This design comes from an exercise in tuning for small area on the open sky130 flow, not from production work.
Function was checked by simulation only, so behaviour that the tests miss may differ from the original.
The series may have gaps, and a smaller design here may also do less where the tests do not look.
Power is estimated from default activity; no workload was simulated.

Run 1, metal 1:
Supply wires on this layer in gray.
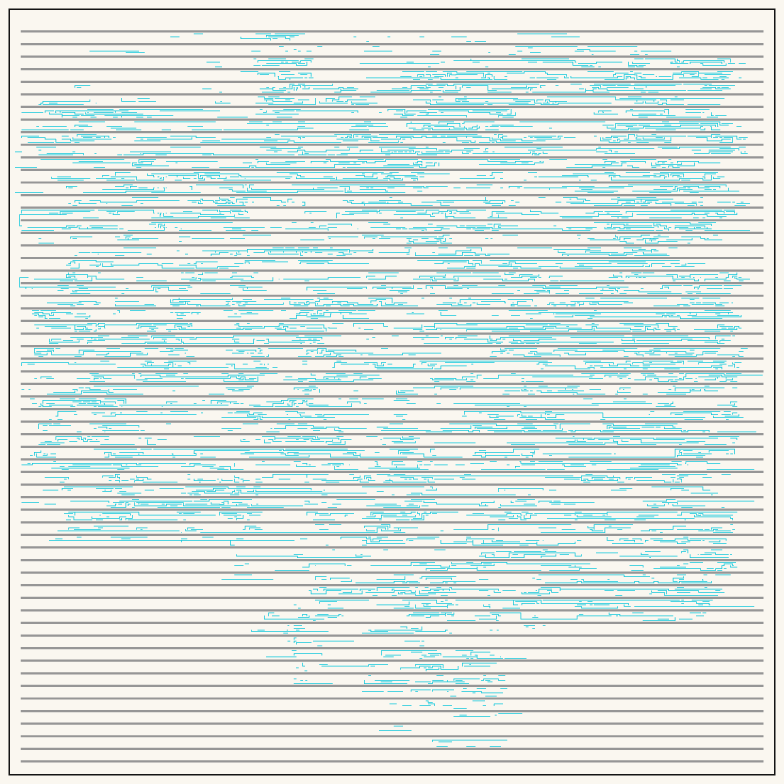
Run 1, the metal 2 layer:
Scale bar: 50 µm. Cells faint in the background.
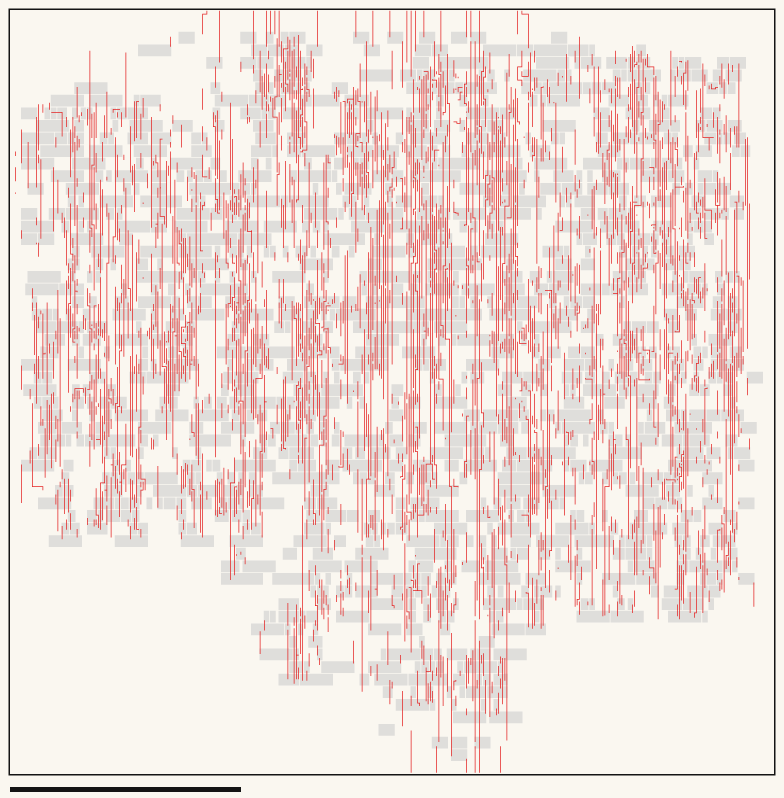
Run 1, signal wires on met3:
Scale bar: 50 µm.
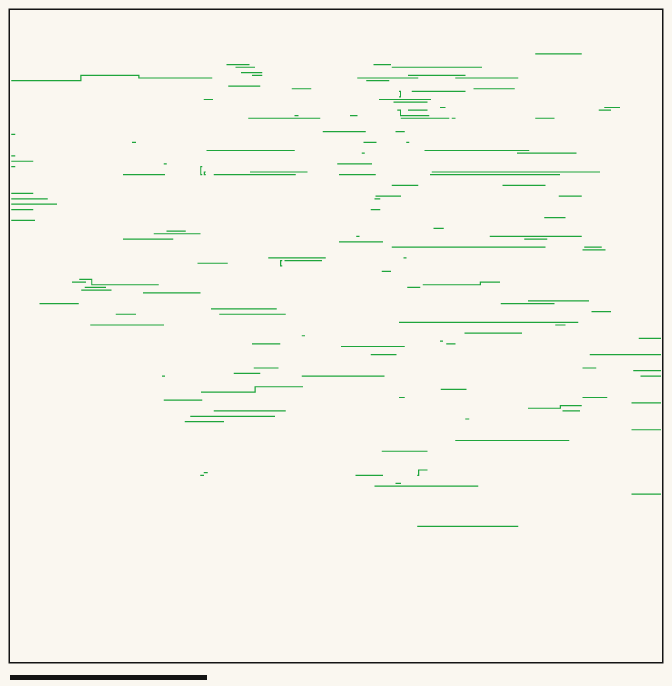
<file path="flow/run.sh">
#!/bin/bash
# synth_recipe.tcl (not shown) runs the flow's synth.tcl, then flattens the netlist and writes it again
# the make line also repeats each setting of config.mk as NAME=value (left out here)
make -C /OpenROAD-flow-scripts/flow DESIGN_CONFIG=/design/flow/config.mk WORK_HOME=/design/flow/orfs CLKGATE_MAP_FILE= SYNTH_SCRIPT=/design/flow/synth_recipe.tcl finish
</file>
<file path="flow/config.mk">
export PLATFORM = sky130hd
export DESIGN_NAME = S8_actividad2
export DESIGN_NICKNAME = S8_actividad2
export VERILOG_FILES = /design/flow/design.v
export SDC_FILE = /design/flow/constraint.sdc
export NUM_CORES = 4
export LEC_CHECK = 0
export CAP_MARGIN = 20
export CORE_MARGIN = 2
export CORE_UTILIZATION = 40
export PLACE_DENSITY = 0.6
export SLEW_MARGIN = 20
</file>
<file path="flow/constraint.sdc">
create_clock -name core_clock -period 10.0 [get_ports {clk}]
set_input_delay 2.0000 -clock core_clock [delete_from_list [all_inputs] [get_ports {clk}]]
set_output_delay 2.0000 -clock core_clock [all_outputs]
set_load 0.01 [all_outputs]
</file>
<file path="flow/design.v">
`timescale 1ns / 1ps
module registro_param #(parameter N = 8)(
    input logic clk, reset, load,
    input logic [N-1 :0] D,
    output logic [N-1 :0] Q
    );
    always_ff@(posedge clk)
        if (reset)
            begin
                Q <= 'b0;
            end
        else if (load)
            Q <= D;   
        else 
            Q <= Q;   
endmodule
`timescale 1ns / 1ps
module S4_actividad3 #(parameter M = 8)(
	input logic [M-1:0] A,
	input logic [M-1:0] B,
	input logic [1:0] OpCode,
	output logic [M-1:0] Result,
	output logic [4:0] Flags
);
	logic N, Z, C, V, P;
	always_comb begin
		case(OpCode)
			2'b00: begin
			    {C, Result} = A - B;
				V = (Result[M-1] & ~A[M-1] & B[M-1]) | (~Result[M-1] & A[M-1] & ~B[M-1]);
			end
			2'b01: begin
			    {C, Result} = A + B;
				V = (Result[M-1] & ~A[M-1] & ~B[M-1]) | (~Result[M-1] & A[M-1] & B[M-1]);		
			end
			2'b10: begin
				Result = (A | B);
				C = 1'b0;
				V = 1'b0;
			end
			2'b11: begin
				Result = (A & B);
				C = 1'b0;
				V = 1'b0;
			end
		endcase
		N = Result[M-1];
		Z = (Result == '0);
		P = ^Result;
		Flags = {N, Z, C, V, P};
	end
endmodule
`timescale 1ns / 1ps
module alu_in_out_reg #(parameter N = 16)(
    input logic [N-1 : 0] data_in,
    input logic load_A, load_B, load_Op, clk, reset, updateRes,
    output logic [N-1 : 0] Result,
    output logic [4:0] Flags
    );
    logic [1:0] V_op;
    logic [N-1 : 0] V_a, V_b;
    logic [1:0] data_in_op;
    logic [N-1:0] Result_alu;
    logic [4:0] Flags_alu;
    assign  data_in_op = data_in[1:0];
    registro_param #(.N(N)) registro_a (.clk(clk), .reset(reset) , .load(load_A), .D(data_in),.Q(V_a));
    registro_param #(.N(N)) registro_b (.clk(clk), .reset(reset) , .load(load_B), .D(data_in),.Q(V_b));
    registro_param #(.N(2)) registro_op (.clk(clk), .reset(reset) , .load(load_Op), .D(data_in_op),.Q(V_op));
    S4_actividad3 #(.M(N)) alu (.A(V_a), .B(V_b), .OpCode(V_op), .Result(Result_alu), .Flags(Flags_alu));
    registro_param #(.N(N)) result_alu (.clk(clk), .reset(reset), .load(updateRes), .D(Result_alu),.Q(Result));  
    registro_param #(.N(5)) result_flags (.clk(clk), .reset(reset), .load(updateRes), .D(Flags_alu),.Q(Flags));
endmodule
`timescale 1ns / 1ps
module Debouncer_FSM #(
    parameter DELAY=15                  
    )
(
	input 	logic clk,                  
	input 	logic rst,                  
	input 	logic PB,                   
	output 	logic PB_pressed_status,    
	output  logic PB_pressed_pulse,     
	output  logic PB_released_pulse     
 );
	logic    PB_sync_aux, PB_sync;
 always_ff @(posedge clk) begin
     if (rst) begin
         PB_sync_aux <= 1'b0;
         PB_sync     <= 1'b0;
     end
     else begin
         PB_sync_aux <= PB;
         PB_sync     <= PB_sync_aux;
     end
 end
	localparam DELAY_WIDTH = $clog2(DELAY);
	logic [DELAY_WIDTH-1:0]    delay_timer; 
    enum logic[5:0] {PB_IDLE, PB_COUNT, PB_PRESSED, PB_STABLE, PB_RELEASED} state, next_state;
  always_ff @(posedge clk) begin
	if (rst) delay_timer <= 0;
	else if (state != next_state) delay_timer <= 0;  
	else delay_timer <= delay_timer + 1;
  end
    always_comb begin
        next_state          = PB_IDLE;
        PB_pressed_status   = 1'b0;
        PB_pressed_pulse    = 1'b0;
        PB_released_pulse   = 1'b0;
        case (state)
            PB_IDLE:        begin
                                if(PB_sync) begin    
                                    next_state= PB_COUNT;
                                end
                            end
            PB_COUNT:       begin
                                if ((PB_sync && (delay_timer >= DELAY-1))) begin
                                    next_state = PB_PRESSED;
                                end 
                                else if (PB_sync)
                                    next_state = PB_COUNT;
                            end
             PB_PRESSED:    begin
                                PB_pressed_pulse = 1'b1;
                                if (PB_sync)
                                    next_state = PB_STABLE;
                            end
             PB_STABLE:     begin
                                PB_pressed_status=1'b1;
                                next_state = PB_STABLE;
                                if (~PB_sync)
                                    next_state = PB_RELEASED;
                            end
              PB_RELEASED:  begin
                                PB_released_pulse = 1'b1;
                                next_state = PB_IDLE;
                            end    
         endcase
    end    
    always@(posedge clk) begin
        if(rst) 
            state <= PB_IDLE;
        else 
            state <= next_state;
    end
endmodule
`timescale 1ns / 1ps
module ReversePolishFSM(
    input logic Enter_pulse,reset,clock,Undo_pulse,
    output logic [2:0] Status,
    output logic LoadOpA,LoadOpB,LoadOpCode,
    output logic updateRes, ToDisplaySel
    );
    enum logic [7:0] {Entering_OpA, Load_OpA, Entering_OpB, Load_OpB, 
    Entering_OpCode, Load_OpCode, Show_Result } state, next_state;
    always_comb begin 
    next_state = Entering_OpA;
    Status = 3'b000;
    LoadOpA = 1'b0;
    LoadOpB = 1'b0;
    LoadOpCode = 1'b0;
    updateRes = 1'b0;
    ToDisplaySel = 1'b0;
        case (state)
            Entering_OpA:   begin
                                if (Enter_pulse) begin
                                    next_state = Load_OpA;
                                    end
                                else
                                    next_state = Entering_OpA;
                                Status = 3'd0;
                                LoadOpA = 1'b0;
                                LoadOpB = 1'b0;
                                LoadOpCode = 1'b0;
                                updateRes = 1'b0;
                                ToDisplaySel = 1'b0;
                            end
            Load_OpA:   begin
                            next_state = Entering_OpB;
                            Status = 3'd1;
                            LoadOpA = 1'b1;
                            LoadOpB = 1'b0;
                            LoadOpCode = 1'b0;
                            updateRes = 1'b0;
                            ToDisplaySel = 1'b0;
                        end
            Entering_OpB:   begin
                                if (Enter_pulse)
                                    next_state = Load_OpB;
                                else if (Undo_pulse)
                                    next_state = Entering_OpA;
                                else
                                    next_state = Entering_OpB;
                            Status = 3'd2;
                            LoadOpA = 1'b0;
                            LoadOpB = 1'b0;
                            LoadOpCode = 1'b0;
                            updateRes = 1'b0;
                            ToDisplaySel = 1'b0;
                        end
            Load_OpB:   begin
                            next_state = Entering_OpCode;
                            Status = 3'd3;
                            LoadOpA = 1'b0;
                            LoadOpB = 1'b1;
                            LoadOpCode = 1'b0;
                            updateRes = 1'b0;
                            ToDisplaySel = 1'b0;
                        end
            Entering_OpCode:   begin
                                if (Enter_pulse)
                                    next_state = Load_OpCode;
                                else if (Undo_pulse)
                                    next_state = Entering_OpB;
                                else
                                    next_state = Entering_OpCode;
                            Status = 3'd4;
                            LoadOpA = 1'b0;
                            LoadOpB = 1'b0;
                            LoadOpCode = 1'b0;
                            updateRes = 1'b0;
                            ToDisplaySel = 1'b0;
                        end
            Load_OpCode:   begin
                            next_state = Show_Result;
                            Status = 3'd5;
                            LoadOpA = 1'b0;
                            LoadOpB = 1'b0;
                            LoadOpCode = 1'b1;
                            updateRes = 1'b0;
                            ToDisplaySel = 1'b0;
                        end
            Show_Result:   begin
                                if (Enter_pulse)
                                    next_state = Entering_OpA;
                                else if (Undo_pulse)
                                    next_state = Entering_OpCode;
                                else
                                    next_state = Show_Result;
                            Status = 3'd6;
                            LoadOpA = 1'b0;
                            LoadOpB = 1'b0;
                            LoadOpCode = 1'b0;
                            updateRes = 1'b1;
                            ToDisplaySel = 1'b1;
                        end                        
        endcase
        end
    always_ff @(posedge clock) begin
        if(reset) 
            state <= Entering_OpA;
        else 
            state <= next_state;
    end
endmodule
`timescale 1ns / 1ps
module Display_selector(
    input logic [15:0] DataIn, Alu_result,
    input logic ToDisplaySel,
    output logic [15:0] ToDisplay
    );
    always_comb begin
        case(ToDisplaySel)
         1'b0:  ToDisplay = DataIn;
         1'b1:  ToDisplay = Alu_result;
         default ToDisplay = DataIn;      
        endcase
        end
endmodule
module unsigned_to_bcd
(
	input  logic 		clk, 	  
				reset,    
	input  logic 		trigger,  
	input  logic [31:0] 	in,       
	output logic  		idle,     
	output logic [31:0] 	bcd 	  
);
	localparam COUNTER_MAX = 32;
	enum logic [2:0] {S_IDLE, S_SHIFT, S_ADD3} state, state_next;
	logic [31:0] shift, shift_next;
	logic [31:0] bcd_next;
	logic [5:0] counter, counter_next;  
	always_comb begin
		{state_next, shift_next, bcd_next, counter_next} = {state, shift, bcd, counter};
		idle = 1'b0;  
		case (state)
		S_IDLE: begin
			counter_next = 'd1;
			shift_next = 'd0;
			idle = 1'b1;
			if (trigger) begin
				state_next = S_SHIFT;
			end
		end
		S_ADD3: begin
			if (shift[31:28] >= 5)
				shift_next[31:28] = shift[31:28] + 4'd3;
			if (shift[27:24] >= 5)
				shift_next[27:24] = shift[27:24] + 4'd3;
			if (shift[23:20] >= 5)
				shift_next[23:20] = shift[23:20] + 4'd3;
			if (shift[19:16] >= 5)
				shift_next[19:16] = shift[19:16] + 4'd3;
			if (shift[15:12] >= 5)
				shift_next[15:12] = shift[15:12] + 4'd3;
			if (shift[11:8] >= 5)
				shift_next[11:8] = shift[11:8] + 4'd3;
			if (shift[7:4] >= 5)
				shift_next[7:4] = shift[7:4] + 4'd3;
			if (shift[3:0] >= 5)
				shift_next[3:0] = shift[3:0] + 4'd3;
			state_next = S_SHIFT;
		end
		S_SHIFT: begin
			shift_next = {shift[30:0], in[COUNTER_MAX - counter_next]};
			if (counter == COUNTER_MAX) begin
				bcd_next = shift_next;
				state_next = S_IDLE;
			end else
				state_next = S_ADD3;
			counter_next = counter + 'd1;
		end
		default: begin
			state_next = S_IDLE;
		end
		endcase
	end
	always @(posedge clk) begin
		if(reset) begin
			{shift, bcd, counter} <= 'd0;
			state <= S_IDLE;
		end
		else
			{state, shift, bcd, counter} <= {state_next, shift_next, bcd_next, counter_next};
	end
endmodule
`timescale 1ns / 1ps
module contador_parameter #(parameter N = 3)(
    input logic clk,reset,
    output logic [N-1:0] count
    );
    always_ff @(posedge clk) 
    begin
        if(reset)
            count <= 'b0;
        else 
            count <= count + 1'b1;
    end
endmodule
`timescale 1ns / 1ps
module bcd_4bit(
    input logic [31:0] HEX,
    input logic [2:0] r_counter,
    output logic [3:0] digito_elegido
    );
    always_comb 
        begin
            case (r_counter)
                3'b000: digito_elegido = HEX[3:0];
                3'b001: digito_elegido = HEX[7:4];
                3'b010: digito_elegido = HEX[11:8];
                3'b011: digito_elegido = HEX[15:12];
                3'b100: digito_elegido = HEX[19:16];
                3'b101: digito_elegido = HEX[23:20];
                3'b110: digito_elegido = HEX[27:24];
                3'b111: digito_elegido = HEX[31:28];
                default: digito_elegido = 'b0;
            endcase
        end
endmodule
`timescale 1ns / 1ps
module BCD_to_sevenseg(
    input logic [3:0] BCD_in, 
    output logic [6:0] sevenSeg
    );
    always_comb begin
        case (BCD_in)
            4'd0:   sevenSeg = 7'b0000_001;  
            4'd1:   sevenSeg = 7'b1001_111;
            4'd2:   sevenSeg = 7'b0010_010;
            4'd3:   sevenSeg = 7'b0000_110;
            4'd4:   sevenSeg = 7'b1001_100;
            4'd5:   sevenSeg = 7'b0100_100;
            4'd6:   sevenSeg = 7'b0100_000;
            4'd7:   sevenSeg = 7'b0001_111;
            4'd8:   sevenSeg = 7'b0000_000;
            4'd9:   sevenSeg = 7'b0001_100;
            4'd10:  sevenSeg = 7'b0001_000;
            4'd11:  sevenSeg = 7'b1100_000;
            4'd12:  sevenSeg = 7'b0110_001;
            4'd13:  sevenSeg = 7'b1000_010;
            4'd14:  sevenSeg = 7'b0110_000;
            4'd15:  sevenSeg = 7'b0111_000;
            default sevenSeg = 'b0;
        endcase
    end 
endmodule 
`timescale 1ns / 1ps
module display_control(
    input logic [2:0] r_counter,
    output logic [7:0] Anodo
    );
    always_comb 
        begin
            case (r_counter)
                3'b000: Anodo = 8'b1111_1110;
                3'b001: Anodo = 8'b1111_1101;
                3'b010: Anodo = 8'b1111_1011;
                3'b011: Anodo = 8'b1111_0111;
                3'b100: Anodo = 8'b1110_1111;
                3'b101: Anodo = 8'b1101_1111;
                3'b110: Anodo = 8'b1011_1111;
                3'b111: Anodo = 8'b0111_1111;
                default: Anodo = 'b0;
            endcase
        end
endmodule
`timescale 1ns / 1ps
module S4_actividad1(
    input  logic        clock,
    input  logic        reset,
    input  logic [31:0] HEX_in,
    output logic [6:0]  segments,
    output logic [7:0]  anodes
    );
    logic [2:0]refresh_counter;
    logic [3:0] elegido;
    contador_parameter #(.N(3)) R_counter (.clk(clock), .reset(reset) , .count(refresh_counter));
    bcd_4bit bcd_selector (.HEX(HEX_in), .r_counter(refresh_counter), .digito_elegido(elegido));    
    BCD_to_sevenseg bcd_seg(.BCD_in(elegido), .sevenSeg(segments));
    display_control control_anodo (.r_counter(refresh_counter), .Anodo (anodes));
endmodule
`timescale 1ns / 1ps
module S8_actividad2 #(parameter N_DEBOUNCER = 10)(
    input logic clk,
    input logic resetN,
    input logic Enter,Undo, DisplayFormat,                
    input logic [15:0] DataIn,
    output logic [6:0] Segments,
    output logic [4:0] Flags,
    output logic [2:0] Status,
    output logic [7:0] Anodes 
    );
    logic reset;
    assign reset = ~resetN;
    logic EnterPulse;
    logic UndoPulse;
    logic LoadOpA,LoadOpB,LoadOpCode;
    logic updateRes, ToDisplaySel;
    logic [15:0] Alu_Result;
    logic [15:0] ToDisplay;
    Debouncer_FSM #(.DELAY(N_DEBOUNCER))debouncer_enterpulse (
        .clk(clk),
        .rst (reset),
        .PB(Enter),
        .PB_pressed_status(),
        .PB_pressed_pulse(EnterPulse),
        .PB_released_pulse()
        );
    Debouncer_FSM #(.DELAY(N_DEBOUNCER)) debouncer_undopulse (
        .clk(clk),
        .rst (reset),
        .PB(Undo),
        .PB_pressed_status(),
        .PB_pressed_pulse(UndoPulse),
        .PB_released_pulse()
        );
    ReversePolishFSM Maquina_estados (
        .Enter_pulse(EnterPulse),
	    .Undo_pulse (UndoPulse),
        .reset(reset),
        .clock(clk),
        .Status(Status),
        .LoadOpA(LoadOpA),
        .LoadOpB(LoadOpB),
        .LoadOpCode(LoadOpCode),
        .updateRes(updateRes),
        .ToDisplaySel(ToDisplaySel)
        );
    alu_in_out_reg #(.N(16)) Alu (
        .data_in(DataIn),
        .load_A(LoadOpA),
        .load_B(LoadOpB),
        .load_Op(LoadOpCode),
        .clk(clk),
        .reset(reset),
        .updateRes(updateRes),
        .Result(Alu_Result),
        .Flags(Flags)
        );
    Display_selector valor_a_display(
        .DataIn(DataIn),
        .Alu_result(Alu_Result),
        .ToDisplaySel(ToDisplaySel),
        .ToDisplay({ToDisplay})
        );     
    logic idle;
    logic [31:0] in_double_dabble;
    logic [31:0] bcd_out;
    assign in_double_dabble = {16'b0,ToDisplay};
    unsigned_to_bcd double_dabble (
        .clk(clk),
    	.reset(reset),
		.trigger(1'b1),
		.in(in_double_dabble),
		.idle(idle),
		.bcd(bcd_out)
	);
    logic [31:0] in_sevenSeg;
    always_comb begin 
        case (DisplayFormat)
            1'b0: in_sevenSeg = {16'b0,ToDisplay};
            1'b1: in_sevenSeg = {bcd_out};
        endcase
        end
    S4_actividad1 Hex_to_sevenSeg (
        .clock(clk),
        .reset(reset),
        .HEX_in(in_sevenSeg),
        .segments(Segments),
        .anodes(Anodes)
        );
endmodule
</file>
==> Implementation_results.wiki, run 1 <==
{| class="wikitable"
! Metric !! Value
|-
| Routed length per placed instance || 16.41 µm
|-
| Endpoint of the worst setup timing path || Segments[3]
|-
| Total standard cell area after synthesis || 10380 µm²
|-
| Combinational group power || 0.220 mW
|-
| Layout Skew || 9.326 ps
|-
| Data required time at the worst endpoint || 8000 ps
|-
| Adder-cell share of the synthesized area || 12.31%
|-
| Register share of the cell area || 27.30%
|-
| First-pass GRT wire length || 44580 µm
|-
| Fraction of final layout cells sized beyond drive strength 1 || 4.930%
|-
| Final cell count without fillers || 1689
|-
| Count of buffers not belonging to the clock network in the layout || 53
|-
| Clk_buf instances || 18
|-
| GRT busiest layer || met2
|-
| Worst Hold End || debouncer_enterpulse.PB_sync$_SDFF_PN0_
|-
| Series of cell instances along the critical path || clkdlybuf4s50_1 -> nand2_1 -> o21ai_0 -> a22o_1 -> nor3_1 -> a21oi_1 -> inv_1 -> ha_1 -> or3b_1 -> nand3_1 -> clkdlybuf4s50_1
|-
| Number of detailed-routing iterations run before antenna repair || 6
|-
| Area share of buffers outside the clock network || 4.428%
|-
| FF+latch count, synth || 158
|-
| Pre-CTS setup slack || 2476 ps
|-
| Sequential area share after synthesis || 30.46%
|-
| Cell depth of the worst min-delay path || 1
|-
| Startpoint class of the critical path || input port
|-
| Clock H-tree levels || 4
|-
| Leakage component of the power || 4.108 nW
|-
| Area of the multi-input gates || 6515 µm²
|-
| Number of unique standard cell types used by synthesis || 74
|-
| Initial antenna violation count || 0
|-
| Root buffer cell || sky130_fd_sc_hd__clkbuf_16
|-
| Area fraction of clock buffers and clock inverters || 5.065%
|-
| Run status || no timing/DRC/antenna violations
|-
| Pin slew with the least headroom to its limit || 934.8 ps
|-
| Switching share of power || 27.59%
|-
| Total number of yosys warnings || 13
|-
| Share of cell area taken by multi-input logic gates || 56.23%
|-
| Count of cell instances traversed by the critical path || 11
|}
Notes on 'metal 1' above:
- nets with wire on the layer: 1330
- main direction: horizontal
detailed-route via count: 9344
met1 Resource Use GR: 27.09%

Notes on 'the metal 2 layer' above:
- share of all routed wire: 46%
- wire length on this layer: 12800 µm
- longest straight run: 65.6 µm
met2 usage in global routing: 34.38%
routed wire length: 27710 µm

Notes on 'signal wires on met3' above:
- nets with wire on the layer: 93
- share of all routed wire: 4.7%

-- run 1: cells by family after synthesis --
| group | Yosys count |
|---|---|
| and+or+nand+nor | 467 |
| AOI/OAI and AO/OA | 357 |
| muxes | 46 |
| xor gates and xnor gates | 40 |
| adders and majority gates | 101 |
| buffers and inverters | 183 |
| DFF | 158 |
-- run 1: registers in the layout (all words and copies together), names as in the netlist, 2 cells and up --
signal and count:
debouncer_undopulse.delay_timer 4, debouncer_enterpulse.delay_timer 4, Hex_to_sevenSeg.R_counter.count 3, Alu.registro_op.Q 2
Anodes 8, double_dabble.state 2, debouncer_enterpulse.state 3, double_dabble.shift 32
debouncer_undopulse.state 3, double_dabble.bcd 32, Alu.result_flags.Q 5, Alu.registro_b.Q 16
Alu.registro_a.Q 16, double_dabble.counter 6, Alu.result_alu.Q 15, Maquina_estados.state 3
-- run 1: per-stage QoR --
step / hold WS, ps / instance area, µm²
6_report: 449.3 / 11590
2_1_floorplan: 409.6 / 10380
3_5_place_dp: 422.3 / 10990
3_3_place_gp: 420.0 / 10980
5_1_grt: 467.8 / 11590
4_1_cts: 448.7 / 11580
## Run 2: files that changed since run 1, shown whole
==> flow/design.v <==
module Debouncer_FSM (
    input  logic clk,
    input  logic rst,
    input  logic PB,
    output logic PB_pressed_pulse
);
    logic PB_sync_aux, PB_sync;
    logic [3:0] st;
    always_ff @(posedge clk) begin
        PB_sync_aux <= PB;
        PB_sync     <= PB_sync_aux;
    end
    always_ff @(posedge clk) begin
        if (rst)
            st <= 4'd14;
        else if (st[3:1] == 3'b111)
            st <= st + 4'd1;
        else if (st == 4'd13)
            st <= 4'd0;
        else if (st == 4'd12)
            st <= PB_sync ? 4'd12 : 4'd13;
        else
            st <= PB_sync ? st + 4'd1 : 4'd0;
    end
    assign PB_pressed_pulse = (st == 4'd11);
endmodule
module S8_actividad2 #(parameter N_DEBOUNCER = 10)(
    input  logic        clk,
    input  logic        resetN,
    input  logic        Enter, Undo, DisplayFormat,
    input  logic [15:0] DataIn,
    output logic [6:0]  Segments,
    output logic [4:0]  Flags,
    output logic [2:0]  Status,
    output logic [7:0]  Anodes
);
    logic reset;
    assign reset = ~resetN;
    logic EnterPulse, UndoPulse;
    Debouncer_FSM debouncer_enterpulse (.clk(clk), .rst(reset), .PB(Enter), .PB_pressed_pulse(EnterPulse));
    Debouncer_FSM debouncer_undopulse  (.clk(clk), .rst(reset), .PB(Undo),  .PB_pressed_pulse(UndoPulse));
    logic [2:0] state;
    always_ff @(posedge clk) begin
        if (reset)
            state <= 3'd0;
        else case (state)
            3'd0: if (EnterPulse) state <= 3'd1;
            3'd1: state <= 3'd2;
            3'd2: if (EnterPulse) state <= 3'd3; else if (UndoPulse) state <= 3'd0;
            3'd3: state <= 3'd4;
            3'd4: if (EnterPulse) state <= 3'd5; else if (UndoPulse) state <= 3'd2;
            3'd5: state <= 3'd6;
            3'd6: if (EnterPulse) state <= 3'd0; else if (UndoPulse) state <= 3'd4;
            default: state <= 3'd0;
        endcase
    end
    assign Status = state;
    logic show;
    assign show = (state == 3'd6);
    logic [15:0] opA, opB;
    logic [1:0]  opc;
    always_ff @(posedge clk) begin
        if (state == 3'd1) opA <= DataIn;
        if (state == 3'd3) opB <= DataIn;
        if (state == 3'd5) opc <= DataIn[1:0];
    end
    logic        sub, lg;
    logic [15:0] bx, sum, cout, alu;
    logic [16:0] cin;
    assign sub = (opc == 2'd0);
    assign lg  = opc[1];
    assign bx  = opB ^ {16{sub}};
    assign cin[0] = sub;
    always_comb begin
        for (int i = 0; i < 16; i++) begin
            logic ci;
            ci = lg ? ~opc[0] : cin[i];
            sum[i]   = opA[i] ^ bx[i] ^ ci;
            cout[i]  = (opA[i] & bx[i]) | (ci & (opA[i] | bx[i]));
            cin[i+1] = cout[i];
        end
    end
    assign alu = lg ? cout : sum;
    logic c15, c16;
    assign c15 = cin[15];
    assign c16 = cin[16];
    logic [15:0] res;
    logic        fC, fV, valid;
    always_ff @(posedge clk) begin
        if (show) res <= alu;
        if (reset) begin
            fC <= 1'b0;
            fV <= 1'b0;
            valid <= 1'b0;
        end else if (show) begin
            fC <= ~opc[1] & (c16 ^ sub);
            fV <= ~opc[1] & (c16 ^ c15);
            valid <= 1'b1;
        end
    end
    assign Flags = {valid & res[15], valid & ~(|res), fC, fV, valid & (^res)};
    logic [15:0] ToDisplay;
    assign ToDisplay = show ? (valid ? res : 16'd0) : DataIn;
    logic [5:0] ph;
    always_ff @(posedge clk) begin
        if (reset) ph <= 6'd0;
        else       ph <= ph + 6'd1;
    end
    logic [17:0] sh, sh_add;
    logic        bit_in;
    logic [18:0] bcd;
    logic        bvalid;
    assign bit_in = ph[5] & ToDisplay[~ph[4:1]];
    always_comb begin
        sh_add = sh;
        for (int d = 0; d < 4; d++)
            if (sh[4*d +: 4] >= 4'd5) sh_add[4*d +: 4] = sh[4*d +: 4] + 4'd3;
    end
    always_ff @(posedge clk) begin
        if (~ph[5] | ph[0]) sh <= {sh[16:0], bit_in};
        else                sh <= sh_add;
        if (ph == 6'd63) bcd <= {sh, bit_in};
        if (reset)           bvalid <= 1'b0;
        else if (ph == 6'd63) bvalid <= 1'b1;
    end
    logic [2:0] k;
    logic [3:0] hexd, decd, digit;
    assign k = ph[2:0];
    always_comb begin
        case (k[1:0])
            2'd0: hexd = ToDisplay[3:0];
            2'd1: hexd = ToDisplay[7:4];
            2'd2: hexd = ToDisplay[11:8];
            default: hexd = ToDisplay[15:12];
        endcase
        if (k[2]) hexd = 4'd0;
        case (k)
            3'd0: decd = bcd[3:0];
            3'd1: decd = bcd[7:4];
            3'd2: decd = bcd[11:8];
            3'd3: decd = bcd[15:12];
            3'd4: decd = {1'b0, bcd[18:16]};
            default: decd = 4'd0;
        endcase
        if (!bvalid) decd = 4'd0;
        digit = DisplayFormat ? decd : hexd;
        case (digit)
            4'd0:  Segments = 7'b0000001;
            4'd1:  Segments = 7'b1001111;
            4'd2:  Segments = 7'b0010010;
            4'd3:  Segments = 7'b0000110;
            4'd4:  Segments = 7'b1001100;
            4'd5:  Segments = 7'b0100100;
            4'd6:  Segments = 7'b0100000;
            4'd7:  Segments = 7'b0001111;
            4'd8:  Segments = 7'b0000000;
            4'd9:  Segments = 7'b0001100;
            4'd10: Segments = 7'b0001000;
            4'd11: Segments = 7'b1100000;
            4'd12: Segments = 7'b0110001;
            4'd13: Segments = 7'b1000010;
            4'd14: Segments = 7'b0110000;
            default: Segments = 7'b0111000;
        endcase
        Anodes = ~(8'd1 << k);
    end
endmodule
==> run 2 against run 1 <==
Compared with the run above:
- still clean on timing, DRC and antenna
- clock power fell by 44%
- flip-flop and latch count fell by 46
- combinational power fell by about 10%
- core utilization rose by 1.0 points
- worst setup slack got worse by 2000 ps
- via count fell by 51%
- wire length fell by 49%
- clock skew fell by 3.8 ps
- critical path depth rose by 39
- largest power group is now registers
==> Implementation_results.wiki, run 2 <==
{| class="wikitable"
! Metric !! Value
|-
| Area-dominant cell class after layout || multi-input gates
|-
| First-pass GRT wire length || 22890 µm
|-
| Sequential cell count || 112
|-
| Seq pwr share || 49.5%
|-
| Area share of buffers outside the clock network || 6.710%
|-
| FF+latch count, synth || 112
|-
| Total number of yosys warnings || 2
|-
| Cell depth of the worst min-delay path || 0
|-
| Cell Rows || 47
|-
| Clock transition at path regs || 70 ps
|-
| Max incr delay on CP || 430 ps
|-
| Leakage component of the power || 2.944 nW
|-
| Final Hold Slack || 334.7 ps
|-
| Slack of the critical path || 460.5 ps
|-
| Layout Skew || 5.563 ps
|-
| Endpoint of the worst setup timing path || fV$_SDFFE_PN0N_
|-
| Final cell count without fillers || 871
|-
| Number of unique standard cell types used by synthesis || 65
|-
| Clk_buf instances || 9
|-
| Met1 Resource Use GR || 20.84%
|-
| Initial antenna violation count || 0
|-
| Hold Path Origin || debouncer_undopulse.PB_sync_aux$_DFF_P_
|-
| Post-detailed-route via-to-cell ratio || 5.206
|-
| Pin slew with the least headroom to its limit || 1023 ps
|-
| Combinational group power || 0.197 mW
|-
| Count of buffers not belonging to the clock network in the layout || 54
|-
| Root buffer cell || sky130_fd_sc_hd__clkbuf_16
|-
| Data required time at the worst endpoint || 10290 ps
|-
| Pre-CTS setup slack || 70.36 ps
|-
| Type of the worst setup path || reg2reg
|-
| Cell area after layout || 7645 µm²
|-
| Most instantiated flip-flop cell in the synthesis netlist || sky130_fd_sc_hd__edfxtp_1
|-
| Total standard cell area after synthesis || 6619 µm²
|-
| Startpoint class of the critical path || register
|-
| Run status || no timing/DRC/antenna violations
|-
| Number of detailed-routing iterations run before antenna repair || 5
|-
| Switching share of power || 27.40%
|-
| GRT busiest layer || met2
|-
| Leading cell type in the layout, fill and taps excluded || sky130_fd_sc_hd__edfxtp_1
|-
| Count of cells resized by post-cts repair || 0
|-
| Sequential area share after synthesis || 47.03%
|-
| Clock H-tree levels || 3
|-
| Fraction of final layout cells sized beyond drive strength 1 || 12.14%
|-
| Share of cell area taken by multi-input logic gates || 41.15%
|-
| Area fraction of clock buffers and clock inverters || 3.879%
|-
| # hold bufs at CTS || 0
|-
| Met2 usage in global routing || 28.55%
|-
| Worst Hold End || debouncer_undopulse.PB_sync$_DFF_P_
|-
| Area of the multi-input gates || 3146 µm²
|}
==> run 2: changes by cell type in the layout (fill, tap and decap cells not counted), sizes merged, moves of 23 or more <==
| cell | previous run | this run |
|---|---|---|
| a21oi | 145 | 12 |
| dfxtp | 158 | 25 |
| edfxtp | 0 | 87 |
| ha | 99 | 34 |
| inv | 109 | 80 |
| nand2 | 200 | 52 |
| nand2b | 32 | 4 |
| nand3 | 55 | 19 |
| nor2 | 85 | 29 |
| o21ai | 69 | 39 |
| o22ai | 25 | 2 |
==> run 2: worst max-delay path, delay by kind of cell (launching register included) <==
kind | cells | cell delay (ps)
buffers and inverters | 13 | 810
DFF | 1 | 430
muxes | 1 | 190
AOI/OAI and AO/OA | 15 | 1050
and+or+nand+nor | 3 | 480
xor gates and xnor gates | 2 | 250
adders and majority gates | 16 | 6270
==> run 2: cells by family after synthesis <==
group                      Yosys count  synth area share [%]
and+or+nand+nor                    147                 10.61
AOI/OAI and AO/OA                  123                 13.57
buffers and inverters              114                 7.013
xor gates and xnor gates            33                 4.367
adders and majority gates           50                 11.27
muxes                               36                 6.144
DFF                                112                 47.03
Run 2, routing congestion:
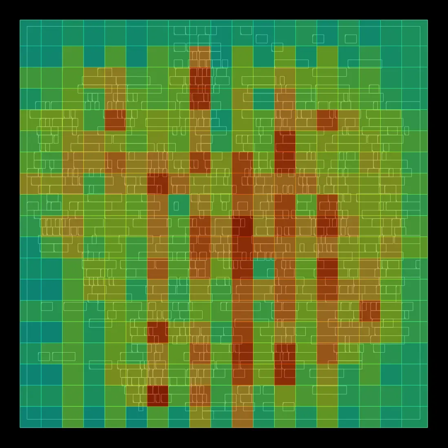
fin util: 46.76%
routed length per placed instance: 16.24 µm
global-route usage over all layers: 16.37%

Run 2, sequential cells colored by netlist name:
Other sequential cells in the stronger gray, the rest of the logic in the fainter gray.
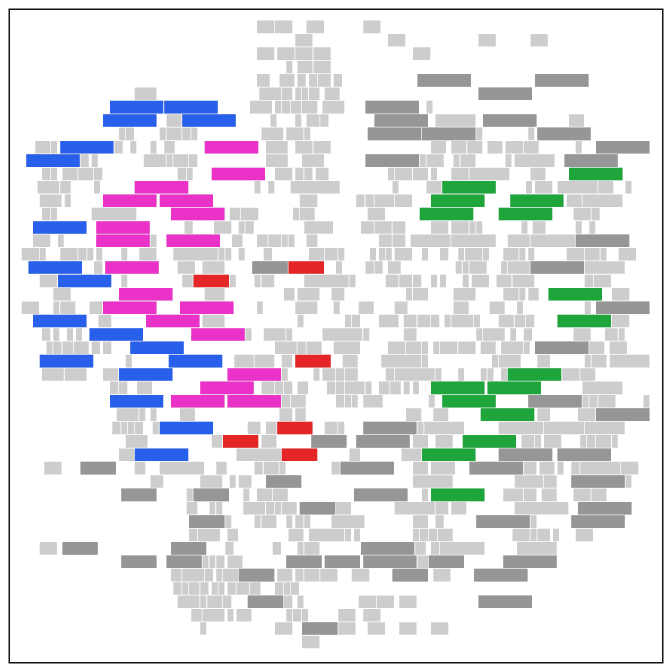
- blue: sh (sequential cells 18)
- red: ph (sequential cells 6; where center)
- magenta: bcd (sequential cells 19)
- green: res (sequential cells 16; where middle right)
- not colored: 53
sequential cell area: 3113 µm²
Flop+latch power: 0.549 mW
register share of the cell area: 40.72%

Run 2, signal wires on met3:
Scale bar: 50 µm.
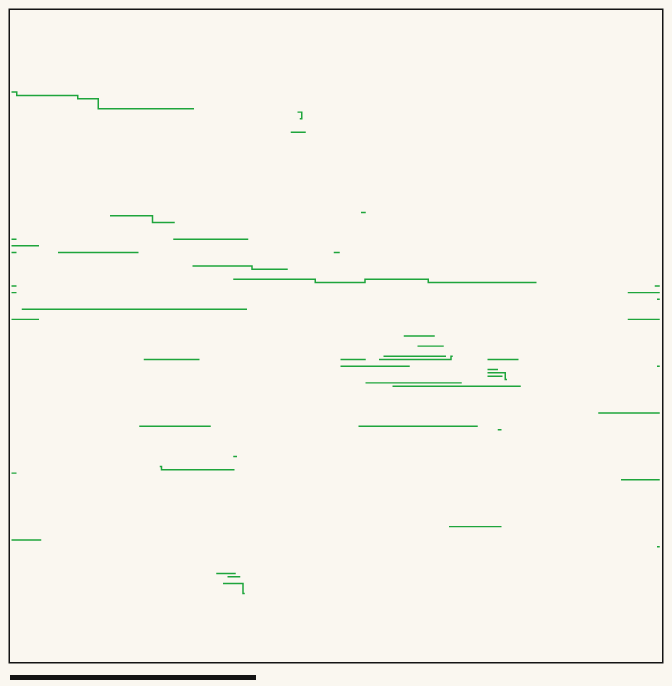
- wire length on this layer: 480 µm
- nets with wire on the layer: 41
met3 routing resource usage after global routing: 3.103%
routed wire length: 14150 µm
detailed-route via count: 4534

## Run 3: files that changed since run 2, shown whole
removed: flow/run.sh
==> flow/design.v <==
module alu_in_out_reg (
    input  logic        clk, reset,
    input  logic [2:0]  state,
    input  logic [15:0] DataIn,
    output logic [4:0]  Flags,
    output logic [15:0] ToDisplay
);
    logic show;
    assign show = (state == 3'd6);
    logic [15:0] opA, opB;
    logic [1:0]  opc;
    always_ff @(posedge clk) begin
        if (state == 3'd1) opA <= DataIn;
        if (state == 3'd3) opB <= DataIn;
        if (state == 3'd5) opc <= DataIn[1:0];
    end
    logic        sub, lg;
    logic [15:0] bx, sum, lgc, alu;
    logic [16:0] c;
    assign sub = ~opc[1] & ~opc[0];
    assign lg  = opc[1];
    assign bx  = opB ^ {16{sub}};
    assign c[0] = sub;
    always_comb begin
        for (int i = 0; i < 16; i++) begin
            sum[i]   = opA[i] ^ bx[i] ^ c[i];
            c[i+1]   = (opA[i] & bx[i]) | (c[i] & (opA[i] | bx[i]));
            lgc[i]   = (opA[i] & opB[i]) | (~opc[0] & (opA[i] | opB[i]));
        end
    end
    assign alu = lg ? lgc : sum;
    logic c15, c16;
    assign c15 = c[15];
    assign c16 = c[16];
    logic [15:0] res;
    logic        fC, fV, valid;
    always_ff @(posedge clk) begin
        if (show) res <= alu;
        if (reset) begin
            fC <= 1'b0;
            fV <= 1'b0;
            valid <= 1'b0;
        end else if (show) begin
            fC <= ~opc[1] & (c16 ^ sub);
            fV <= ~opc[1] & (c16 ^ c15);
            valid <= 1'b1;
        end
    end
    assign Flags = {valid & res[15], valid & ~(|res), fC, fV, valid & (^res)};
    assign ToDisplay = show ? (valid ? res : 16'd0) : DataIn;
endmodule
module Debouncer_FSM (
    input  logic clk,
    input  logic rst,
    input  logic PB,
    output logic PB_pressed_pulse
);
    logic PB_sync_aux, PB_sync;
    logic [3:0] st, nx, adv;
    always_ff @(posedge clk) begin
        PB_sync_aux <= PB;
        PB_sync     <= PB_sync_aux;
    end
    localparam logic [3:0] R0 = 4'd1, R1 = 4'd2, I = 4'd4, P = 4'd12, S = 4'd8, RL = 4'd0;
    assign adv = {st[2:0], st[3] ^ st[2]};
    always_comb begin
        if (st == RL)                  nx = I;
        else if (st == R0 || st == R1) nx = adv;
        else if (st == S)              nx = PB_sync ? S : RL;
        else                           nx = PB_sync ? adv : I;
    end
    always_ff @(posedge clk) st <= rst ? R0 : nx;
    assign PB_pressed_pulse = (st == P);
endmodule
module ReversePolishFSM (
    input  logic clk, reset, Enter_pulse, Undo_pulse,
    output logic [2:0] state
);
    always_ff @(posedge clk) begin
        if (reset)
            state <= 3'd0;
        else case (state)
            3'd0: if (Enter_pulse) state <= 3'd1;
            3'd1: state <= 3'd2;
            3'd2: if (Enter_pulse) state <= 3'd3; else if (Undo_pulse) state <= 3'd0;
            3'd3: state <= 3'd4;
            3'd4: if (Enter_pulse) state <= 3'd5; else if (Undo_pulse) state <= 3'd2;
            3'd5: state <= 3'd6;
            3'd6: if (Enter_pulse) state <= 3'd0; else if (Undo_pulse) state <= 3'd4;
            default: state <= 3'd0;
        endcase
    end
endmodule
module unsigned_to_bcd (
    input  logic        clk, reset,
    input  logic [15:0] ToDisplay,
    output logic [5:0]  ph,
    output logic [18:0] bcd,
    output logic        bvalid
);
    always_ff @(posedge clk) begin
        if (reset) ph <= 6'd0;
        else       ph <= ph + 6'd1;
    end
    function automatic logic [3:0] add3(input logic [3:0] d);
        case (d)
            4'd5: add3 = 4'd8;
            4'd6: add3 = 4'd9;
            4'd7: add3 = 4'd10;
            4'd8: add3 = 4'd11;
            4'd9: add3 = 4'd12;
            default: add3 = d;
        endcase
    endfunction
    logic [17:0] sh, sh_add;
    logic        bit_in;
    assign bit_in = ph[5] & ToDisplay[~ph[4:1]];
    always_comb begin
        sh_add[17:16] = sh[17:16];
        for (int d = 0; d < 4; d++) sh_add[4*d +: 4] = add3(sh[4*d +: 4]);
    end
    always_ff @(posedge clk) begin
        if (~ph[5] | ph[0]) sh <= {sh[16:0], bit_in};
        else                sh <= sh_add;
        if (ph == 6'd63) bcd <= {sh, bit_in};
        if (reset)            bvalid <= 1'b0;
        else if (ph == 6'd63) bvalid <= 1'b1;
    end
endmodule
module S4_actividad1 (
    input  logic [2:0]  k,
    input  logic [15:0] ToDisplay,
    input  logic [18:0] bcd,
    input  logic        bvalid,
    input  logic        DisplayFormat,
    output logic [6:0]  Segments,
    output logic [7:0]  Anodes
);
    logic [3:0] hexd, decd, digit;
    always_comb begin
        case (k[1:0])
            2'd0: hexd = ToDisplay[3:0];
            2'd1: hexd = ToDisplay[7:4];
            2'd2: hexd = ToDisplay[11:8];
            default: hexd = ToDisplay[15:12];
        endcase
        if (k[2]) hexd = 4'd0;
        case (k)
            3'd0: decd = bcd[3:0];
            3'd1: decd = bcd[7:4];
            3'd2: decd = bcd[11:8];
            3'd3: decd = bcd[15:12];
            3'd4: decd = {1'b0, bcd[18:16]};
            default: decd = 4'd0;
        endcase
        if (!bvalid) decd = 4'd0;
        digit = DisplayFormat ? decd : hexd;
        case (digit)
            4'd0:  Segments = 7'b0000001;
            4'd1:  Segments = 7'b1001111;
            4'd2:  Segments = 7'b0010010;
            4'd3:  Segments = 7'b0000110;
            4'd4:  Segments = 7'b1001100;
            4'd5:  Segments = 7'b0100100;
            4'd6:  Segments = 7'b0100000;
            4'd7:  Segments = 7'b0001111;
            4'd8:  Segments = 7'b0000000;
            4'd9:  Segments = 7'b0001100;
            4'd10: Segments = 7'b0001000;
            4'd11: Segments = 7'b1100000;
            4'd12: Segments = 7'b0110001;
            4'd13: Segments = 7'b1000010;
            4'd14: Segments = 7'b0110000;
            default: Segments = 7'b0111000;
        endcase
        Anodes = ~(8'd1 << k);
    end
endmodule
module S8_actividad2 #(parameter N_DEBOUNCER = 10)(
    input  logic        clk,
    input  logic        resetN,
    input  logic        Enter, Undo, DisplayFormat,
    input  logic [15:0] DataIn,
    output logic [6:0]  Segments,
    output logic [4:0]  Flags,
    output logic [2:0]  Status,
    output logic [7:0]  Anodes
);
    logic reset;
    assign reset = ~resetN;
    logic EnterPulse, UndoPulse;
    Debouncer_FSM debouncer_enterpulse (.clk(clk), .rst(reset), .PB(Enter), .PB_pressed_pulse(EnterPulse));
    Debouncer_FSM debouncer_undopulse  (.clk(clk), .rst(reset), .PB(Undo),  .PB_pressed_pulse(UndoPulse));
    logic [2:0] state;
    ReversePolishFSM fsm (.clk(clk), .reset(reset), .Enter_pulse(EnterPulse), .Undo_pulse(UndoPulse), .state(state));
    assign Status = state;
    logic [15:0] ToDisplay;
    alu_in_out_reg alu (.clk(clk), .reset(reset), .state(state), .DataIn(DataIn), .Flags(Flags), .ToDisplay(ToDisplay));
    logic [5:0] ph;
    logic [18:0] bcd;
    logic bvalid;
    unsigned_to_bcd dd (.clk(clk), .reset(reset), .ToDisplay(ToDisplay), .ph(ph), .bcd(bcd), .bvalid(bvalid));
    S4_actividad1 disp (.k(ph[2:0]), .ToDisplay(ToDisplay), .bcd(bcd), .bvalid(bvalid), .DisplayFormat(DisplayFormat),
                        .Segments(Segments), .Anodes(Anodes));
endmodule
==> flow/flow/run.sh <==
#!/bin/bash
# Own layout flow: the standard ORFS flow (standard.sh) with
#  - an area-oriented ABC script and full-adder-only extraction in synthesis
#    (registers are mapped exactly as in the standard synthesis),
#  - minimum-size port buffers,
#  - a clock tree of small buffers without dummy loads.
# Each tool's output is kept in logs under this folder (orfs/logs) and in flow_make.log.
set -euo pipefail
W=$(pwd)
rm -rf "$W/scripts_mod"
cp -r "$FLOW_HOME/scripts" "$W/scripts_mod"
cp "$W/flow/abc_area.script" "$W/scripts_mod/abc_area.script"
sed -i 's/^  extract_fa {\*}\[dont_use_extract_fa_args\]$/  extract_fa -fa/' "$W/scripts_mod/synth.tcl"
grep -q '^  extract_fa -fa$' "$W/scripts_mod/synth.tcl"
. "$W/flow/knobs.sh"
bash "$W/standard.sh" SCRIPTS_DIR="$W/scripts_mod" ABC_AREA=1 \
  "BUFFER_PORTS_ARGS=$BUFFER_PORTS_ARGS" \
  "CTS_ARGS=$CTS_ARGS" \
  finish > "$W/flow_make.log" 2>&1
==> flow/flow/abc_area.script <==
strash
dch -f
map -a
strash
dch -f
map -a
strash
dch -f
amap
topo
==> flow/flow/knobs.sh <==
BUFFER_PORTS_ARGS="-buffer_cell sky130_fd_sc_hd__buf_1"
CTS_ARGS="-sink_clustering_enable -repair_clock_nets -dont_use_dummy_load -buf_list sky130_fd_sc_hd__clkbuf_8"
==> flow/standard.sh <==
#!/bin/bash
# synth_recipe.tcl (not shown) runs the flow's synth.tcl, then flattens the netlist and writes it again
# the make line also repeats each setting of config.mk as NAME=value (left out here)
make -C /OpenROAD-flow-scripts/flow DESIGN_CONFIG=/design/flow/config.mk WORK_HOME=/design/flow/orfs CLKGATE_MAP_FILE= SYNTH_SCRIPT=/design/flow/synth_recipe.tcl "${@:-finish}"
==> flow/config.mk <==
export PLATFORM = sky130hd
export DESIGN_NAME = S8_actividad2
export DESIGN_NICKNAME = S8_actividad2
export VERILOG_FILES = /design/flow/design.v
export SDC_FILE = /design/flow/constraint.sdc
export NUM_CORES = 4
export LEC_CHECK = 0
export CAP_MARGIN = 20
export CORE_MARGIN = 2
export CORE_UTILIZATION = 65
export PLACE_DENSITY = 0.75
export SLEW_MARGIN = 20
==> run 3 against run 2 <==
Compared with the run above:
- area after synthesis shrank 16%
- fmax grew 7.2%
- clock power shrank 42%
- critical path type unchanged
- highest routed layer unchanged
- critical path depth shrank 23
- die area shrank 47%
- worst hold slack gained 4.4 ps
- clock-buffer cell count is the same
- first-iteration DRC count shrank 7.2%
- clock skew grew 21 ps
- sequential power shrank 7.7%
- combinational power shrank 68%
- final cell count shrank 17%
==> Implementation_results.wiki, run 3 <==
{| class="wikitable"
! Metric !! Value
|-
| Run status || no timing/DRC/antenna violations
|-
| FF+latch count, synth || 112
|-
| Area-dominant cell class after layout || flip-flops and latches
|-
| Layout Skew || 26.17 ps
|-
| Sequential cell count || 112
|-
| Pin slew with the least headroom to its limit || 969.9 ps
|-
| Simple-gate portion of the synthesized area || 14.06%
|-
| Worst Hold End || debouncer_undopulse.PB_sync$_DFF_P_
|-
| Final cell count without fillers || 725
|-
| GRT busiest layer || met2
|-
| Leading cell type in the layout, fill and taps excluded || sky130_fd_sc_hd__nor2_1
|-
| Total number of yosys warnings || 5
|-
| Register ranked first by flip-flop count || dd.bcd
|-
| Count of buffers not belonging to the clock network in the layout || 47
|-
| Area of the multi-input gates || 2116 µm²
|-
| Switching share of power || 22.68%
|-
| Flop+latch power || 0.507 mW
|-
| Global-route usage over all layers || 26.85%
|-
| Sequential area share after synthesis || 56.15%
|-
| Leakage component of the power || 1.979 nW
|-
| Type of the worst setup path || reg2reg
|-
| Sequential cell area || 3113 µm²
|-
| Data required time at the worst endpoint || 10290 ps
|-
| Routed length per placed instance || 16.64 µm
|-
| Number of detailed-routing iterations run before antenna repair || 5
|}
-- run 3: changes by cell type in the layout (fill, tap and decap cells not counted), moves of 28 or more --
| cell | before | now |
|---|---|---|
| sky130_fd_sc_hd__a21oi_1 | 12 | 53 |
| sky130_fd_sc_hd__buf_1 | 0 | 43 |
| sky130_fd_sc_hd__clkdlybuf4s50_1 | 43 | 0 |
| sky130_fd_sc_hd__clkinv_1 | 1 | 83 |
| sky130_fd_sc_hd__ha_1 | 34 | 0 |
| sky130_fd_sc_hd__inv_1 | 72 | 0 |
| sky130_fd_sc_hd__nor2_1 | 28 | 100 |
| sky130_fd_sc_hd__xnor2_1 | 28 | 0 |
-- run 3: through the flow --
step / area (µm²) / power [mW]
2_1_floorplan: 5544 / 0.5577
3_3_place_gp: 5863 / 0.5766
3_5_place_dp: 5863 / 0.5788
4_1_cts: 5987 / 0.7823
5_1_grt: 5987 / 0.8072
6_report: 5987 / 0.7810
-- run 3: routing by layer --
metal	part of all wire (%)	wire [µm]	vias up
met1	42	5060	2150
met3	5.6	678	15
met2	51	6160	158
li1	-	-	2138
met5	0	0	-
met4	1.4	163	0
Run 3, metal 4:
Scale bar: 20 µm. Supply wires on this layer in gray. Cells faint in the background.
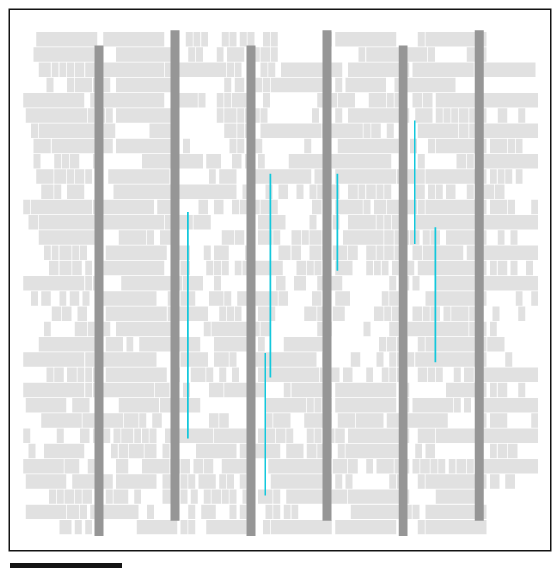
- wire length on this layer: 164 µm
- longest straight run: 40.1 µm
- nets with wire on the layer: 5

Run 3, the metal 2 layer:
Scale bar: 20 µm. Cells faint in the background.
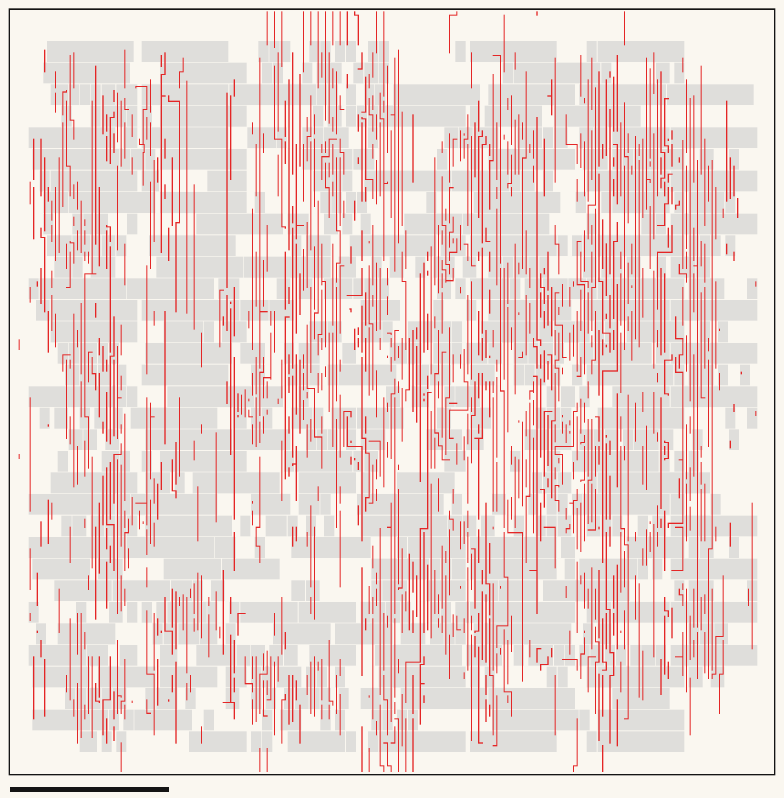
- wire length on this layer: 6160 µm
- main direction: vertical

Run 3, metal 1:
Supply wires on this layer in gray.
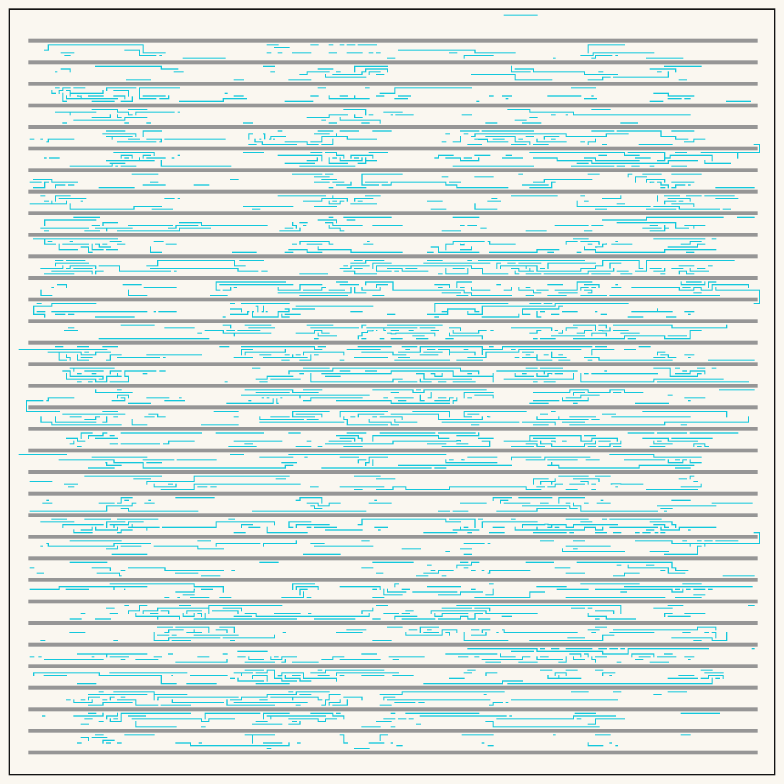
- share of all routed wire: 42%
- longest straight run: 25.8 µm
- nets with wire on the layer: 617
- wire length on this layer: 5060 µm

==> inputs of run 4 (changes only) <==
--- a/flow/config.mk
+++ b/flow/config.mk
@@ -7,6 +7,6 @@
 export LEC_CHECK = 0
 export CAP_MARGIN = 20
 export CORE_MARGIN = 2
-export CORE_UTILIZATION = 65
-export PLACE_DENSITY = 0.75
+export CORE_UTILIZATION = 40
+export PLACE_DENSITY = 0.6
 export SLEW_MARGIN = 20
==> run 4 against run 3 <==
Compared with the run above:
- worst setup slack better by 390 ps
- still clean on timing, DRC and antenna
- critical endpoint unchanged
- fmax increased by 4.6%
- core utilization shrank 28 points
- critical path type unchanged
- clock skew up 15 ps
- highest routed layer unchanged
- non-clock buffer count rose by 1
==> Implementation_results.wiki, run 4 <==
{| class="wikitable"
! Metric !! Value
|-
| Run status || no timing/DRC/antenna violations
|-
| Startpoint class of the critical path || register
|-
| Root buffer cell || sky130_fd_sc_hd__clkbuf_8
|-
| Pin slew with the least headroom to its limit || 934.4 ps
|-
| Most instantiated flip-flop cell in the synthesis netlist || sky130_fd_sc_hd__edfxtp_1
|-
| # hold bufs at CTS || 0
|-
| Routed length on met2 || 6206 µm
|-
| Buffers and inverters on the worst path || 5
|-
| Leakage component of the power || 1.984 nW
|-
| Layout Skew || 41.54 ps
|-
| Routed wl met3 || 719 µm
|-
| Clock H-tree levels || 3
|-
| Pre-CTS setup slack || 1489 ps
|-
| Register ranked first by flip-flop count || dd.bcd
|-
| Cell Rows || 43
|-
| Clock transition at path regs || 100 ps
|-
| Cell family with most CP delay || adder cells
|-
| Largest register FFs || 19
|-
| Number of detailed-routing iterations run before antenna repair || 5
|-
| Type of the worst setup path || reg2reg
|-
| Post-detailed-route via-to-cell ratio || 5.442
|-
| Uppermost metal layer occupied by signal nets || met4
|-
| Sequential area share after synthesis || 56.15%
|-
| Fraction of final layout cells sized beyond drive strength 1 || 2.415%
|-
| Slack of the critical path || 1490 ps
|-
| Total number of yosys warnings || 5
|}
-- run 4: cell counts after synthesis --
Identical to the previous run, type by type.
-- run 4: power by group through the flow --
stage	clock, mW	combinational, mW	sequential [mW]
2_1_floorplan	0	0.0413	0.516
5_1_grt	0.241	0.0703	0.508
4_1_cts	0.226	0.0622	0.507
3_5_place_dp	0	0.0618	0.518
6_report	0.215	0.0626	0.507
3_3_place_gp	0	0.0602	0.517
-- run 4: cells by family after synthesis --
logic type / share of synthesized area [%]
flip-flops: 56.15
AO/OA/AOI/OAI: 18.33
buffers and inverters: 5.890
AND/OR/NAND/NOR: 14.06
XOR/XNOR: 0.1580
adder cells (fa/ha/maj): 5.416
-- run 4: layout make-up --
class	instances	area [µm²]	area share, %
repair buffers	48	198.9	3.271
multi-input cells	369	2110	34.68
inverters	83	311.5	5.122
well taps	180	225.2	3.703
clock buffers	9	123.9	2.037
flip-flops and latches	112	3113	51.18
-- run 4: through the flow --
stage                     instances  power [mW]  instance area (µm²)  util [%]
after floorplan                 566      0.5577                 5544         -
after global placement          792      0.5774                 5958     43.43
after detailed placement        792      0.5795                 5958     43.43
after CTS                       801      0.7950                 6082     44.33
after global routing            801      0.8193                 6082     44.33
final                           801      0.7846                 6082     44.33
Run 4, the metal 2 layer:
Scale bar: 20 µm. Cells faint in the background.
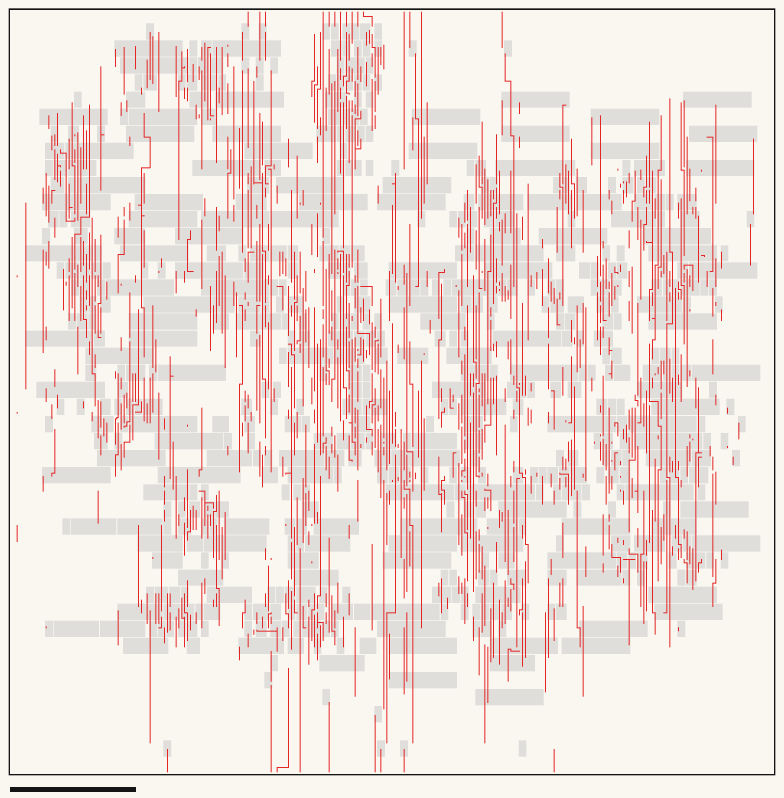
- nets with wire on the layer: 563
- wire length on this layer: 6210 µm
- longest straight run: 48.3 µm
- share of all routed wire: 49%
- main direction: vertical
routed wire length: 12610 µm
detailed-route via count: 4359

Run 4, routing congestion:
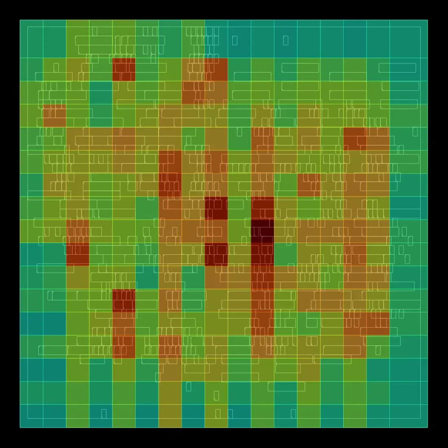
met2 usage in global routing: 30.44%
GRT busiest layer: met2

Run 4, signal wires on met3:
Scale bar: 20 µm.
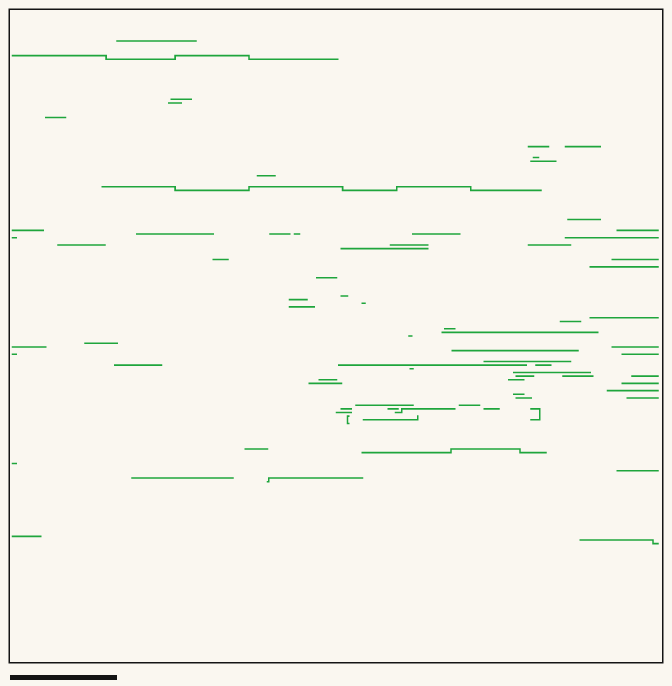
- wire length on this layer: 719 µm
- share of all routed wire: 5.7%
met3 routing resource usage after global routing: 4.541%

==> inputs of run 5 (changes only) <==
==> flow/flow/run.sh (replaced) <==
#!/bin/bash
# Own layout flow: the standard ORFS flow (standard.sh) with
#  - area-oriented ABC scripts and full-adder-only extraction in synthesis;
#    a few synthesis variants are tried and the smallest netlist is laid out
#    (registers are mapped exactly as in the standard synthesis, only the
#    combinational mapping differs between variants),
#  - minimum-size port buffers,
#  - a clock tree of clkbuf_8 buffers without dummy loads.
# Tool output: flow_*.log in this folder and orfs*/logs.
set -euo pipefail
W=$(pwd)
. "$W/flow/knobs.sh"

mkvariant() { # name noabc abc-script-file
  local d="$W/sd_$1"
  rm -rf "$d"; cp -r "$FLOW_HOME/scripts" "$d"
  cp "$W/flow/$3" "$d/abc_area.script"
  sed -i 's/^  extract_fa {\*}\[dont_use_extract_fa_args\]$/  extract_fa -fa/' "$d/synth.tcl"
  grep -q '^  extract_fa -fa$' "$d/synth.tcl"
  if [ "$2" = 1 ]; then
    sed -i 's/^  synth -top \$::env(DESIGN_NAME) -run fine: {\*}\$synth_full_args$/  synth -top $::env(DESIGN_NAME) -run fine: -noabc {*}$synth_full_args/' "$d/synth.tcl"
    grep -q -- '-run fine: -noabc' "$d/synth.tcl"
  fi
}

VARIANTS="a7:0:abc_a7.script a7n:1:abc_a7.script a4:0:abc_a4.script a4n:1:abc_a4.script a10:0:abc_a10.script a10n:1:abc_a10.script"
best=""; bestarea=""
for v in $VARIANTS; do
  IFS=: read -r name na scr <<< "$v"
  mkvariant "$name" "$na" "$scr"
done
pids=()
for v in $VARIANTS; do
  IFS=: read -r name na scr <<< "$v"
  bash "$W/standard.sh" WORK_HOME="$W/syn_$name" SCRIPTS_DIR="$W/sd_$name" ABC_AREA=1 synth > "$W/flow_synth_$name.log" 2>&1 &
  pids+=($!)
  while [ "$(jobs -rp | wc -l)" -ge 3 ]; do sleep 1; done
done
wait
for v in $VARIANTS; do
  IFS=: read -r name na scr <<< "$v"
  f="$W/syn_$name/reports/$FLOW_PLATFORM/S8_actividad2/base/synth_stat.txt"
  [ -f "$f" ] || continue
  a=$(grep "Chip area" "$f" | tail -1 | awk '{print $NF}')
  echo "variant $name area $a" | tee -a "$W/flow_variants.log"
  if [ -z "$bestarea" ] || awk "BEGIN{exit !($a < $bestarea)}"; then best=$name; bestarea=$a; fi
done
echo "chosen $best $bestarea" | tee -a "$W/flow_variants.log"
bash "$W/standard.sh" SCRIPTS_DIR="$W/sd_$best" ABC_AREA=1 \
  "BUFFER_PORTS_ARGS=$BUFFER_PORTS_ARGS" \
  "CTS_ARGS=$CTS_ARGS" \
  finish > "$W/flow_make.log" 2>&1
==> flow/flow/abc_a10.script (new file) <==
strash
dch -f
amap
topo
==> flow/flow/abc_a4.script (new file) <==
strash
dch -f
map -a
strash
dch -f
map -a
strash
dch -f
amap
strash
dch -f
map -a
strash
dch -f
amap
topo
==> flow/flow/abc_a7.script (new file) <==
strash
dch -f
map -a
strash
dch -f
map -a
strash
dch -f
amap
topo
--- a/flow/config.mk
+++ b/flow/config.mk
@@ -7,6 +7,6 @@
 export LEC_CHECK = 0
 export CAP_MARGIN = 20
 export CORE_MARGIN = 2
-export CORE_UTILIZATION = 40
-export PLACE_DENSITY = 0.6
+export CORE_UTILIZATION = 65
+export PLACE_DENSITY = 0.75
 export SLEW_MARGIN = 20
removed: flow/flow/abc_area.script
==> run 5 against run 4 <==
Compared with the run above:
- register-to-register slack worse by 700 ps
- combinational power down 2%
- sequential power about the same
- core utilization up 28 points
- largest power group unchanged
- via count up 1.7%
- non-clock buffer count up 1
==> Implementation_results.wiki, run 5 <==
{| class="wikitable"
! Metric !! Value
|-
| Run status || no timing/DRC/antenna violations
|-
| Leakage component of the power || 1.971 nW
|-
| Total number of yosys warnings || 5
|-
| Pin slew with the least headroom to its limit || 948.1 ps
|-
| Initial antenna violation count || 0
|-
| Register ranked first by flip-flop count || dd.bcd
|-
| Combinational group power || 0.0615 mW
|-
| Flop+latch power || 0.507 mW
|-
| Switching share of power || 23.07%
|-
| Cell family with most CP delay || adder cells
|-
| Fin util || 72.79%
|-
| Leading cell type in the layout, fill and taps excluded || sky130_fd_sc_hd__nor2_1
|-
| Main power group || registers
|-
| Type of the worst setup path || reg2reg
|-
| Max incr delay on CP || 800 ps
|-
| Uppermost metal layer occupied by signal nets || met4
|-
| # hold bufs at CTS || 0
|-
| Clock H-tree levels || 3
|-
| First-pass GRT wire length || 19490 µm
|-
| Detailed-route wire length on metal 1 || 4905 µm
|-
| FF+latch count, synth || 112
|-
| Fraction of final layout cells sized beyond drive strength 1 || 2.787%
|-
| Buffers and inverters on the worst path || 1
|-
| Hold Path Origin || debouncer_enterpulse.PB_sync_aux$_DFF_P_
|-
| Cell depth of the worst min-delay path || 0
|-
| Count of cell instances traversed by the critical path || 21
|-
| Routed length on met2 || 6352 µm
|-
| Power in the clock group || 0.215 mW
|-
| Series of cell instances along the critical path || nor2_2 -> buf_4 -> fa_1 -> fa_1 -> fa_1 -> fa_1 -> fa_1 -> fa_1 -> fa_1 -> fa_1 -> fa_1 -> fa_1 -> fa_1 -> fa_1 -> fa_1 -> fa_1 -> fa_1 -> fa_1 -> a211oi_1 -> a21oi_1 -> nor2_1
|-
| Total standard cell area after synthesis || 5520 µm²
|-
| Most instantiated flip-flop cell in the synthesis netlist || sky130_fd_sc_hd__edfxtp_1
|-
| Startpoint class of the critical path || register
|-
| Root buffer cell || sky130_fd_sc_hd__clkbuf_8
|-
| Worst Hold End || debouncer_enterpulse.PB_sync$_DFF_P_
|-
| Routed length per placed instance || 17.28 µm
|-
| Number of unique standard cell types used by synthesis || 40
|-
| Count of cells resized by post-cts repair || 0
|-
| Data required time at the worst endpoint || 10270 ps
|-
| Global-route usage over all layers || 28.05%
|-
| Post-detailed-route via-to-cell ratio || 6.200
|-
| Routed wl met3 || 883 µm
|-
| Cell Rows || 33
|-
| Number of nets produced by synthesis || 591
|}
==> run 5: stage by stage <==
step	hold WS (ps)	total power [mW]	area [µm²]	setup WS, ps	std cells
after global routing	345.4	0.8087	5981	417.9	715
after global placement	310.9	0.5755	5857	865.0	706
final	338.1	0.7837	5981	794.5	715
after CTS	341.1	0.7844	5981	752.0	715
after detailed placement	313.8	0.5776	5857	787.8	706
after floorplan	309.6	0.5562	5520	124.9	554
==> run 5: area by class of cell <==
type                            instances  area [µm²]  share of cell area, %
Clock buffer                            9       123.9                  2.071
Tap cell                              105       131.4                  2.197
Timing Repair Buffer                   49       206.4                  3.452
Multi-Input combinational cell        381        2185                  36.53
Inverter                               59       221.5                  3.703
Sequential cell                       112        3113                  52.05
==> run 5: logic make-up (layout without fill, tap and decap cells) <==
| family | Yosys count | in the layout | synth area share, % |
|---|---|---|---|
| AO/OA/AOI/OAI | 191 | 191 | 20.54 |
| adder cells (fa/ha/maj) | 16 | 16 | 5.802 |
| buffers and inverters | 61 | 117 | 4.284 |
| flip-flops | 112 | 112 | 56.39 |
| AND/OR/NAND/NOR | 174 | 174 | 12.99 |
Run 5, the metal 2 layer:
Scale bar: 20 µm. Cells faint in the background.
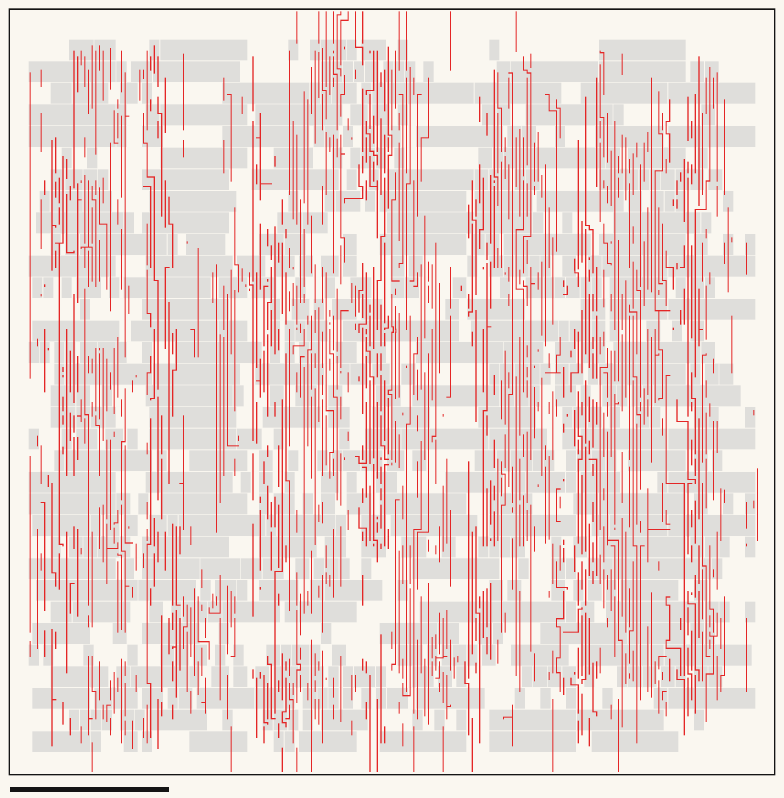
- share of all routed wire: 51%
- main direction: vertical
- wire length on this layer: 6350 µm
- nets with wire on the layer: 574
- longest straight run: 40.5 µm
detailed-route via count: 4433
met2 usage in global routing: 51.10%
routed wire length: 12360 µm

Run 5, metal 1:
Supply wires on this layer in gray.
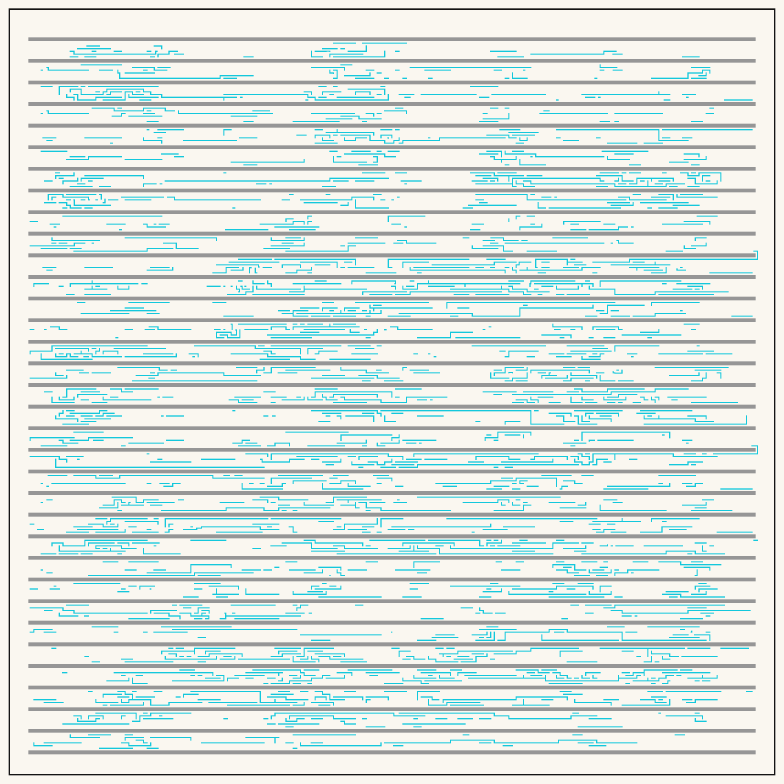
- share of all routed wire: 40%
- nets with wire on the layer: 601
met1 Resource Use GR: 33.74%

Run 5, metal 4:
Scale bar: 20 µm. Supply wires on this layer in gray. Cells faint in the background.
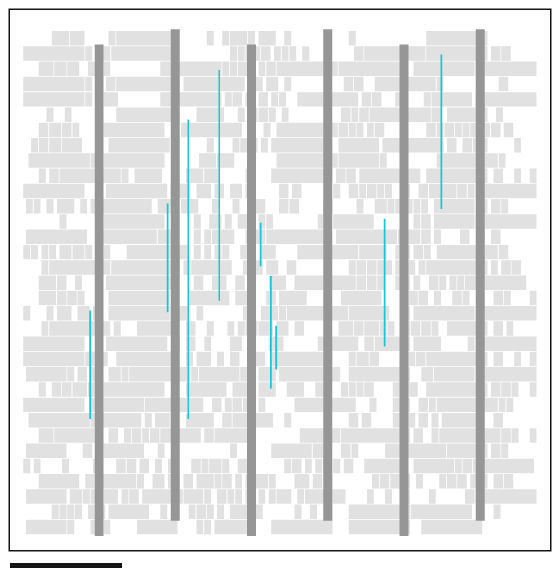
- share of all routed wire: 1.8%
- main direction: vertical
- nets with wire on the layer: 8
- wire length on this layer: 216 µm

==> inputs of run 6 (changes only) <==
--- a/flow/config.mk
+++ b/flow/config.mk
@@ -8,5 +8,6 @@
 export CAP_MARGIN = 20
 export CORE_MARGIN = 2
 export CORE_UTILIZATION = 65
+export GPL_TIMING_DRIVEN = 0
 export PLACE_DENSITY = 0.75
 export SLEW_MARGIN = 20
==> run 6 against run 5 <==
Compared with the run above:
- fmax is 1.8% lower
- critical path depth grew 1
- non-clock buffer count grew 2
- via count down 0.52%
- wire length about the same
- clock skew is 1.5 ps higher
- cell area increased by 0.65%
- final cell count rose by 0.42%
- worst setup slack got worse by 170 ps
- sequential power barely moved
- die area stayed put
- critical path type unchanged
- highest routed layer unchanged
==> Implementation_results.wiki, run 6 <==
{| class="wikitable"
! Metric !! Value
|-
| Run status || no timing/DRC/antenna violations
|-
| Startpoint class of the critical path || register
|-
| Main power group || registers
|-
| Clock H-tree levels || 3
|-
| Total number of yosys warnings || 5
|-
| Total grt overflow || 0
|-
| Total standard cell area after synthesis || 5520 µm²
|-
| Flop+latch power || 0.507 mW
|-
| Seq pwr share || 65.0%
|-
| Layout Skew || 32.05 ps
|-
| Worst Hold End || debouncer_undopulse.PB_sync$_DFF_P_
|-
| Largest register FFs || 19
|-
| Number of unique standard cell types used by synthesis || 40
|-
| Routed wl met3 || 745 µm
|-
| Fraction of final layout cells sized beyond drive strength 1 || 3.752%
|-
| Data required time at the worst endpoint || 10260 ps
|-
| Sequential area share after synthesis || 56.39%
|-
| Combinational group power || 0.0623 mW
|-
| Count of cell instances traversed by the critical path || 22
|-
| Count of cells resized by post-cts repair || 0
|-
| Met1 Resource Use GR || 33.67%
|-
| Number of nets produced by synthesis || 591
|-
| Adder-cell share of the synthesized area || 5.802%
|-
| Series of cell instances along the critical path || nor2_4 -> buf_4 -> fa_1 -> fa_1 -> fa_1 -> fa_1 -> fa_1 -> fa_1 -> fa_1 -> fa_1 -> fa_1 -> fa_1 -> fa_1 -> fa_1 -> fa_1 -> fa_1 -> fa_1 -> fa_1 -> nor2_1 -> a211oi_1 -> a21oi_1 -> nor2_1
|-
| Hold Path Origin || debouncer_undopulse.PB_sync_aux$_DFF_P_
|-
| Dominant combinational cell family by area after synthesis || compound AO/OA/AOI/OAI gates
|-
| Power Total || 0.7794 mW
|-
| Max incr delay on CP || 870 ps
|-
| Leakage component of the power || 1.986 nW
|-
| Number of detailed-routing iterations run before antenna repair || 6
|-
| Buffers and inverters on the worst path || 1
|-
| Pin slew with the least headroom to its limit || 948.6 ps
|-
| Uppermost metal layer occupied by signal nets || met4
|-
| Xor and xnor fraction of the mapped netlist area || 0%
|-
| Cell family with most CP delay || adder cells
|-
| Register ranked first by flip-flop count || dd.bcd
|-
| Clock transition at path regs || 110 ps
|-
| Pre-CTS setup slack || 41.24 ps
|-
| Simple-gate portion of the synthesized area || 12.99%
|-
| Endpoint of the worst setup timing path || alu.fC$_SDFFE_PN0N_
|-
| Cell depth of the worst min-delay path || 0
|-
| Compound-cell area share of the yosys netlist || 20.53%
|-
| Cell Rows || 33
|-
| Type of the worst setup path || reg2reg
|-
| Switching share of power || 22.65%
|-
| FF+latch count, synth || 112
|-
| Global-route usage over all layers || 27.20%
|-
| Portion of netlist area occupied by mux cells || 0%
|-
| Cell area after layout || 6020 µm²
|-
| Root buffer cell || sky130_fd_sc_hd__clkbuf_8
|-
| Post-detailed-route via-to-cell ratio || 6.142
|-
| Routed length on met2 || 6373 µm
|-
| Post-place instance area || 5882 µm²
|}
## run 6: cell types whose count changed in the layout (fill, tap and decap cells not counted)
cell                     before  now
sky130_fd_sc_hd__buf_4        6    5
sky130_fd_sc_hd__buf_6        0    3
sky130_fd_sc_hd__nor2_1     101   98
sky130_fd_sc_hd__nor2_2       1    4
sky130_fd_sc_hd__nor2_4       0    1
sky130_fd_sc_hd__nor3_2       0    1
sky130_fd_sc_hd__nor3_4       1    0
## run 6: what timing repair did
action / CTS / global route
setup endpoints to repair: 1 / 3
pin swaps: 1 / 1
hold buffers: 0 / 0
gates cloned: 0 / 1
buffers inserted: 0 / 1
## run 6: metrics by stage
stage / utilization [%] / instances
after floorplan: - / 554
after detailed placement: 71.59 / 707
after global placement: 70.75 / 702
after CTS: 73.09 / 716
final: 73.26 / 718
after global routing: 73.26 / 718
## run 6: layout make-up
type	count	area [µm²]	share of cell area, %
sequential	112	3113	51.71
multi-input combinational	382	2197	36.50
inverter	59	221.5	3.679
timing repair buffer	49	217.7	3.617
tap	105	131.4	2.182
clock buffer	9	123.9	2.058
buffer	2	15.01	0.2494
Run 6, routing congestion:
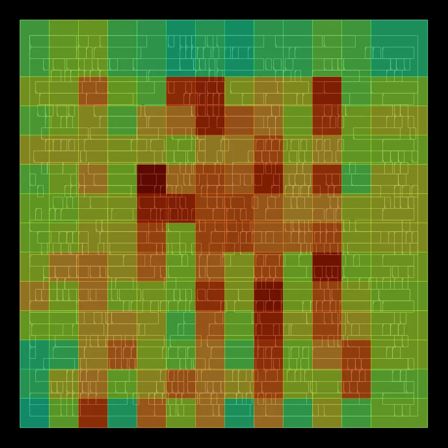
routed length per placed instance: 17.20 µm
met2 usage in global routing: 48.09%
fin util: 73.26%
met3 routing resource usage after global routing: 3.681%

Run 6, metal 1:
Supply wires on this layer in gray.
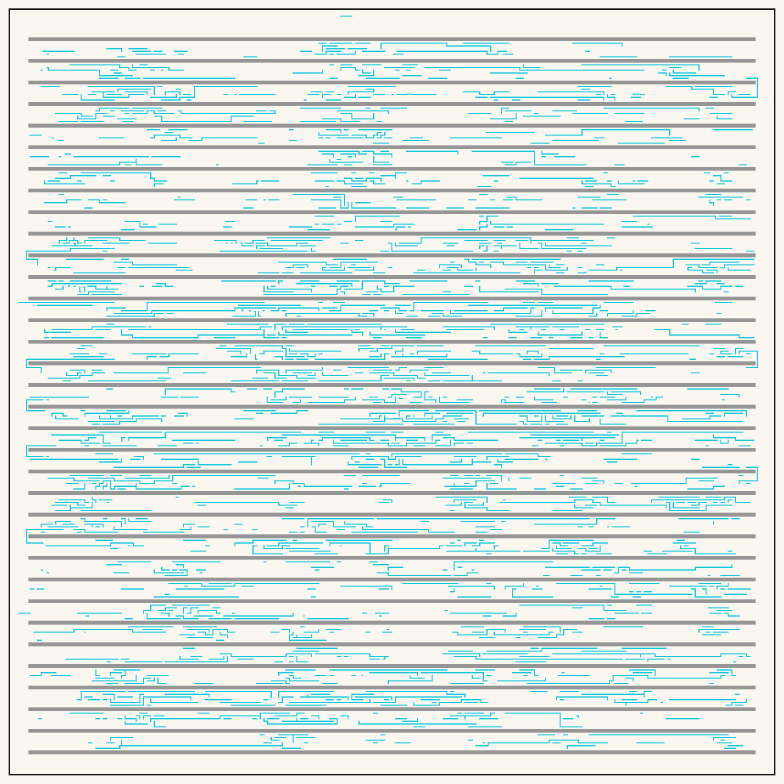
- nets with wire on the layer: 611
- main direction: horizontal
- wire length on this layer: 4990 µm

Run 6, signal wires on met3:
Scale bar: 20 µm.
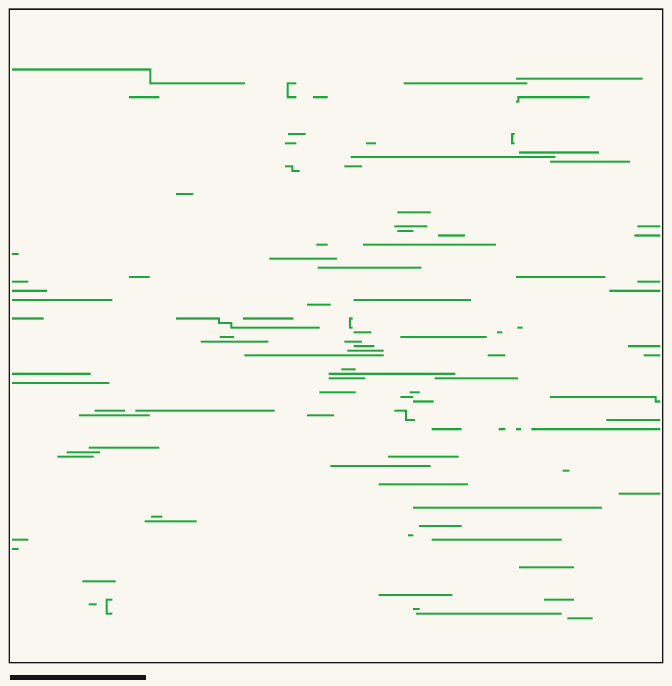
- nets with wire on the layer: 78
- main direction: horizontal
- share of all routed wire: 6.0%
detailed-route via count: 4410
routed wire length: 12350 µm

==> inputs of run 7 (changes only) <==
--- a/flow/config.mk
+++ b/flow/config.mk
@@ -5,9 +5,9 @@
 export SDC_FILE = /design/flow/constraint.sdc
 export NUM_CORES = 4
 export LEC_CHECK = 0
-export CAP_MARGIN = 20
+export CAP_MARGIN = 0
 export CORE_MARGIN = 2
 export CORE_UTILIZATION = 65
 export GPL_TIMING_DRIVEN = 0
 export PLACE_DENSITY = 0.75
-export SLEW_MARGIN = 20
+export SLEW_MARGIN = 0
==> run 7 against run 6 <==
Compared with the run above:
- still clean on timing, DRC and antenna
- area after synthesis did not move
- critical endpoint unchanged
- sequential share of layout area decreased by 0.075 points
- clock power is 2% higher
- sequential power about the same
==> Implementation_results.wiki, run 7 <==
{| class="wikitable"
! Metric !! Value
|-
| Total number of yosys warnings || 5
|-
| Post-place instance area || 5869 µm²
|-
| Area-dominant cell class after layout || flip-flops and latches
|-
| Cell Rows || 33
|-
| Total standard cell area after synthesis || 5520 µm²
|-
| Pin slew with the least headroom to its limit || 947.9 ps
|-
| Number of multi-input combinational cells || 381
|-
| Worst Hold End || debouncer_undopulse.PB_sync$_DFF_P_
|-
| Sequential cell count || 112
|-
| Hold Path Origin || debouncer_undopulse.PB_sync_aux$_DFF_P_
|-
| Combinational group power || 0.0623 mW
|-
| Sequential cell area || 3113 µm²
|-
| Count of buffers not belonging to the clock network in the layout || 52
|-
| Post-detailed-route via-to-cell ratio || 6.120
|-
| Final cell count without fillers || 718
|-
| Compound-cell area share of the yosys netlist || 20.53%
|-
| Most instantiated flip-flop cell in the synthesis netlist || sky130_fd_sc_hd__edfxtp_1
|-
| # hold bufs at CTS || 0
|-
| Max incr delay on CP || 870 ps
|-
| Data required time at the worst endpoint || 10270 ps
|-
| Clock H-tree levels || 3
|-
| Final Hold Slack || 337.1 ps
|-
| Series of cell instances along the critical path || nor2_4 -> nor2_1 -> a21oi_1 -> fa_1 -> fa_1 -> fa_1 -> fa_1 -> fa_1 -> fa_1 -> fa_1 -> fa_1 -> fa_1 -> fa_1 -> fa_1 -> fa_1 -> fa_1 -> fa_1 -> fa_1 -> fa_1 -> a211oi_1 -> a21oi_1 -> nor2_1
|-
| Clk_buf instances || 9
|-
| Register ranked first by flip-flop count || dd.bcd
|-
| Initial antenna violation count || 0
|-
| Root buffer cell || sky130_fd_sc_hd__clkbuf_8
|-
| Cell family with most CP delay || adder cells
|-
| Met1 Resource Use GR || 33.40%
|-
| Leading cell type in the layout, fill and taps excluded || sky130_fd_sc_hd__nor2_1
|-
| Detailed-route wire length on metal 1 || 5040 µm
|-
| Simple-gate portion of the synthesized area || 12.99%
|-
| Run status || no timing/DRC/antenna violations
|-
| Seq pwr share || 64.7%
|-
| Num tapcells || 105
|-
| First-pass GRT wire length || 19160 µm
|-
| Layout Skew || 31.05 ps
|-
| FF+latch count, synth || 112
|-
| Total grt overflow || 0
|-
| Sequential area share after synthesis || 56.39%
|-
| Area fraction of clock buffers and clock inverters || 2.055%
|-
| Register share of the cell area || 51.64%
|-
| Share of cell area taken by multi-input logic gates || 36.34%
|-
| Clock transition at path regs || 110 ps
|-
| Fraction of final layout cells sized beyond drive strength 1 || 3.752%
|-
| Area of the multi-input gates || 2191 µm²
|-
| Adder-cell share of the synthesized area || 5.802%
|-
| Main power group || registers
|-
| Xor and xnor fraction of the mapped netlist area || 0%
|}
## run 7: per-stage QoR
step                setup WS (ps)  setup TNS [ps]  total power, mW  utilization (%)
CTS                         12.25               0           0.7803            72.94
detailed placement          103.7               0           0.5778            71.43
floorplan                   124.9               0           0.5562                -
global placement            -1006           -3090           0.5745            70.75
global route                233.2               0           0.8106            73.37
finish                      588.9               0           0.7828            73.37
## run 7: worst max path at each step
stage,start,to,slack [ps],cells past startpoint
after floorplan,alu.opc[1]$_DFFE_PN_,alu.fC$_SDFFE_PN0N_,120,22
final,alu.opc[1]$_DFFE_PN_,alu.fC$_SDFFE_PN0N_,590,22
after global routing,alu.opc[1]$_DFFE_PN_,alu.fC$_SDFFE_PN0N_,230,23
after detailed placement,alu.opc[1]$_DFFE_PN_,alu.fC$_SDFFE_PN0N_,100,22
after global placement,alu.opc[1]$_DFFE_PN_,alu.fC$_SDFFE_PN0N_,-1010,22
after CTS,alu.opc[1]$_DFFE_PN_,alu.fC$_SDFFE_PN0N_,10,21
## run 7: timing repair
item / 4_1_cts / 5_1_grt
gates resized for setup: 0 / 1
setup buffers: 0 / 4
setup endpoints to repair: 0 / 3
Run 7, signal wires on met3:
Scale bar: 20 µm.
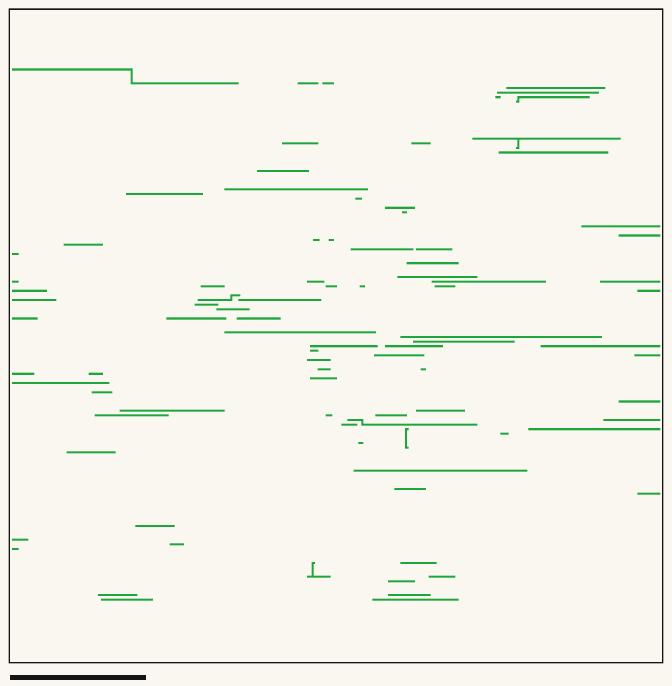
- nets with wire on the layer: 68
- wire length on this layer: 662 µm
- share of all routed wire: 5.3%
met3 routing resource usage after global routing: 5.090%
detailed-route via count: 4394
routed wire length: 12390 µm

Run 7, metal 4:
Scale bar: 20 µm. Supply wires on this layer in gray. Cells faint in the background.
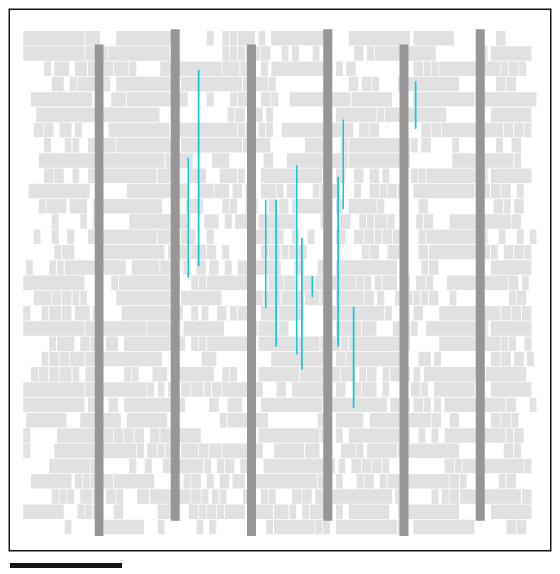
- share of all routed wire: 1.9%
- wire length on this layer: 232 µm

Run 7, routing congestion:
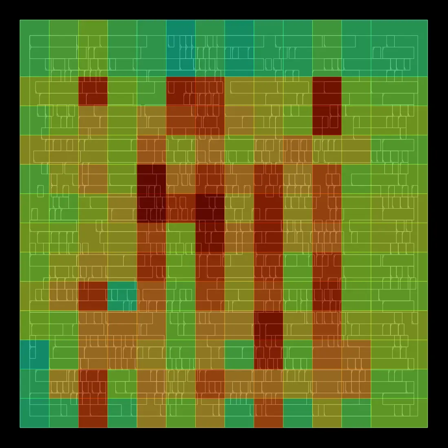
global-route usage over all layers: 27.65%
met2 usage in global routing: 49.25%
fin util: 73.37%
routed length per placed instance: 17.25 µm

==> inputs of run 8 (changes only) <==
--- a/flow/flow/run.sh
+++ b/flow/flow/run.sh
@@ -23,7 +23,7 @@
   fi
 }
 
-VARIANTS="a7:0:abc_a7.script a7n:1:abc_a7.script a4:0:abc_a4.script a4n:1:abc_a4.script a10:0:abc_a10.script a10n:1:abc_a10.script"
+VARIANTS="a7:0:abc_a7.script a4n:1:abc_a4.script a10:0:abc_a10.script d30:0:abc_d30.script d30n:1:abc_d30.script"
 best=""; bestarea=""
 for v in $VARIANTS; do
   IFS=: read -r name na scr <<< "$v"
==> flow/flow/abc_d30.script (new file) <==
strash
&get -n
&deepsyn -T 30
&put
dch -f
amap
strash
dch -f
map -a
strash
dch -f
amap
topo
--- a/flow/config.mk
+++ b/flow/config.mk
@@ -5,9 +5,8 @@
 export SDC_FILE = /design/flow/constraint.sdc
 export NUM_CORES = 4
 export LEC_CHECK = 0
-export CAP_MARGIN = 0
+export CAP_MARGIN = 20
 export CORE_MARGIN = 2
 export CORE_UTILIZATION = 65
-export GPL_TIMING_DRIVEN = 0
 export PLACE_DENSITY = 0.75
-export SLEW_MARGIN = 0
+export SLEW_MARGIN = 20
==> run 8 against run 7 <==
Compared with the run above:
- clock power is essentially flat
- via count decreased by 4.1%
- core utilization down 1.2 points
- non-clock buffer count down 4
- register-to-register slack gained 310 ps
- worst hold slack better by 9.1 ps
- synthesized cell count decreased by 3.4%
- sequential share of layout area is 1.4 points higher
- fmax is 3.4% higher
- sequential power hardly changed
- power is 0.24% lower
- critical path type unchanged
==> Implementation_results.wiki, run 8 <==
{| class="wikitable"
! Metric !! Value
|-
| Number of nets produced by synthesis || 572
|-
| Fraction of final layout cells sized beyond drive strength 1 || 2.881%
|-
| Count of cell instances traversed by the critical path || 21
|-
| Leading cell type in the layout, fill and taps excluded || sky130_fd_sc_hd__nor2_1
|-
| Register ranked first by flip-flop count || dd.bcd
|-
| Number of unique standard cell types used by synthesis || 37
|-
| Max incr delay on CP || 510 ps
|-
| Switching share of power || 22.72%
|-
| Post-place instance area || 5747 µm²
|-
| Data required time at the worst endpoint || 10250 ps
|-
| Root buffer cell || sky130_fd_sc_hd__clkbuf_8
|-
| Cell Rows || 33
|-
| Run status || no timing/DRC/antenna violations
|-
| Layout Skew || 35.92 ps
|-
| Flop+latch power || 0.507 mW
|-
| # hold bufs at CTS || 0
|-
| Combinational group power || 0.0619 mW
|-
| Clock H-tree levels || 3
|-
| Cell family with most CP delay || adder cells
|-
| Final Hold Slack || 346.2 ps
|-
| Cell area after layout || 5871 µm²
|-
| Sequential area share after synthesis || 57.51%
|-
| Largest register FFs || 19
|-
| Total standard cell area after synthesis || 5413 µm²
|-
| Cell count after placement || 686
|-
| Cell depth of the worst min-delay path || 0
|-
| Slack of the critical path || 898.1 ps
|-
| FF+latch count, synth || 112
|-
| Endpoint of the worst setup timing path || alu.fV$_SDFFE_PN0N_
|-
| Leakage component of the power || 1.939 nW
|-
| First-pass GRT wire length || 18890 µm
|-
| Power in the clock group || 0.212 mW
|-
| Setup total negative slack || 0 ps
|-
| Type of the worst setup path || reg2reg
|-
| Initial antenna violation count || 0
|-
| Hold Path Origin || debouncer_enterpulse.PB_sync_aux$_DFF_P_
|-
| Launch point of the critical path || alu.opc[1]$_DFFE_PN_
|-
| Number of detailed-routing iterations run before antenna repair || 6
|-
| Pre-CTS setup slack || 917.3 ps
|-
| Clock transition at path regs || 110 ps
|-
| Seq pwr share || 64.9%
|-
| Startpoint class of the critical path || register
|-
| Power Total || 0.7809 mW
|-
| Worst Hold End || debouncer_enterpulse.PB_sync$_DFF_P_
|-
| Post-detailed-route via-to-cell ratio || 6.060
|-
| Final cell count without fillers || 695
|}
[run 8: cell types whose count changed after synthesis, sizes merged, moves of 5 or more]
cell and change:
nor2 -6, o21ai -9, nor3 +18, a21oi -14, o22ai +5
[run 8: final cells by class]
type / count / area [µm²]
multi-input combinational: 366 / 2097
timing repair buffer: 48 / 198.9
clock buffer: 9 / 123.9
fill: 610 / 2263
inverter: 55 / 206.4
tap: 105 / 131.4
sequential: 112 / 3113
[run 8: routing by layer]
metal | vias to the layer above | global-route usage, % | share of wire (%)
met5 | - | 0 | 0
met1 | 1990 | 35.91 | 41
met2 | 146 | 46.89 | 51
li1 | 2061 | - | -
met3 | 15 | 5.692 | 6.7
met4 | 0 | 8.333 | 1.4
[run 8: worst register-to-register path: cells and delay by family (launching register included)]
kind / cells / cell delay (ps)
fa+ha+maj: 16 / 7640
compound gates: 3 / 470
flops: 1 / 360
buf+inv: 1 / 210
simple gates: 1 / 300
[run 8: cell families after synthesis]
kind of cell / Yosys count / share of synthesized area [%]
xor+xnor: 1 / 0.1618
fa+ha+maj: 16 / 5.918
compound gates: 162 / 17.68
simple gates: 187 / 14.63
flops: 112 / 57.51
buf+inv: 57 / 4.091
Run 8, routing congestion:
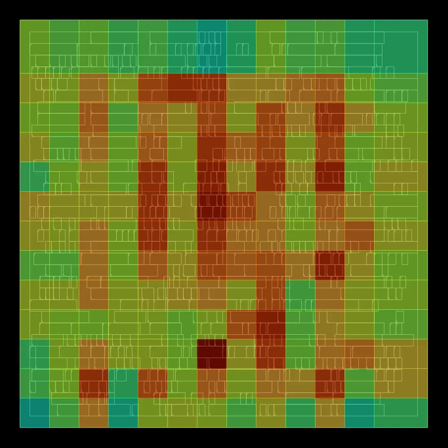
global-route usage over all layers: 27.59%
routed length per placed instance: 16.83 µm
met2 usage in global routing: 46.89%
met1 Resource Use GR: 35.91%
fin util: 72.17%

Run 8, metal 4:
Scale bar: 20 µm. Supply wires on this layer in gray. Cells faint in the background.
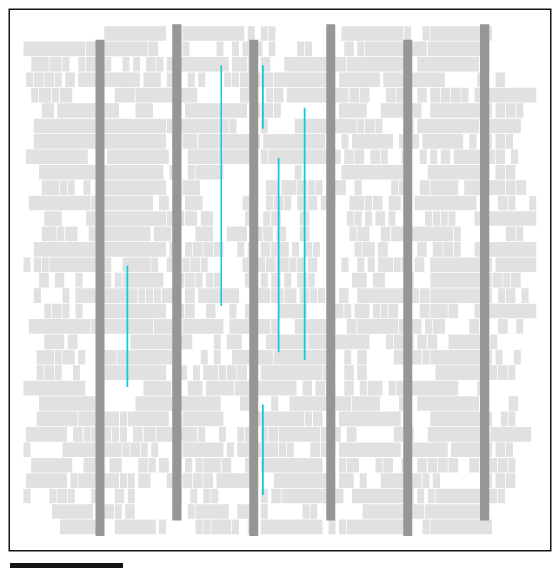
- main direction: vertical
- longest straight run: 44.2 µm
- share of all routed wire: 1.4%
- wire length on this layer: 168 µm
- nets with wire on the layer: 5

Run 8, signal wires on met3:
Scale bar: 20 µm.
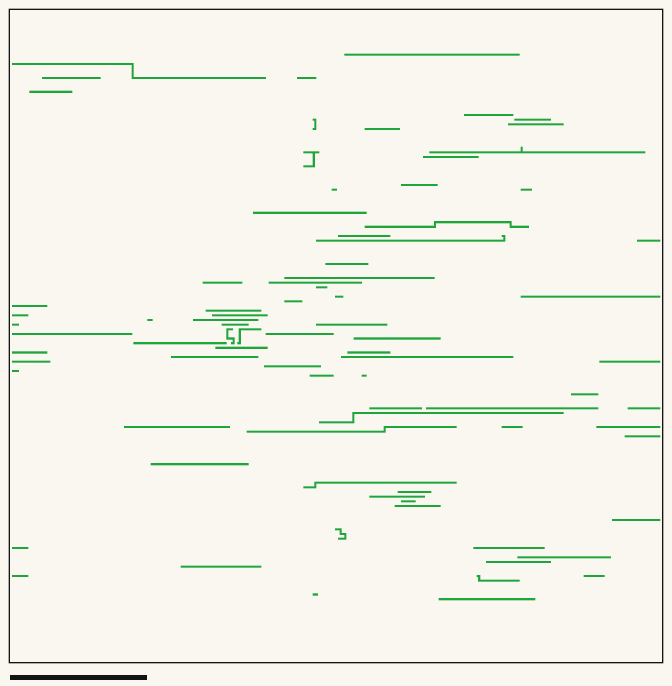
- longest straight run: 31.3 µm
- wire length on this layer: 780 µm
detailed-route via count: 4212
met3 routing resource usage after global routing: 5.692%
routed wire length: 11690 µm

==> inputs of run 9 (changes only) <==
--- a/flow/design.v
+++ b/flow/design.v
@@ -6,13 +6,13 @@
     output logic [15:0] ToDisplay
 );
     logic show;
-    assign show = (state == 3'd6);
+    assign show = state[2] & state[1];    
     logic [15:0] opA, opB;
     logic [1:0]  opc;
     always_ff @(posedge clk) begin
         if (state == 3'd1) opA <= DataIn;
         if (state == 3'd3) opB <= DataIn;
-        if (state == 3'd5) opc <= DataIn[1:0];
+        if (state[2] & state[0]) opc <= DataIn[1:0];    
     end
     logic        sub, lg;
     logic [15:0] bx, sum, lgc, alu;
@@ -103,14 +103,12 @@
         else       ph <= ph + 6'd1;
     end
     function automatic logic [3:0] add3(input logic [3:0] d);
-        case (d)
-            4'd5: add3 = 4'd8;
-            4'd6: add3 = 4'd9;
-            4'd7: add3 = 4'd10;
-            4'd8: add3 = 4'd11;
-            4'd9: add3 = 4'd12;
-            default: add3 = d;
-        endcase
+        logic g;
+        g = d[3] | (d[2] & (d[1] | d[0]));
+        add3[3] = g;
+        add3[2] = (d[2] & ~d[1] & ~d[0]) | (d[3] & d[0]);
+        add3[1] = (~g & d[1]) | (d[2] & d[1] & d[0]) | (d[3] & ~d[0]);
+        add3[0] = d[0] ^ g;
     endfunction
     logic [17:0] sh, sh_add;
     logic        bit_in;
==> run 9 against run 8 <==
Compared with the run above:
- clock power barely moved
- via count up 2.5%
- power decreased by 1.3%
- cell area decreased by 1.6%
- non-clock buffer count is the same
- worst hold slack worse by 7.5 ps
- critical path type unchanged
- critical endpoint is now alu.fC$_SDFFE_PN0P_
==> Implementation_results.wiki, run 9 <==
{| class="wikitable"
! Metric !! Value
|-
| Combinational group power || 0.0604 mW
|-
| Type of the worst setup path || reg2reg
|-
| Number of multi-input combinational cells || 385
|-
| Cell area after layout || 5779 µm²
|-
| Share of cell area taken by multi-input logic gates || 36.96%
|-
| Xor and xnor fraction of the mapped netlist area || 0%
|-
| Global-route usage over all layers || 28.46%
|-
| Layout Skew || 24.12 ps
|-
| Power Total || 0.7708 mW
|-
| Series of cell instances along the critical path || nor2_2 -> a21oi_1 -> fa_1 -> fa_1 -> fa_1 -> fa_1 -> fa_1 -> fa_1 -> fa_1 -> fa_1 -> fa_1 -> fa_1 -> fa_1 -> fa_1 -> fa_1 -> fa_1 -> fa_1 -> fa_1 -> clkinv_1 -> nor2_1 -> o32ai_1
|-
| Pre-CTS setup slack || 496.8 ps
|-
| Area-dominant cell class after layout || flip-flops and latches
|-
| Post-detailed-route via-to-cell ratio || 5.978
|-
| Register share of the cell area || 51.09%
|-
| Simple-gate portion of the synthesized area || 14.84%
|-
| Compound-cell area share of the yosys netlist || 19.00%
|-
| Clock H-tree levels || 3
|-
| Adder-cell share of the synthesized area || 6.012%
|-
| Largest register FFs || 19
|-
| Portion of netlist area occupied by mux cells || 0%
|-
| Cell count after placement || 713
|-
| Number of unique standard cell types used by synthesis || 33
|-
| Run status || no timing/DRC/antenna violations
|-
| Count of cells resized by post-cts repair || 0
|-
| Most instantiated flip-flop cell in the synthesis netlist || sky130_fd_sc_hd__edfxtp_1
|-
| Clk_buf instances || 9
|-
| Post-CTS setup repair buffer count || 0
|-
| Detailed-route wire length on metal 1 || 4951 µm
|-
| Clock transition at path regs || 100 ps
|}
-- run 9: cell types whose count changed in the layout (fill, tap and decap cells not counted), moves of 5 or more --
cell                       delta
sky130_fd_sc_hd__dfxtp_1     +16
sky130_fd_sc_hd__edfxtp_1    -16
sky130_fd_sc_hd__clkinv_1     +8
sky130_fd_sc_hd__nand2_1     +16
sky130_fd_sc_hd__o221ai_1     +5
sky130_fd_sc_hd__o21ai_0     +37
sky130_fd_sc_hd__nor3_1       -9
sky130_fd_sc_hd__nor2_1       +8
sky130_fd_sc_hd__a21oi_1     -11
sky130_fd_sc_hd__o22ai_1     -11
-- run 9: worst paths after layout --
check | start | endpoint | cells after the start
worst min-delay path | debouncer_undopulse.PB_sync_aux$_DFF_P_ | debouncer_undopulse.PB_sync$_DFF_P_ | 0
worst max register to register | alu.opc[1]$_DFFE_PP_ | alu.fC$_SDFFE_PN0P_ | 21
worst min register to register | debouncer_undopulse.PB_sync_aux$_DFF_P_ | debouncer_undopulse.PB_sync$_DFF_P_ | 0
worst max-delay path | alu.opc[1]$_DFFE_PP_ | alu.fC$_SDFFE_PN0P_ | 21
Run 9, metal 1:
Supply wires on this layer in gray.
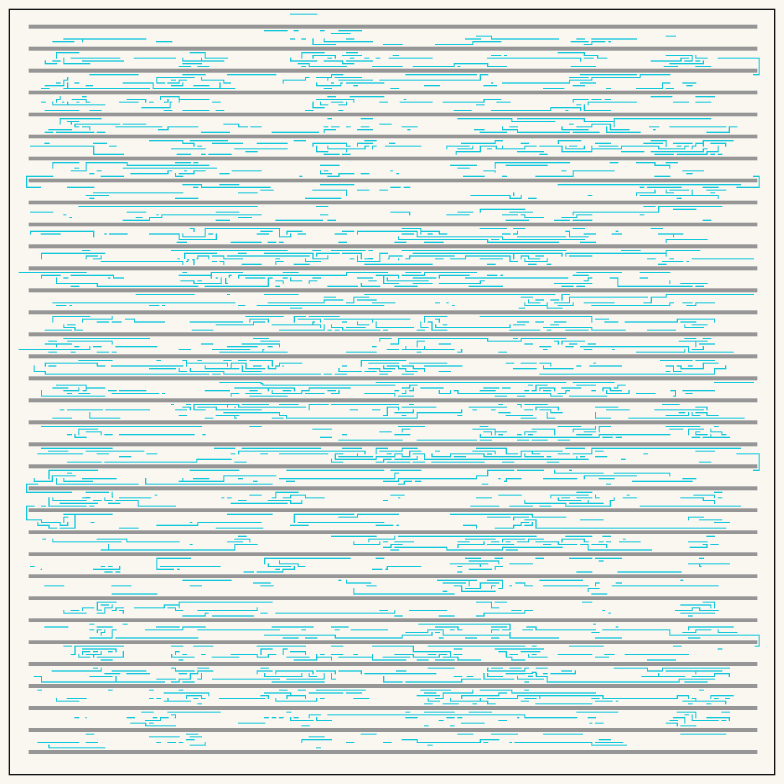
- main direction: horizontal
- share of all routed wire: 42%
- longest straight run: 24.4 µm
- wire length on this layer: 4950 µm

Run 9, the metal 2 layer:
Scale bar: 20 µm. Cells faint in the background.
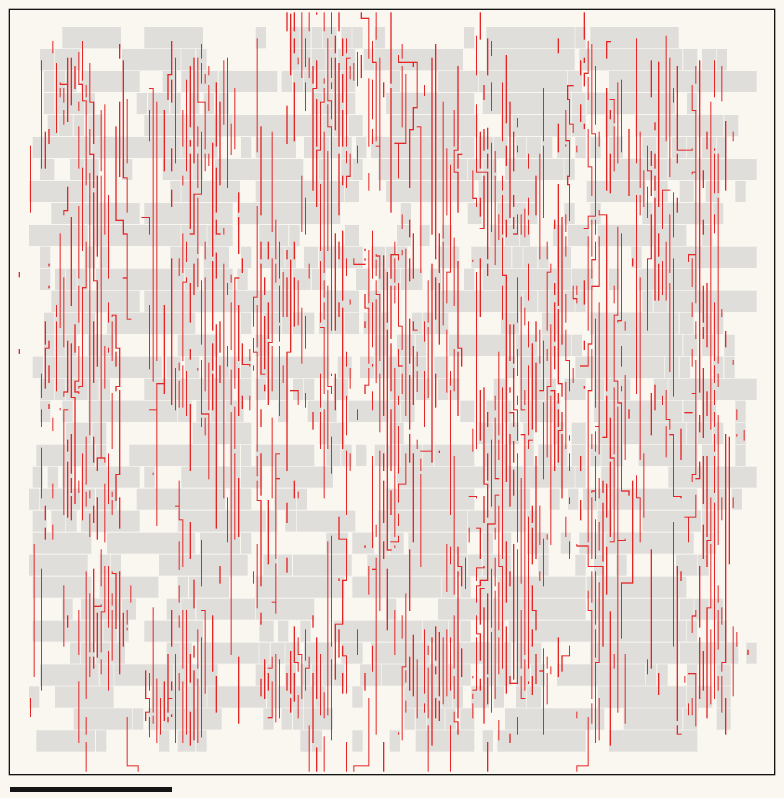
- longest straight run: 41.0 µm
- nets with wire on the layer: 553
- wire length on this layer: 5900 µm
- main direction: vertical
- share of all routed wire: 50%
met2 usage in global routing: 48.04%
detailed-route via count: 4316
routed wire length: 11870 µm

Run 9, routing congestion:
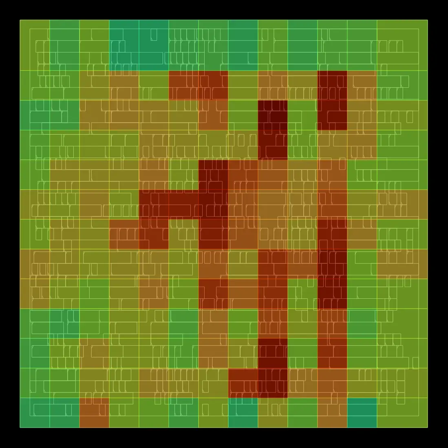
met3 routing resource usage after global routing: 5.587%
met1 Resource Use GR: 35.41%
routed length per placed instance: 16.45 µm

==> inputs of run 10 (changes only) <==
--- a/flow/flow/run.sh
+++ b/flow/flow/run.sh
@@ -23,7 +23,7 @@
   fi
 }
 
-VARIANTS="a7:0:abc_a7.script a4n:1:abc_a4.script a10:0:abc_a10.script d30:0:abc_d30.script d30n:1:abc_d30.script"
+VARIANTS="a7:0:abc_a7.script a4n:1:abc_a4.script d30:0:abc_d30.script d30n:1:abc_d30.script d30m:1:abc_d30m.script d30m0:0:abc_d30m.script"
 best=""; bestarea=""
 for v in $VARIANTS; do
   IFS=: read -r name na scr <<< "$v"
==> flow/flow/abc_d30m.script (new file) <==
strash
&get -n
&deepsyn -T 30
&put
dch -f
map -a
strash
dch -f
map -a
topo
==> run 10 against run 9 <==
Compared with the run above:
- still clean
- die area is 0.63% lower
- worst setup slack better by 500 ps
- synthesized cell count down 7.3%
- clock skew up 15 ps
- critical endpoint unchanged
- largest power group unchanged
==> Implementation_results.wiki, run 10 <==
{| class="wikitable"
! Metric !! Value
|-
| Startpoint class of the critical path || register
|-
| FF+latch count, synth || 112
|-
| Cell Rows || 32
|-
| Number of detailed-routing iterations run before antenna repair || 5
|-
| Portion of netlist area occupied by mux cells || 0%
|-
| Most instantiated flip-flop cell in the synthesis netlist || sky130_fd_sc_hd__edfxtp_1
|-
| # hold bufs at CTS || 0
|-
| Count of cells along the worst register-to-register path || 22
|-
| Largest register FFs || 19
|-
| Endpoint of the worst setup timing path || alu.fC$_SDFFE_PN0P_
|-
| Clock H-tree levels || 3
|-
| Count of cell instances traversed by the critical path || 22
|-
| Global-route usage over all layers || 27.17%
|-
| Share of cell area taken by multi-input logic gates || 37.14%
|-
| Power Total || 0.7695 mW
|-
| Adder-cell share of the synthesized area || 6.052%
|-
| Pin slew with the least headroom to its limit || 936.8 ps
|-
| Routed wl met3 || 604 µm
|-
| Number of unique standard cell types used by synthesis || 29
|-
| Number of multi-input combinational cells || 353
|-
| Total grt overflow || 0
|-
| GRT busiest layer || met2
|-
| Total standard cell area after synthesis || 5293 µm²
|-
| Leakage component of the power || 1.923 nW
|-
| Initial antenna violation count || 0
|-
| Launch point of the critical path || alu.opc[1]$_DFFE_PP_
|-
| Compound-cell area share of the yosys netlist || 17.59%
|-
| Setup total negative slack || 0 ps
|-
| Uppermost metal layer occupied by signal nets || met4
|-
| Clk_buf instances || 9
|-
| Area fraction of clock buffers and clock inverters || 2.155%
|-
| Final Hold Slack || 339.2 ps
|-
| Number of inverters outside the clock class in the layout || 54
|-
| Type of the worst setup path || reg2reg
|-
| Data required time at the worst endpoint || 10270 ps
|-
| Launch point of the worst reg-to-reg path || alu.opc[1]$_DFFE_PP_
|-
| Worst reg2reg path endpoint || alu.fC$_SDFFE_PN0P_
|-
| Simple-gate portion of the synthesized area || 11.49%
|-
| Buffers and inverters on the worst path || 2
|-
| Clock transition at path regs || 110 ps
|-
| Post-CTS setup repair buffer count || 0
|-
| Met2 usage in global routing || 47.32%
|-
| Area-dominant cell class after layout || flip-flops and latches
|-
| Sequential cell count || 112
|-
| Number of nets produced by synthesis || 558
|-
| Max incr delay on CP || 510 ps
|-
| Cell family with most CP delay || adder cells
|-
| Cell depth of the worst min-delay path || 0
|-
| Post-place instance area || 5624 µm²
|-
| Run status || no timing/DRC/antenna violations
|-
| Sequential area share after synthesis || 55.79%
|-
| Count of cells resized by post-cts repair || 0
|-
| Cell area after layout || 5748 µm²
|-
| Layout Skew || 38.78 ps
|-
| Num tapcells || 102
|-
| Routed length on met2 || 5866 µm
|-
| Fraction of final layout cells sized beyond drive strength 1 || 3.293%
|-
| Total number of yosys warnings || 5
|-
| Area of the multi-input gates || 2135 µm²
|-
| Root buffer cell || sky130_fd_sc_hd__clkbuf_8
|}
[run 10: cell count changes in the layout (fill, tap and decap cells not counted), moves of 8 or more]
| cell | change |
|---|---|
| sky130_fd_sc_hd__nor2_1 | -51 |
| sky130_fd_sc_hd__xor2_1 | +22 |
| sky130_fd_sc_hd__a21oi_1 | -16 |
| sky130_fd_sc_hd__a22oi_1 | +14 |
| sky130_fd_sc_hd__a211oi_1 | -9 |
| sky130_fd_sc_hd__clkinv_1 | -9 |
| sky130_fd_sc_hd__nand2_1 | +9 |
| sky130_fd_sc_hd__nand3_1 | +8 |
| sky130_fd_sc_hd__xnor2_1 | +8 |
[run 10: through the flow]
stage,setup slack (ps),util [%],std cells
after floorplan,384.0,-,521
after global placement,1193,72.04,670
after detailed placement,956.1,72.04,670
after CTS,960.8,73.62,679
after global routing,714.3,73.62,679
final,992.6,73.62,679
[run 10: report_power, final]
group          internal [mW]  switching (mW)  total [mW]
logic                 0.0201          0.0389      0.0590
registers              0.492         0.00650       0.499
clock network         0.0812           0.131       0.212
total                  0.593           0.176       0.770
Run 10, metal 1:
Supply wires on this layer in gray.
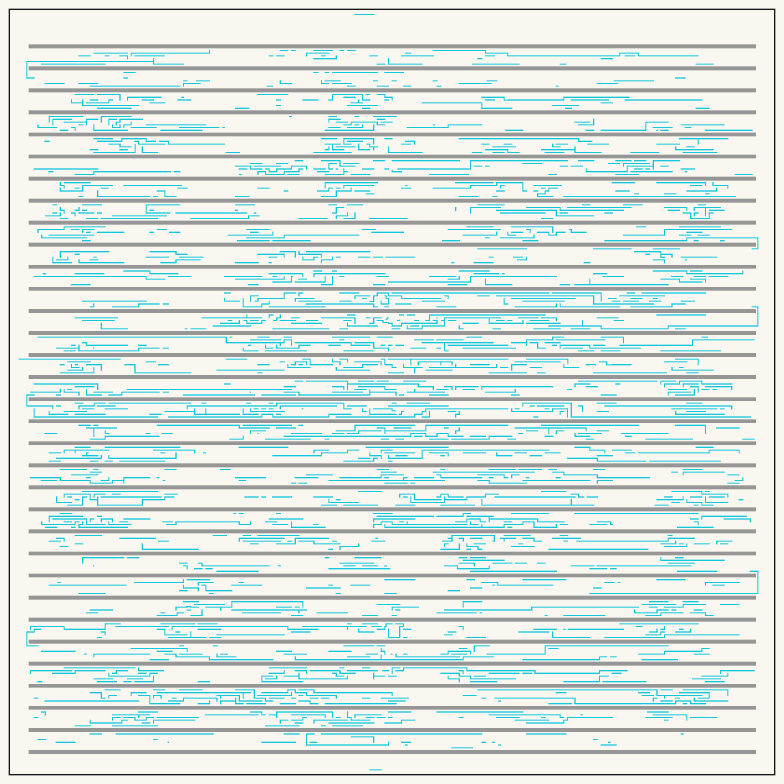
- share of all routed wire: 42%
- nets with wire on the layer: 576
- main direction: horizontal
- wire length on this layer: 4810 µm
detailed-route via count: 4096
routed wire length: 11440 µm
met1 Resource Use GR: 33.95%

Run 10, metal 4:
Scale bar: 20 µm. Supply wires on this layer in gray. Cells faint in the background.
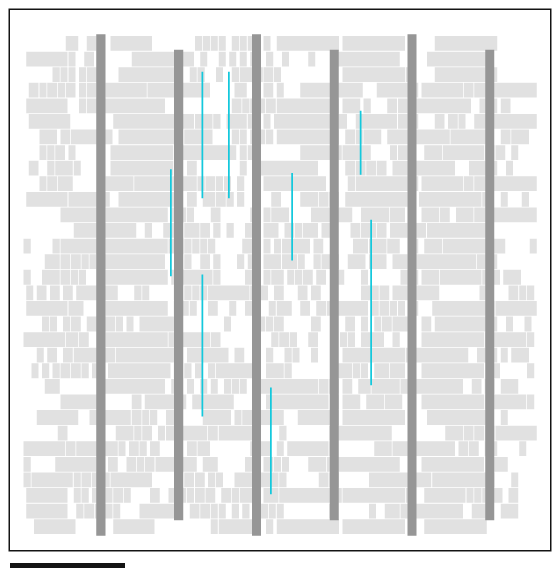
- wire length on this layer: 159 µm
- share of all routed wire: 1.4%
- longest straight run: 28.6 µm

Run 10, routing congestion:
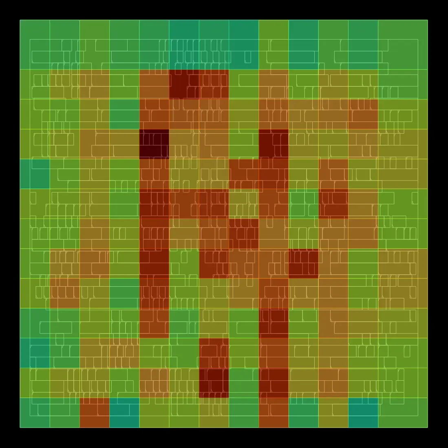
fin util: 73.62%
routed length per placed instance: 16.85 µm

==> inputs of run 11 (changes only) <==
--- a/flow/design.v
+++ b/flow/design.v
@@ -20,8 +20,8 @@
     assign sub = ~opc[1] & ~opc[0];
     assign lg  = opc[1];
     assign bx  = opB ^ {16{sub}};
-    assign c[0] = sub;
-    always_comb begin
+    always_comb begin
+        c[0] = sub;
         for (int i = 0; i < 16; i++) begin
             sum[i]   = opA[i] ^ bx[i] ^ c[i];
             c[i+1]   = (opA[i] & bx[i]) | (c[i] & (opA[i] | bx[i]));
--- a/flow/flow/run.sh
+++ b/flow/flow/run.sh
@@ -23,7 +23,7 @@
   fi
 }
 
-VARIANTS="a7:0:abc_a7.script a4n:1:abc_a4.script d30:0:abc_d30.script d30n:1:abc_d30.script d30m:1:abc_d30m.script d30m0:0:abc_d30m.script"
+VARIANTS="a7:0:abc_a7.script a4n:1:abc_a4.script d30n:1:abc_d30.script d30m:1:abc_d30m.script d30m0:0:abc_d30m.script ds2:1:abc_ds2.script"
 best=""; bestarea=""
 for v in $VARIANTS; do
   IFS=: read -r name na scr <<< "$v"
==> flow/flow/abc_ds2.script (new file) <==
strash
&get -n
&deepsyn -T 30 -S 2
&put
dch -f
map -a
strash
dch -f
map -a
topo
==> run 11 against run 10 <==
Compared with the run above:
- highest routed layer unchanged
- sequential share of layout area increased by 0.36 points
- die area decreased by 0.46%
- still clean
- non-clock buffer count decreased by 2
- first-iteration DRC count increased by 3.9%
- critical endpoint unchanged
- largest cell class unchanged
==> Implementation_results.wiki, run 11 <==
{| class="wikitable"
! Metric !! Value
|-
| Layout Skew || 21.88 ps
|-
| Clock transition at path regs || 110 ps
|-
| Number of unique standard cell types used by synthesis || 29
|-
| Number of nets produced by synthesis || 556
|-
| Setup total negative slack || 0 ps
|-
| Final Hold Slack || 346.7 ps
|-
| Largest register FFs || 19
|-
| Buffers and inverters on the worst path || 1
|-
| Seq pwr share || 64.7%
|-
| Area of the multi-input gates || 2151 µm²
|-
| Count of cells resized by post-cts repair || 0
|-
| Run status || no timing/DRC/antenna violations
|-
| Main power group || registers
|-
| Uppermost metal layer occupied by signal nets || met4
|}
run 11: cell count changes in the layout (fill, tap and decap cells not counted), sizes merged, moves of 3 or more:
cell and delta:
a221oi -4, a22oi -5, a31oi +4, clkinv -11, nand2 +13, nand3 +9, nor2 +6, nor3 -3
o21ai -13, o221ai -4, o32ai +3
run 11: path summary, 6_finish.rpt:
check                           slack (ps)  cells after the start                                     start                                   end
worst max-delay path                   790                     21                      alu.opc[1]$_DFFE_PP_                   alu.fC$_SDFFE_PN0P_
worst min-delay path                   350                      0  debouncer_enterpulse.PB_sync_aux$_DFF_P_  debouncer_enterpulse.PB_sync$_DFF_P_
worst max register to register         790                     21                      alu.opc[1]$_DFFE_PP_                   alu.fC$_SDFFE_PN0P_
worst min register to register         350                      0  debouncer_enterpulse.PB_sync_aux$_DFF_P_  debouncer_enterpulse.PB_sync$_DFF_P_
run 11: cell families after synthesis:
family / after synthesis / share of synthesized area, %
adders and majority gates: 16 / 6.081
DFF: 112 / 56.06
and+or+nand+nor: 174 / 13.47
xor gates and xnor gates: 33 / 5.487
buffers and inverters: 45 / 3.349
AOI/OAI and AO/OA: 139 / 15.56
Run 11, the metal 2 layer:
Scale bar: 20 µm. Cells faint in the background.
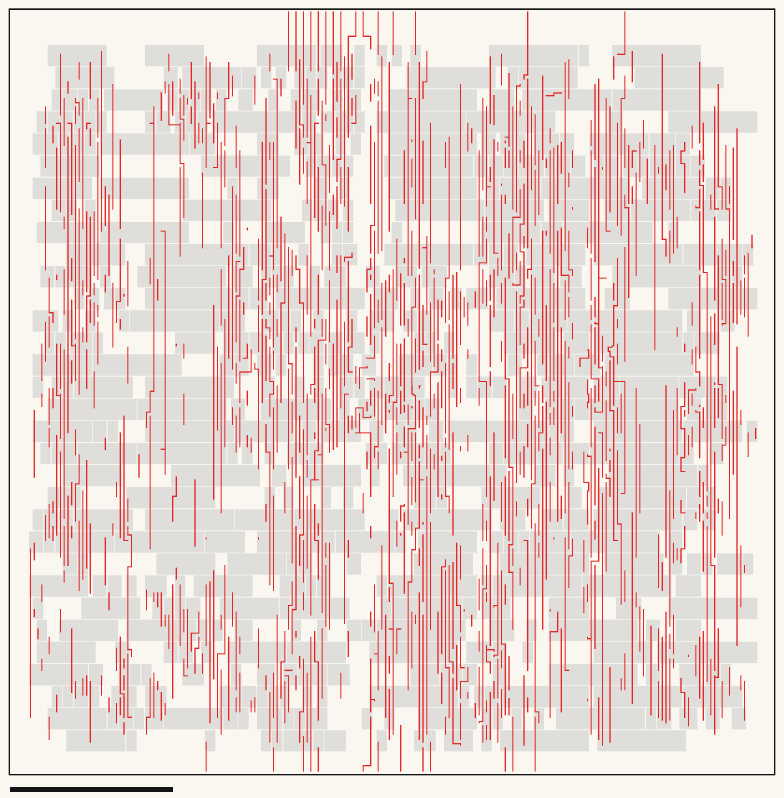
- nets with wire on the layer: 530
- share of all routed wire: 53%
- longest straight run: 38.1 µm
- main direction: vertical
- wire length on this layer: 6050 µm

Run 11, signal wires on met3:
Scale bar: 20 µm.
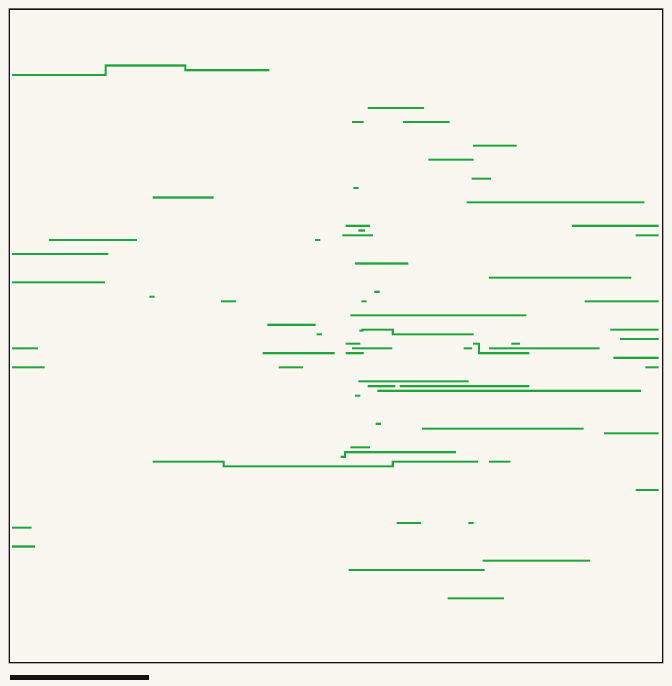
- nets with wire on the layer: 45
- main direction: horizontal
- wire length on this layer: 563 µm
- longest straight run: 37.7 µm

Run 11, metal 1:
Supply wires on this layer in gray.
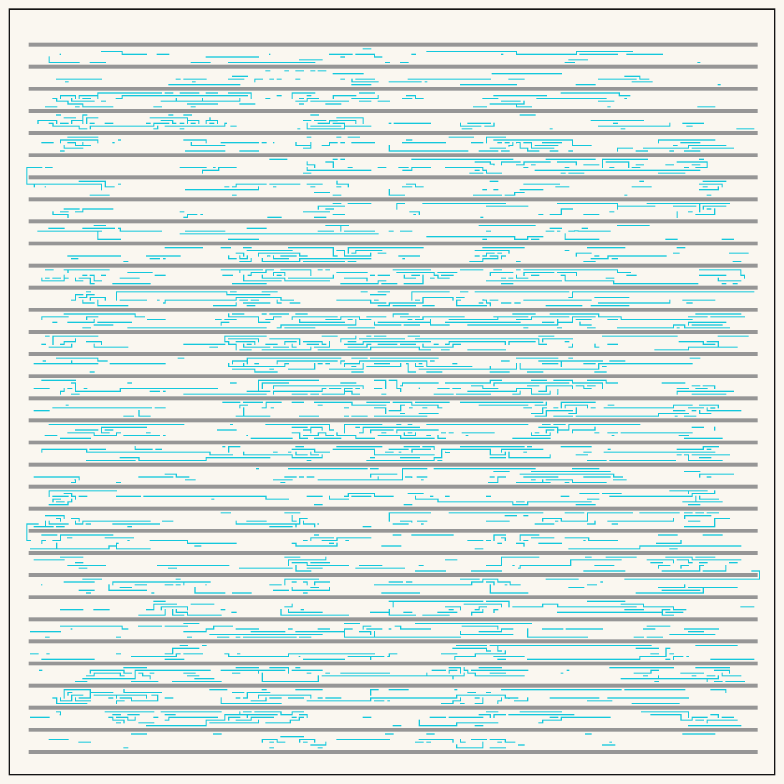
- longest straight run: 24.4 µm
- nets with wire on the layer: 570
- wire length on this layer: 4540 µm
- main direction: horizontal
- share of all routed wire: 40%
routed wire length: 11380 µm
met1 Resource Use GR: 32.51%
detailed-route via count: 4022


==> gallery <==
The metal 2 layer.
picture 1
Scale bar: 20 µm. Cells faint in the background.
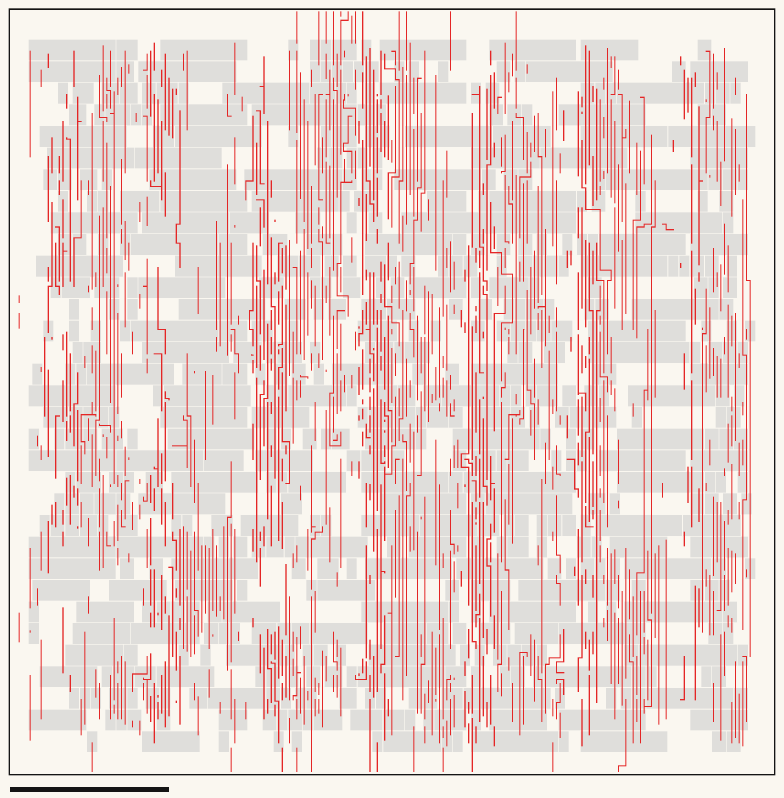
picture 2
Scale bar: 50 µm. Cells faint in the background.
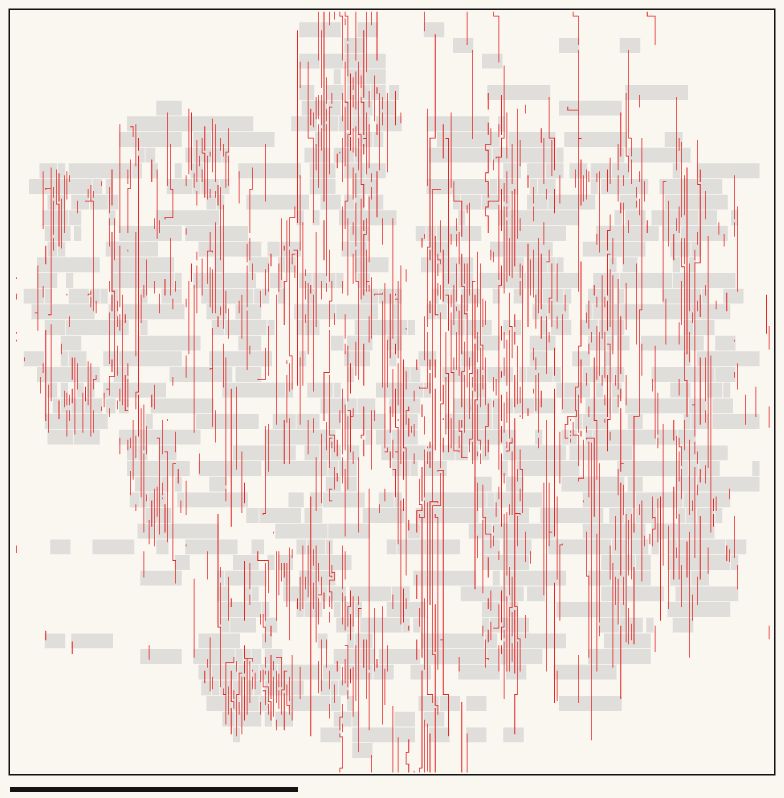
| picture | from |
|---|---|
| picture 2 | run 2 |
| picture 1 | run 7 |
- largest die: picture 2

## port drivers added, routing unchanged
In the flow no input, the clock included, has a driving cell. The finished layouts below were timed again as built, in two steps.
Step 1 (the two cells are an assumption about what drives the block):
set clk [get_ports {clk}]
set_driving_cell -lib_cell sky130_fd_sc_hd__clkbuf_16 $clk
set_driving_cell -lib_cell sky130_fd_sc_hd__buf_2 [delete_from_list [all_inputs] $clk]
Step 2, shift: input delay + t, output delay - t, t = (earliest + latest rising clock arrival at the registers) / 2. This alone moves slack from input paths to output paths.
Slacks: ideal / step 1 / step 2; pairs: ideal / step 1.
run | shift t [ns] | setup slack, ns | hold WS [ns] | cell pins on the clock port's net
run 1 | 0.468 | 2.424 / 2.401 / 2.401 | 0.449 / 0.449 / 0.449 | 1
run 2 | 0.392 | 0.461 / 0.461 / 0.461 | 0.335 / 0.335 / 0.335 | 1
run 3 | 0.381 | 1.099 / 1.099 / 1.099 | 0.339 / 0.339 / 0.339 | 1
run 4 | 0.407 | 1.490 / 1.490 / 1.490 | 0.332 / 0.332 / 0.332 | 1
run 5 | 0.391 | 0.794 / 0.794 / 0.794 | 0.338 / 0.338 / 0.338 | 1
run 6 | 0.387 | 0.623 / 0.623 / 0.623 | 0.336 / 0.336 / 0.336 | 1
run 7 | 0.389 | 0.589 / 0.589 / 0.589 | 0.337 / 0.337 / 0.337 | 1
run 8 | 0.396 | 0.898 / 0.898 / 0.898 | 0.346 / 0.346 / 0.346 | 1
run 9 | 0.390 | 0.490 / 0.490 / 0.490 | 0.339 / 0.339 / 0.339 | 1
run 10 | 0.398 | 0.993 / 0.993 / 0.993 | 0.339 / 0.339 / 0.339 | 1
run 11 | 0.392 | 0.794 / 0.794 / 0.794 | 0.347 / 0.347 / 0.347 | 1
After both steps every run listed still meets setup and hold. The setup slack of run 1, which loses most, moves by -0.023 ns with the drivers and by -0.023 ns with both steps.
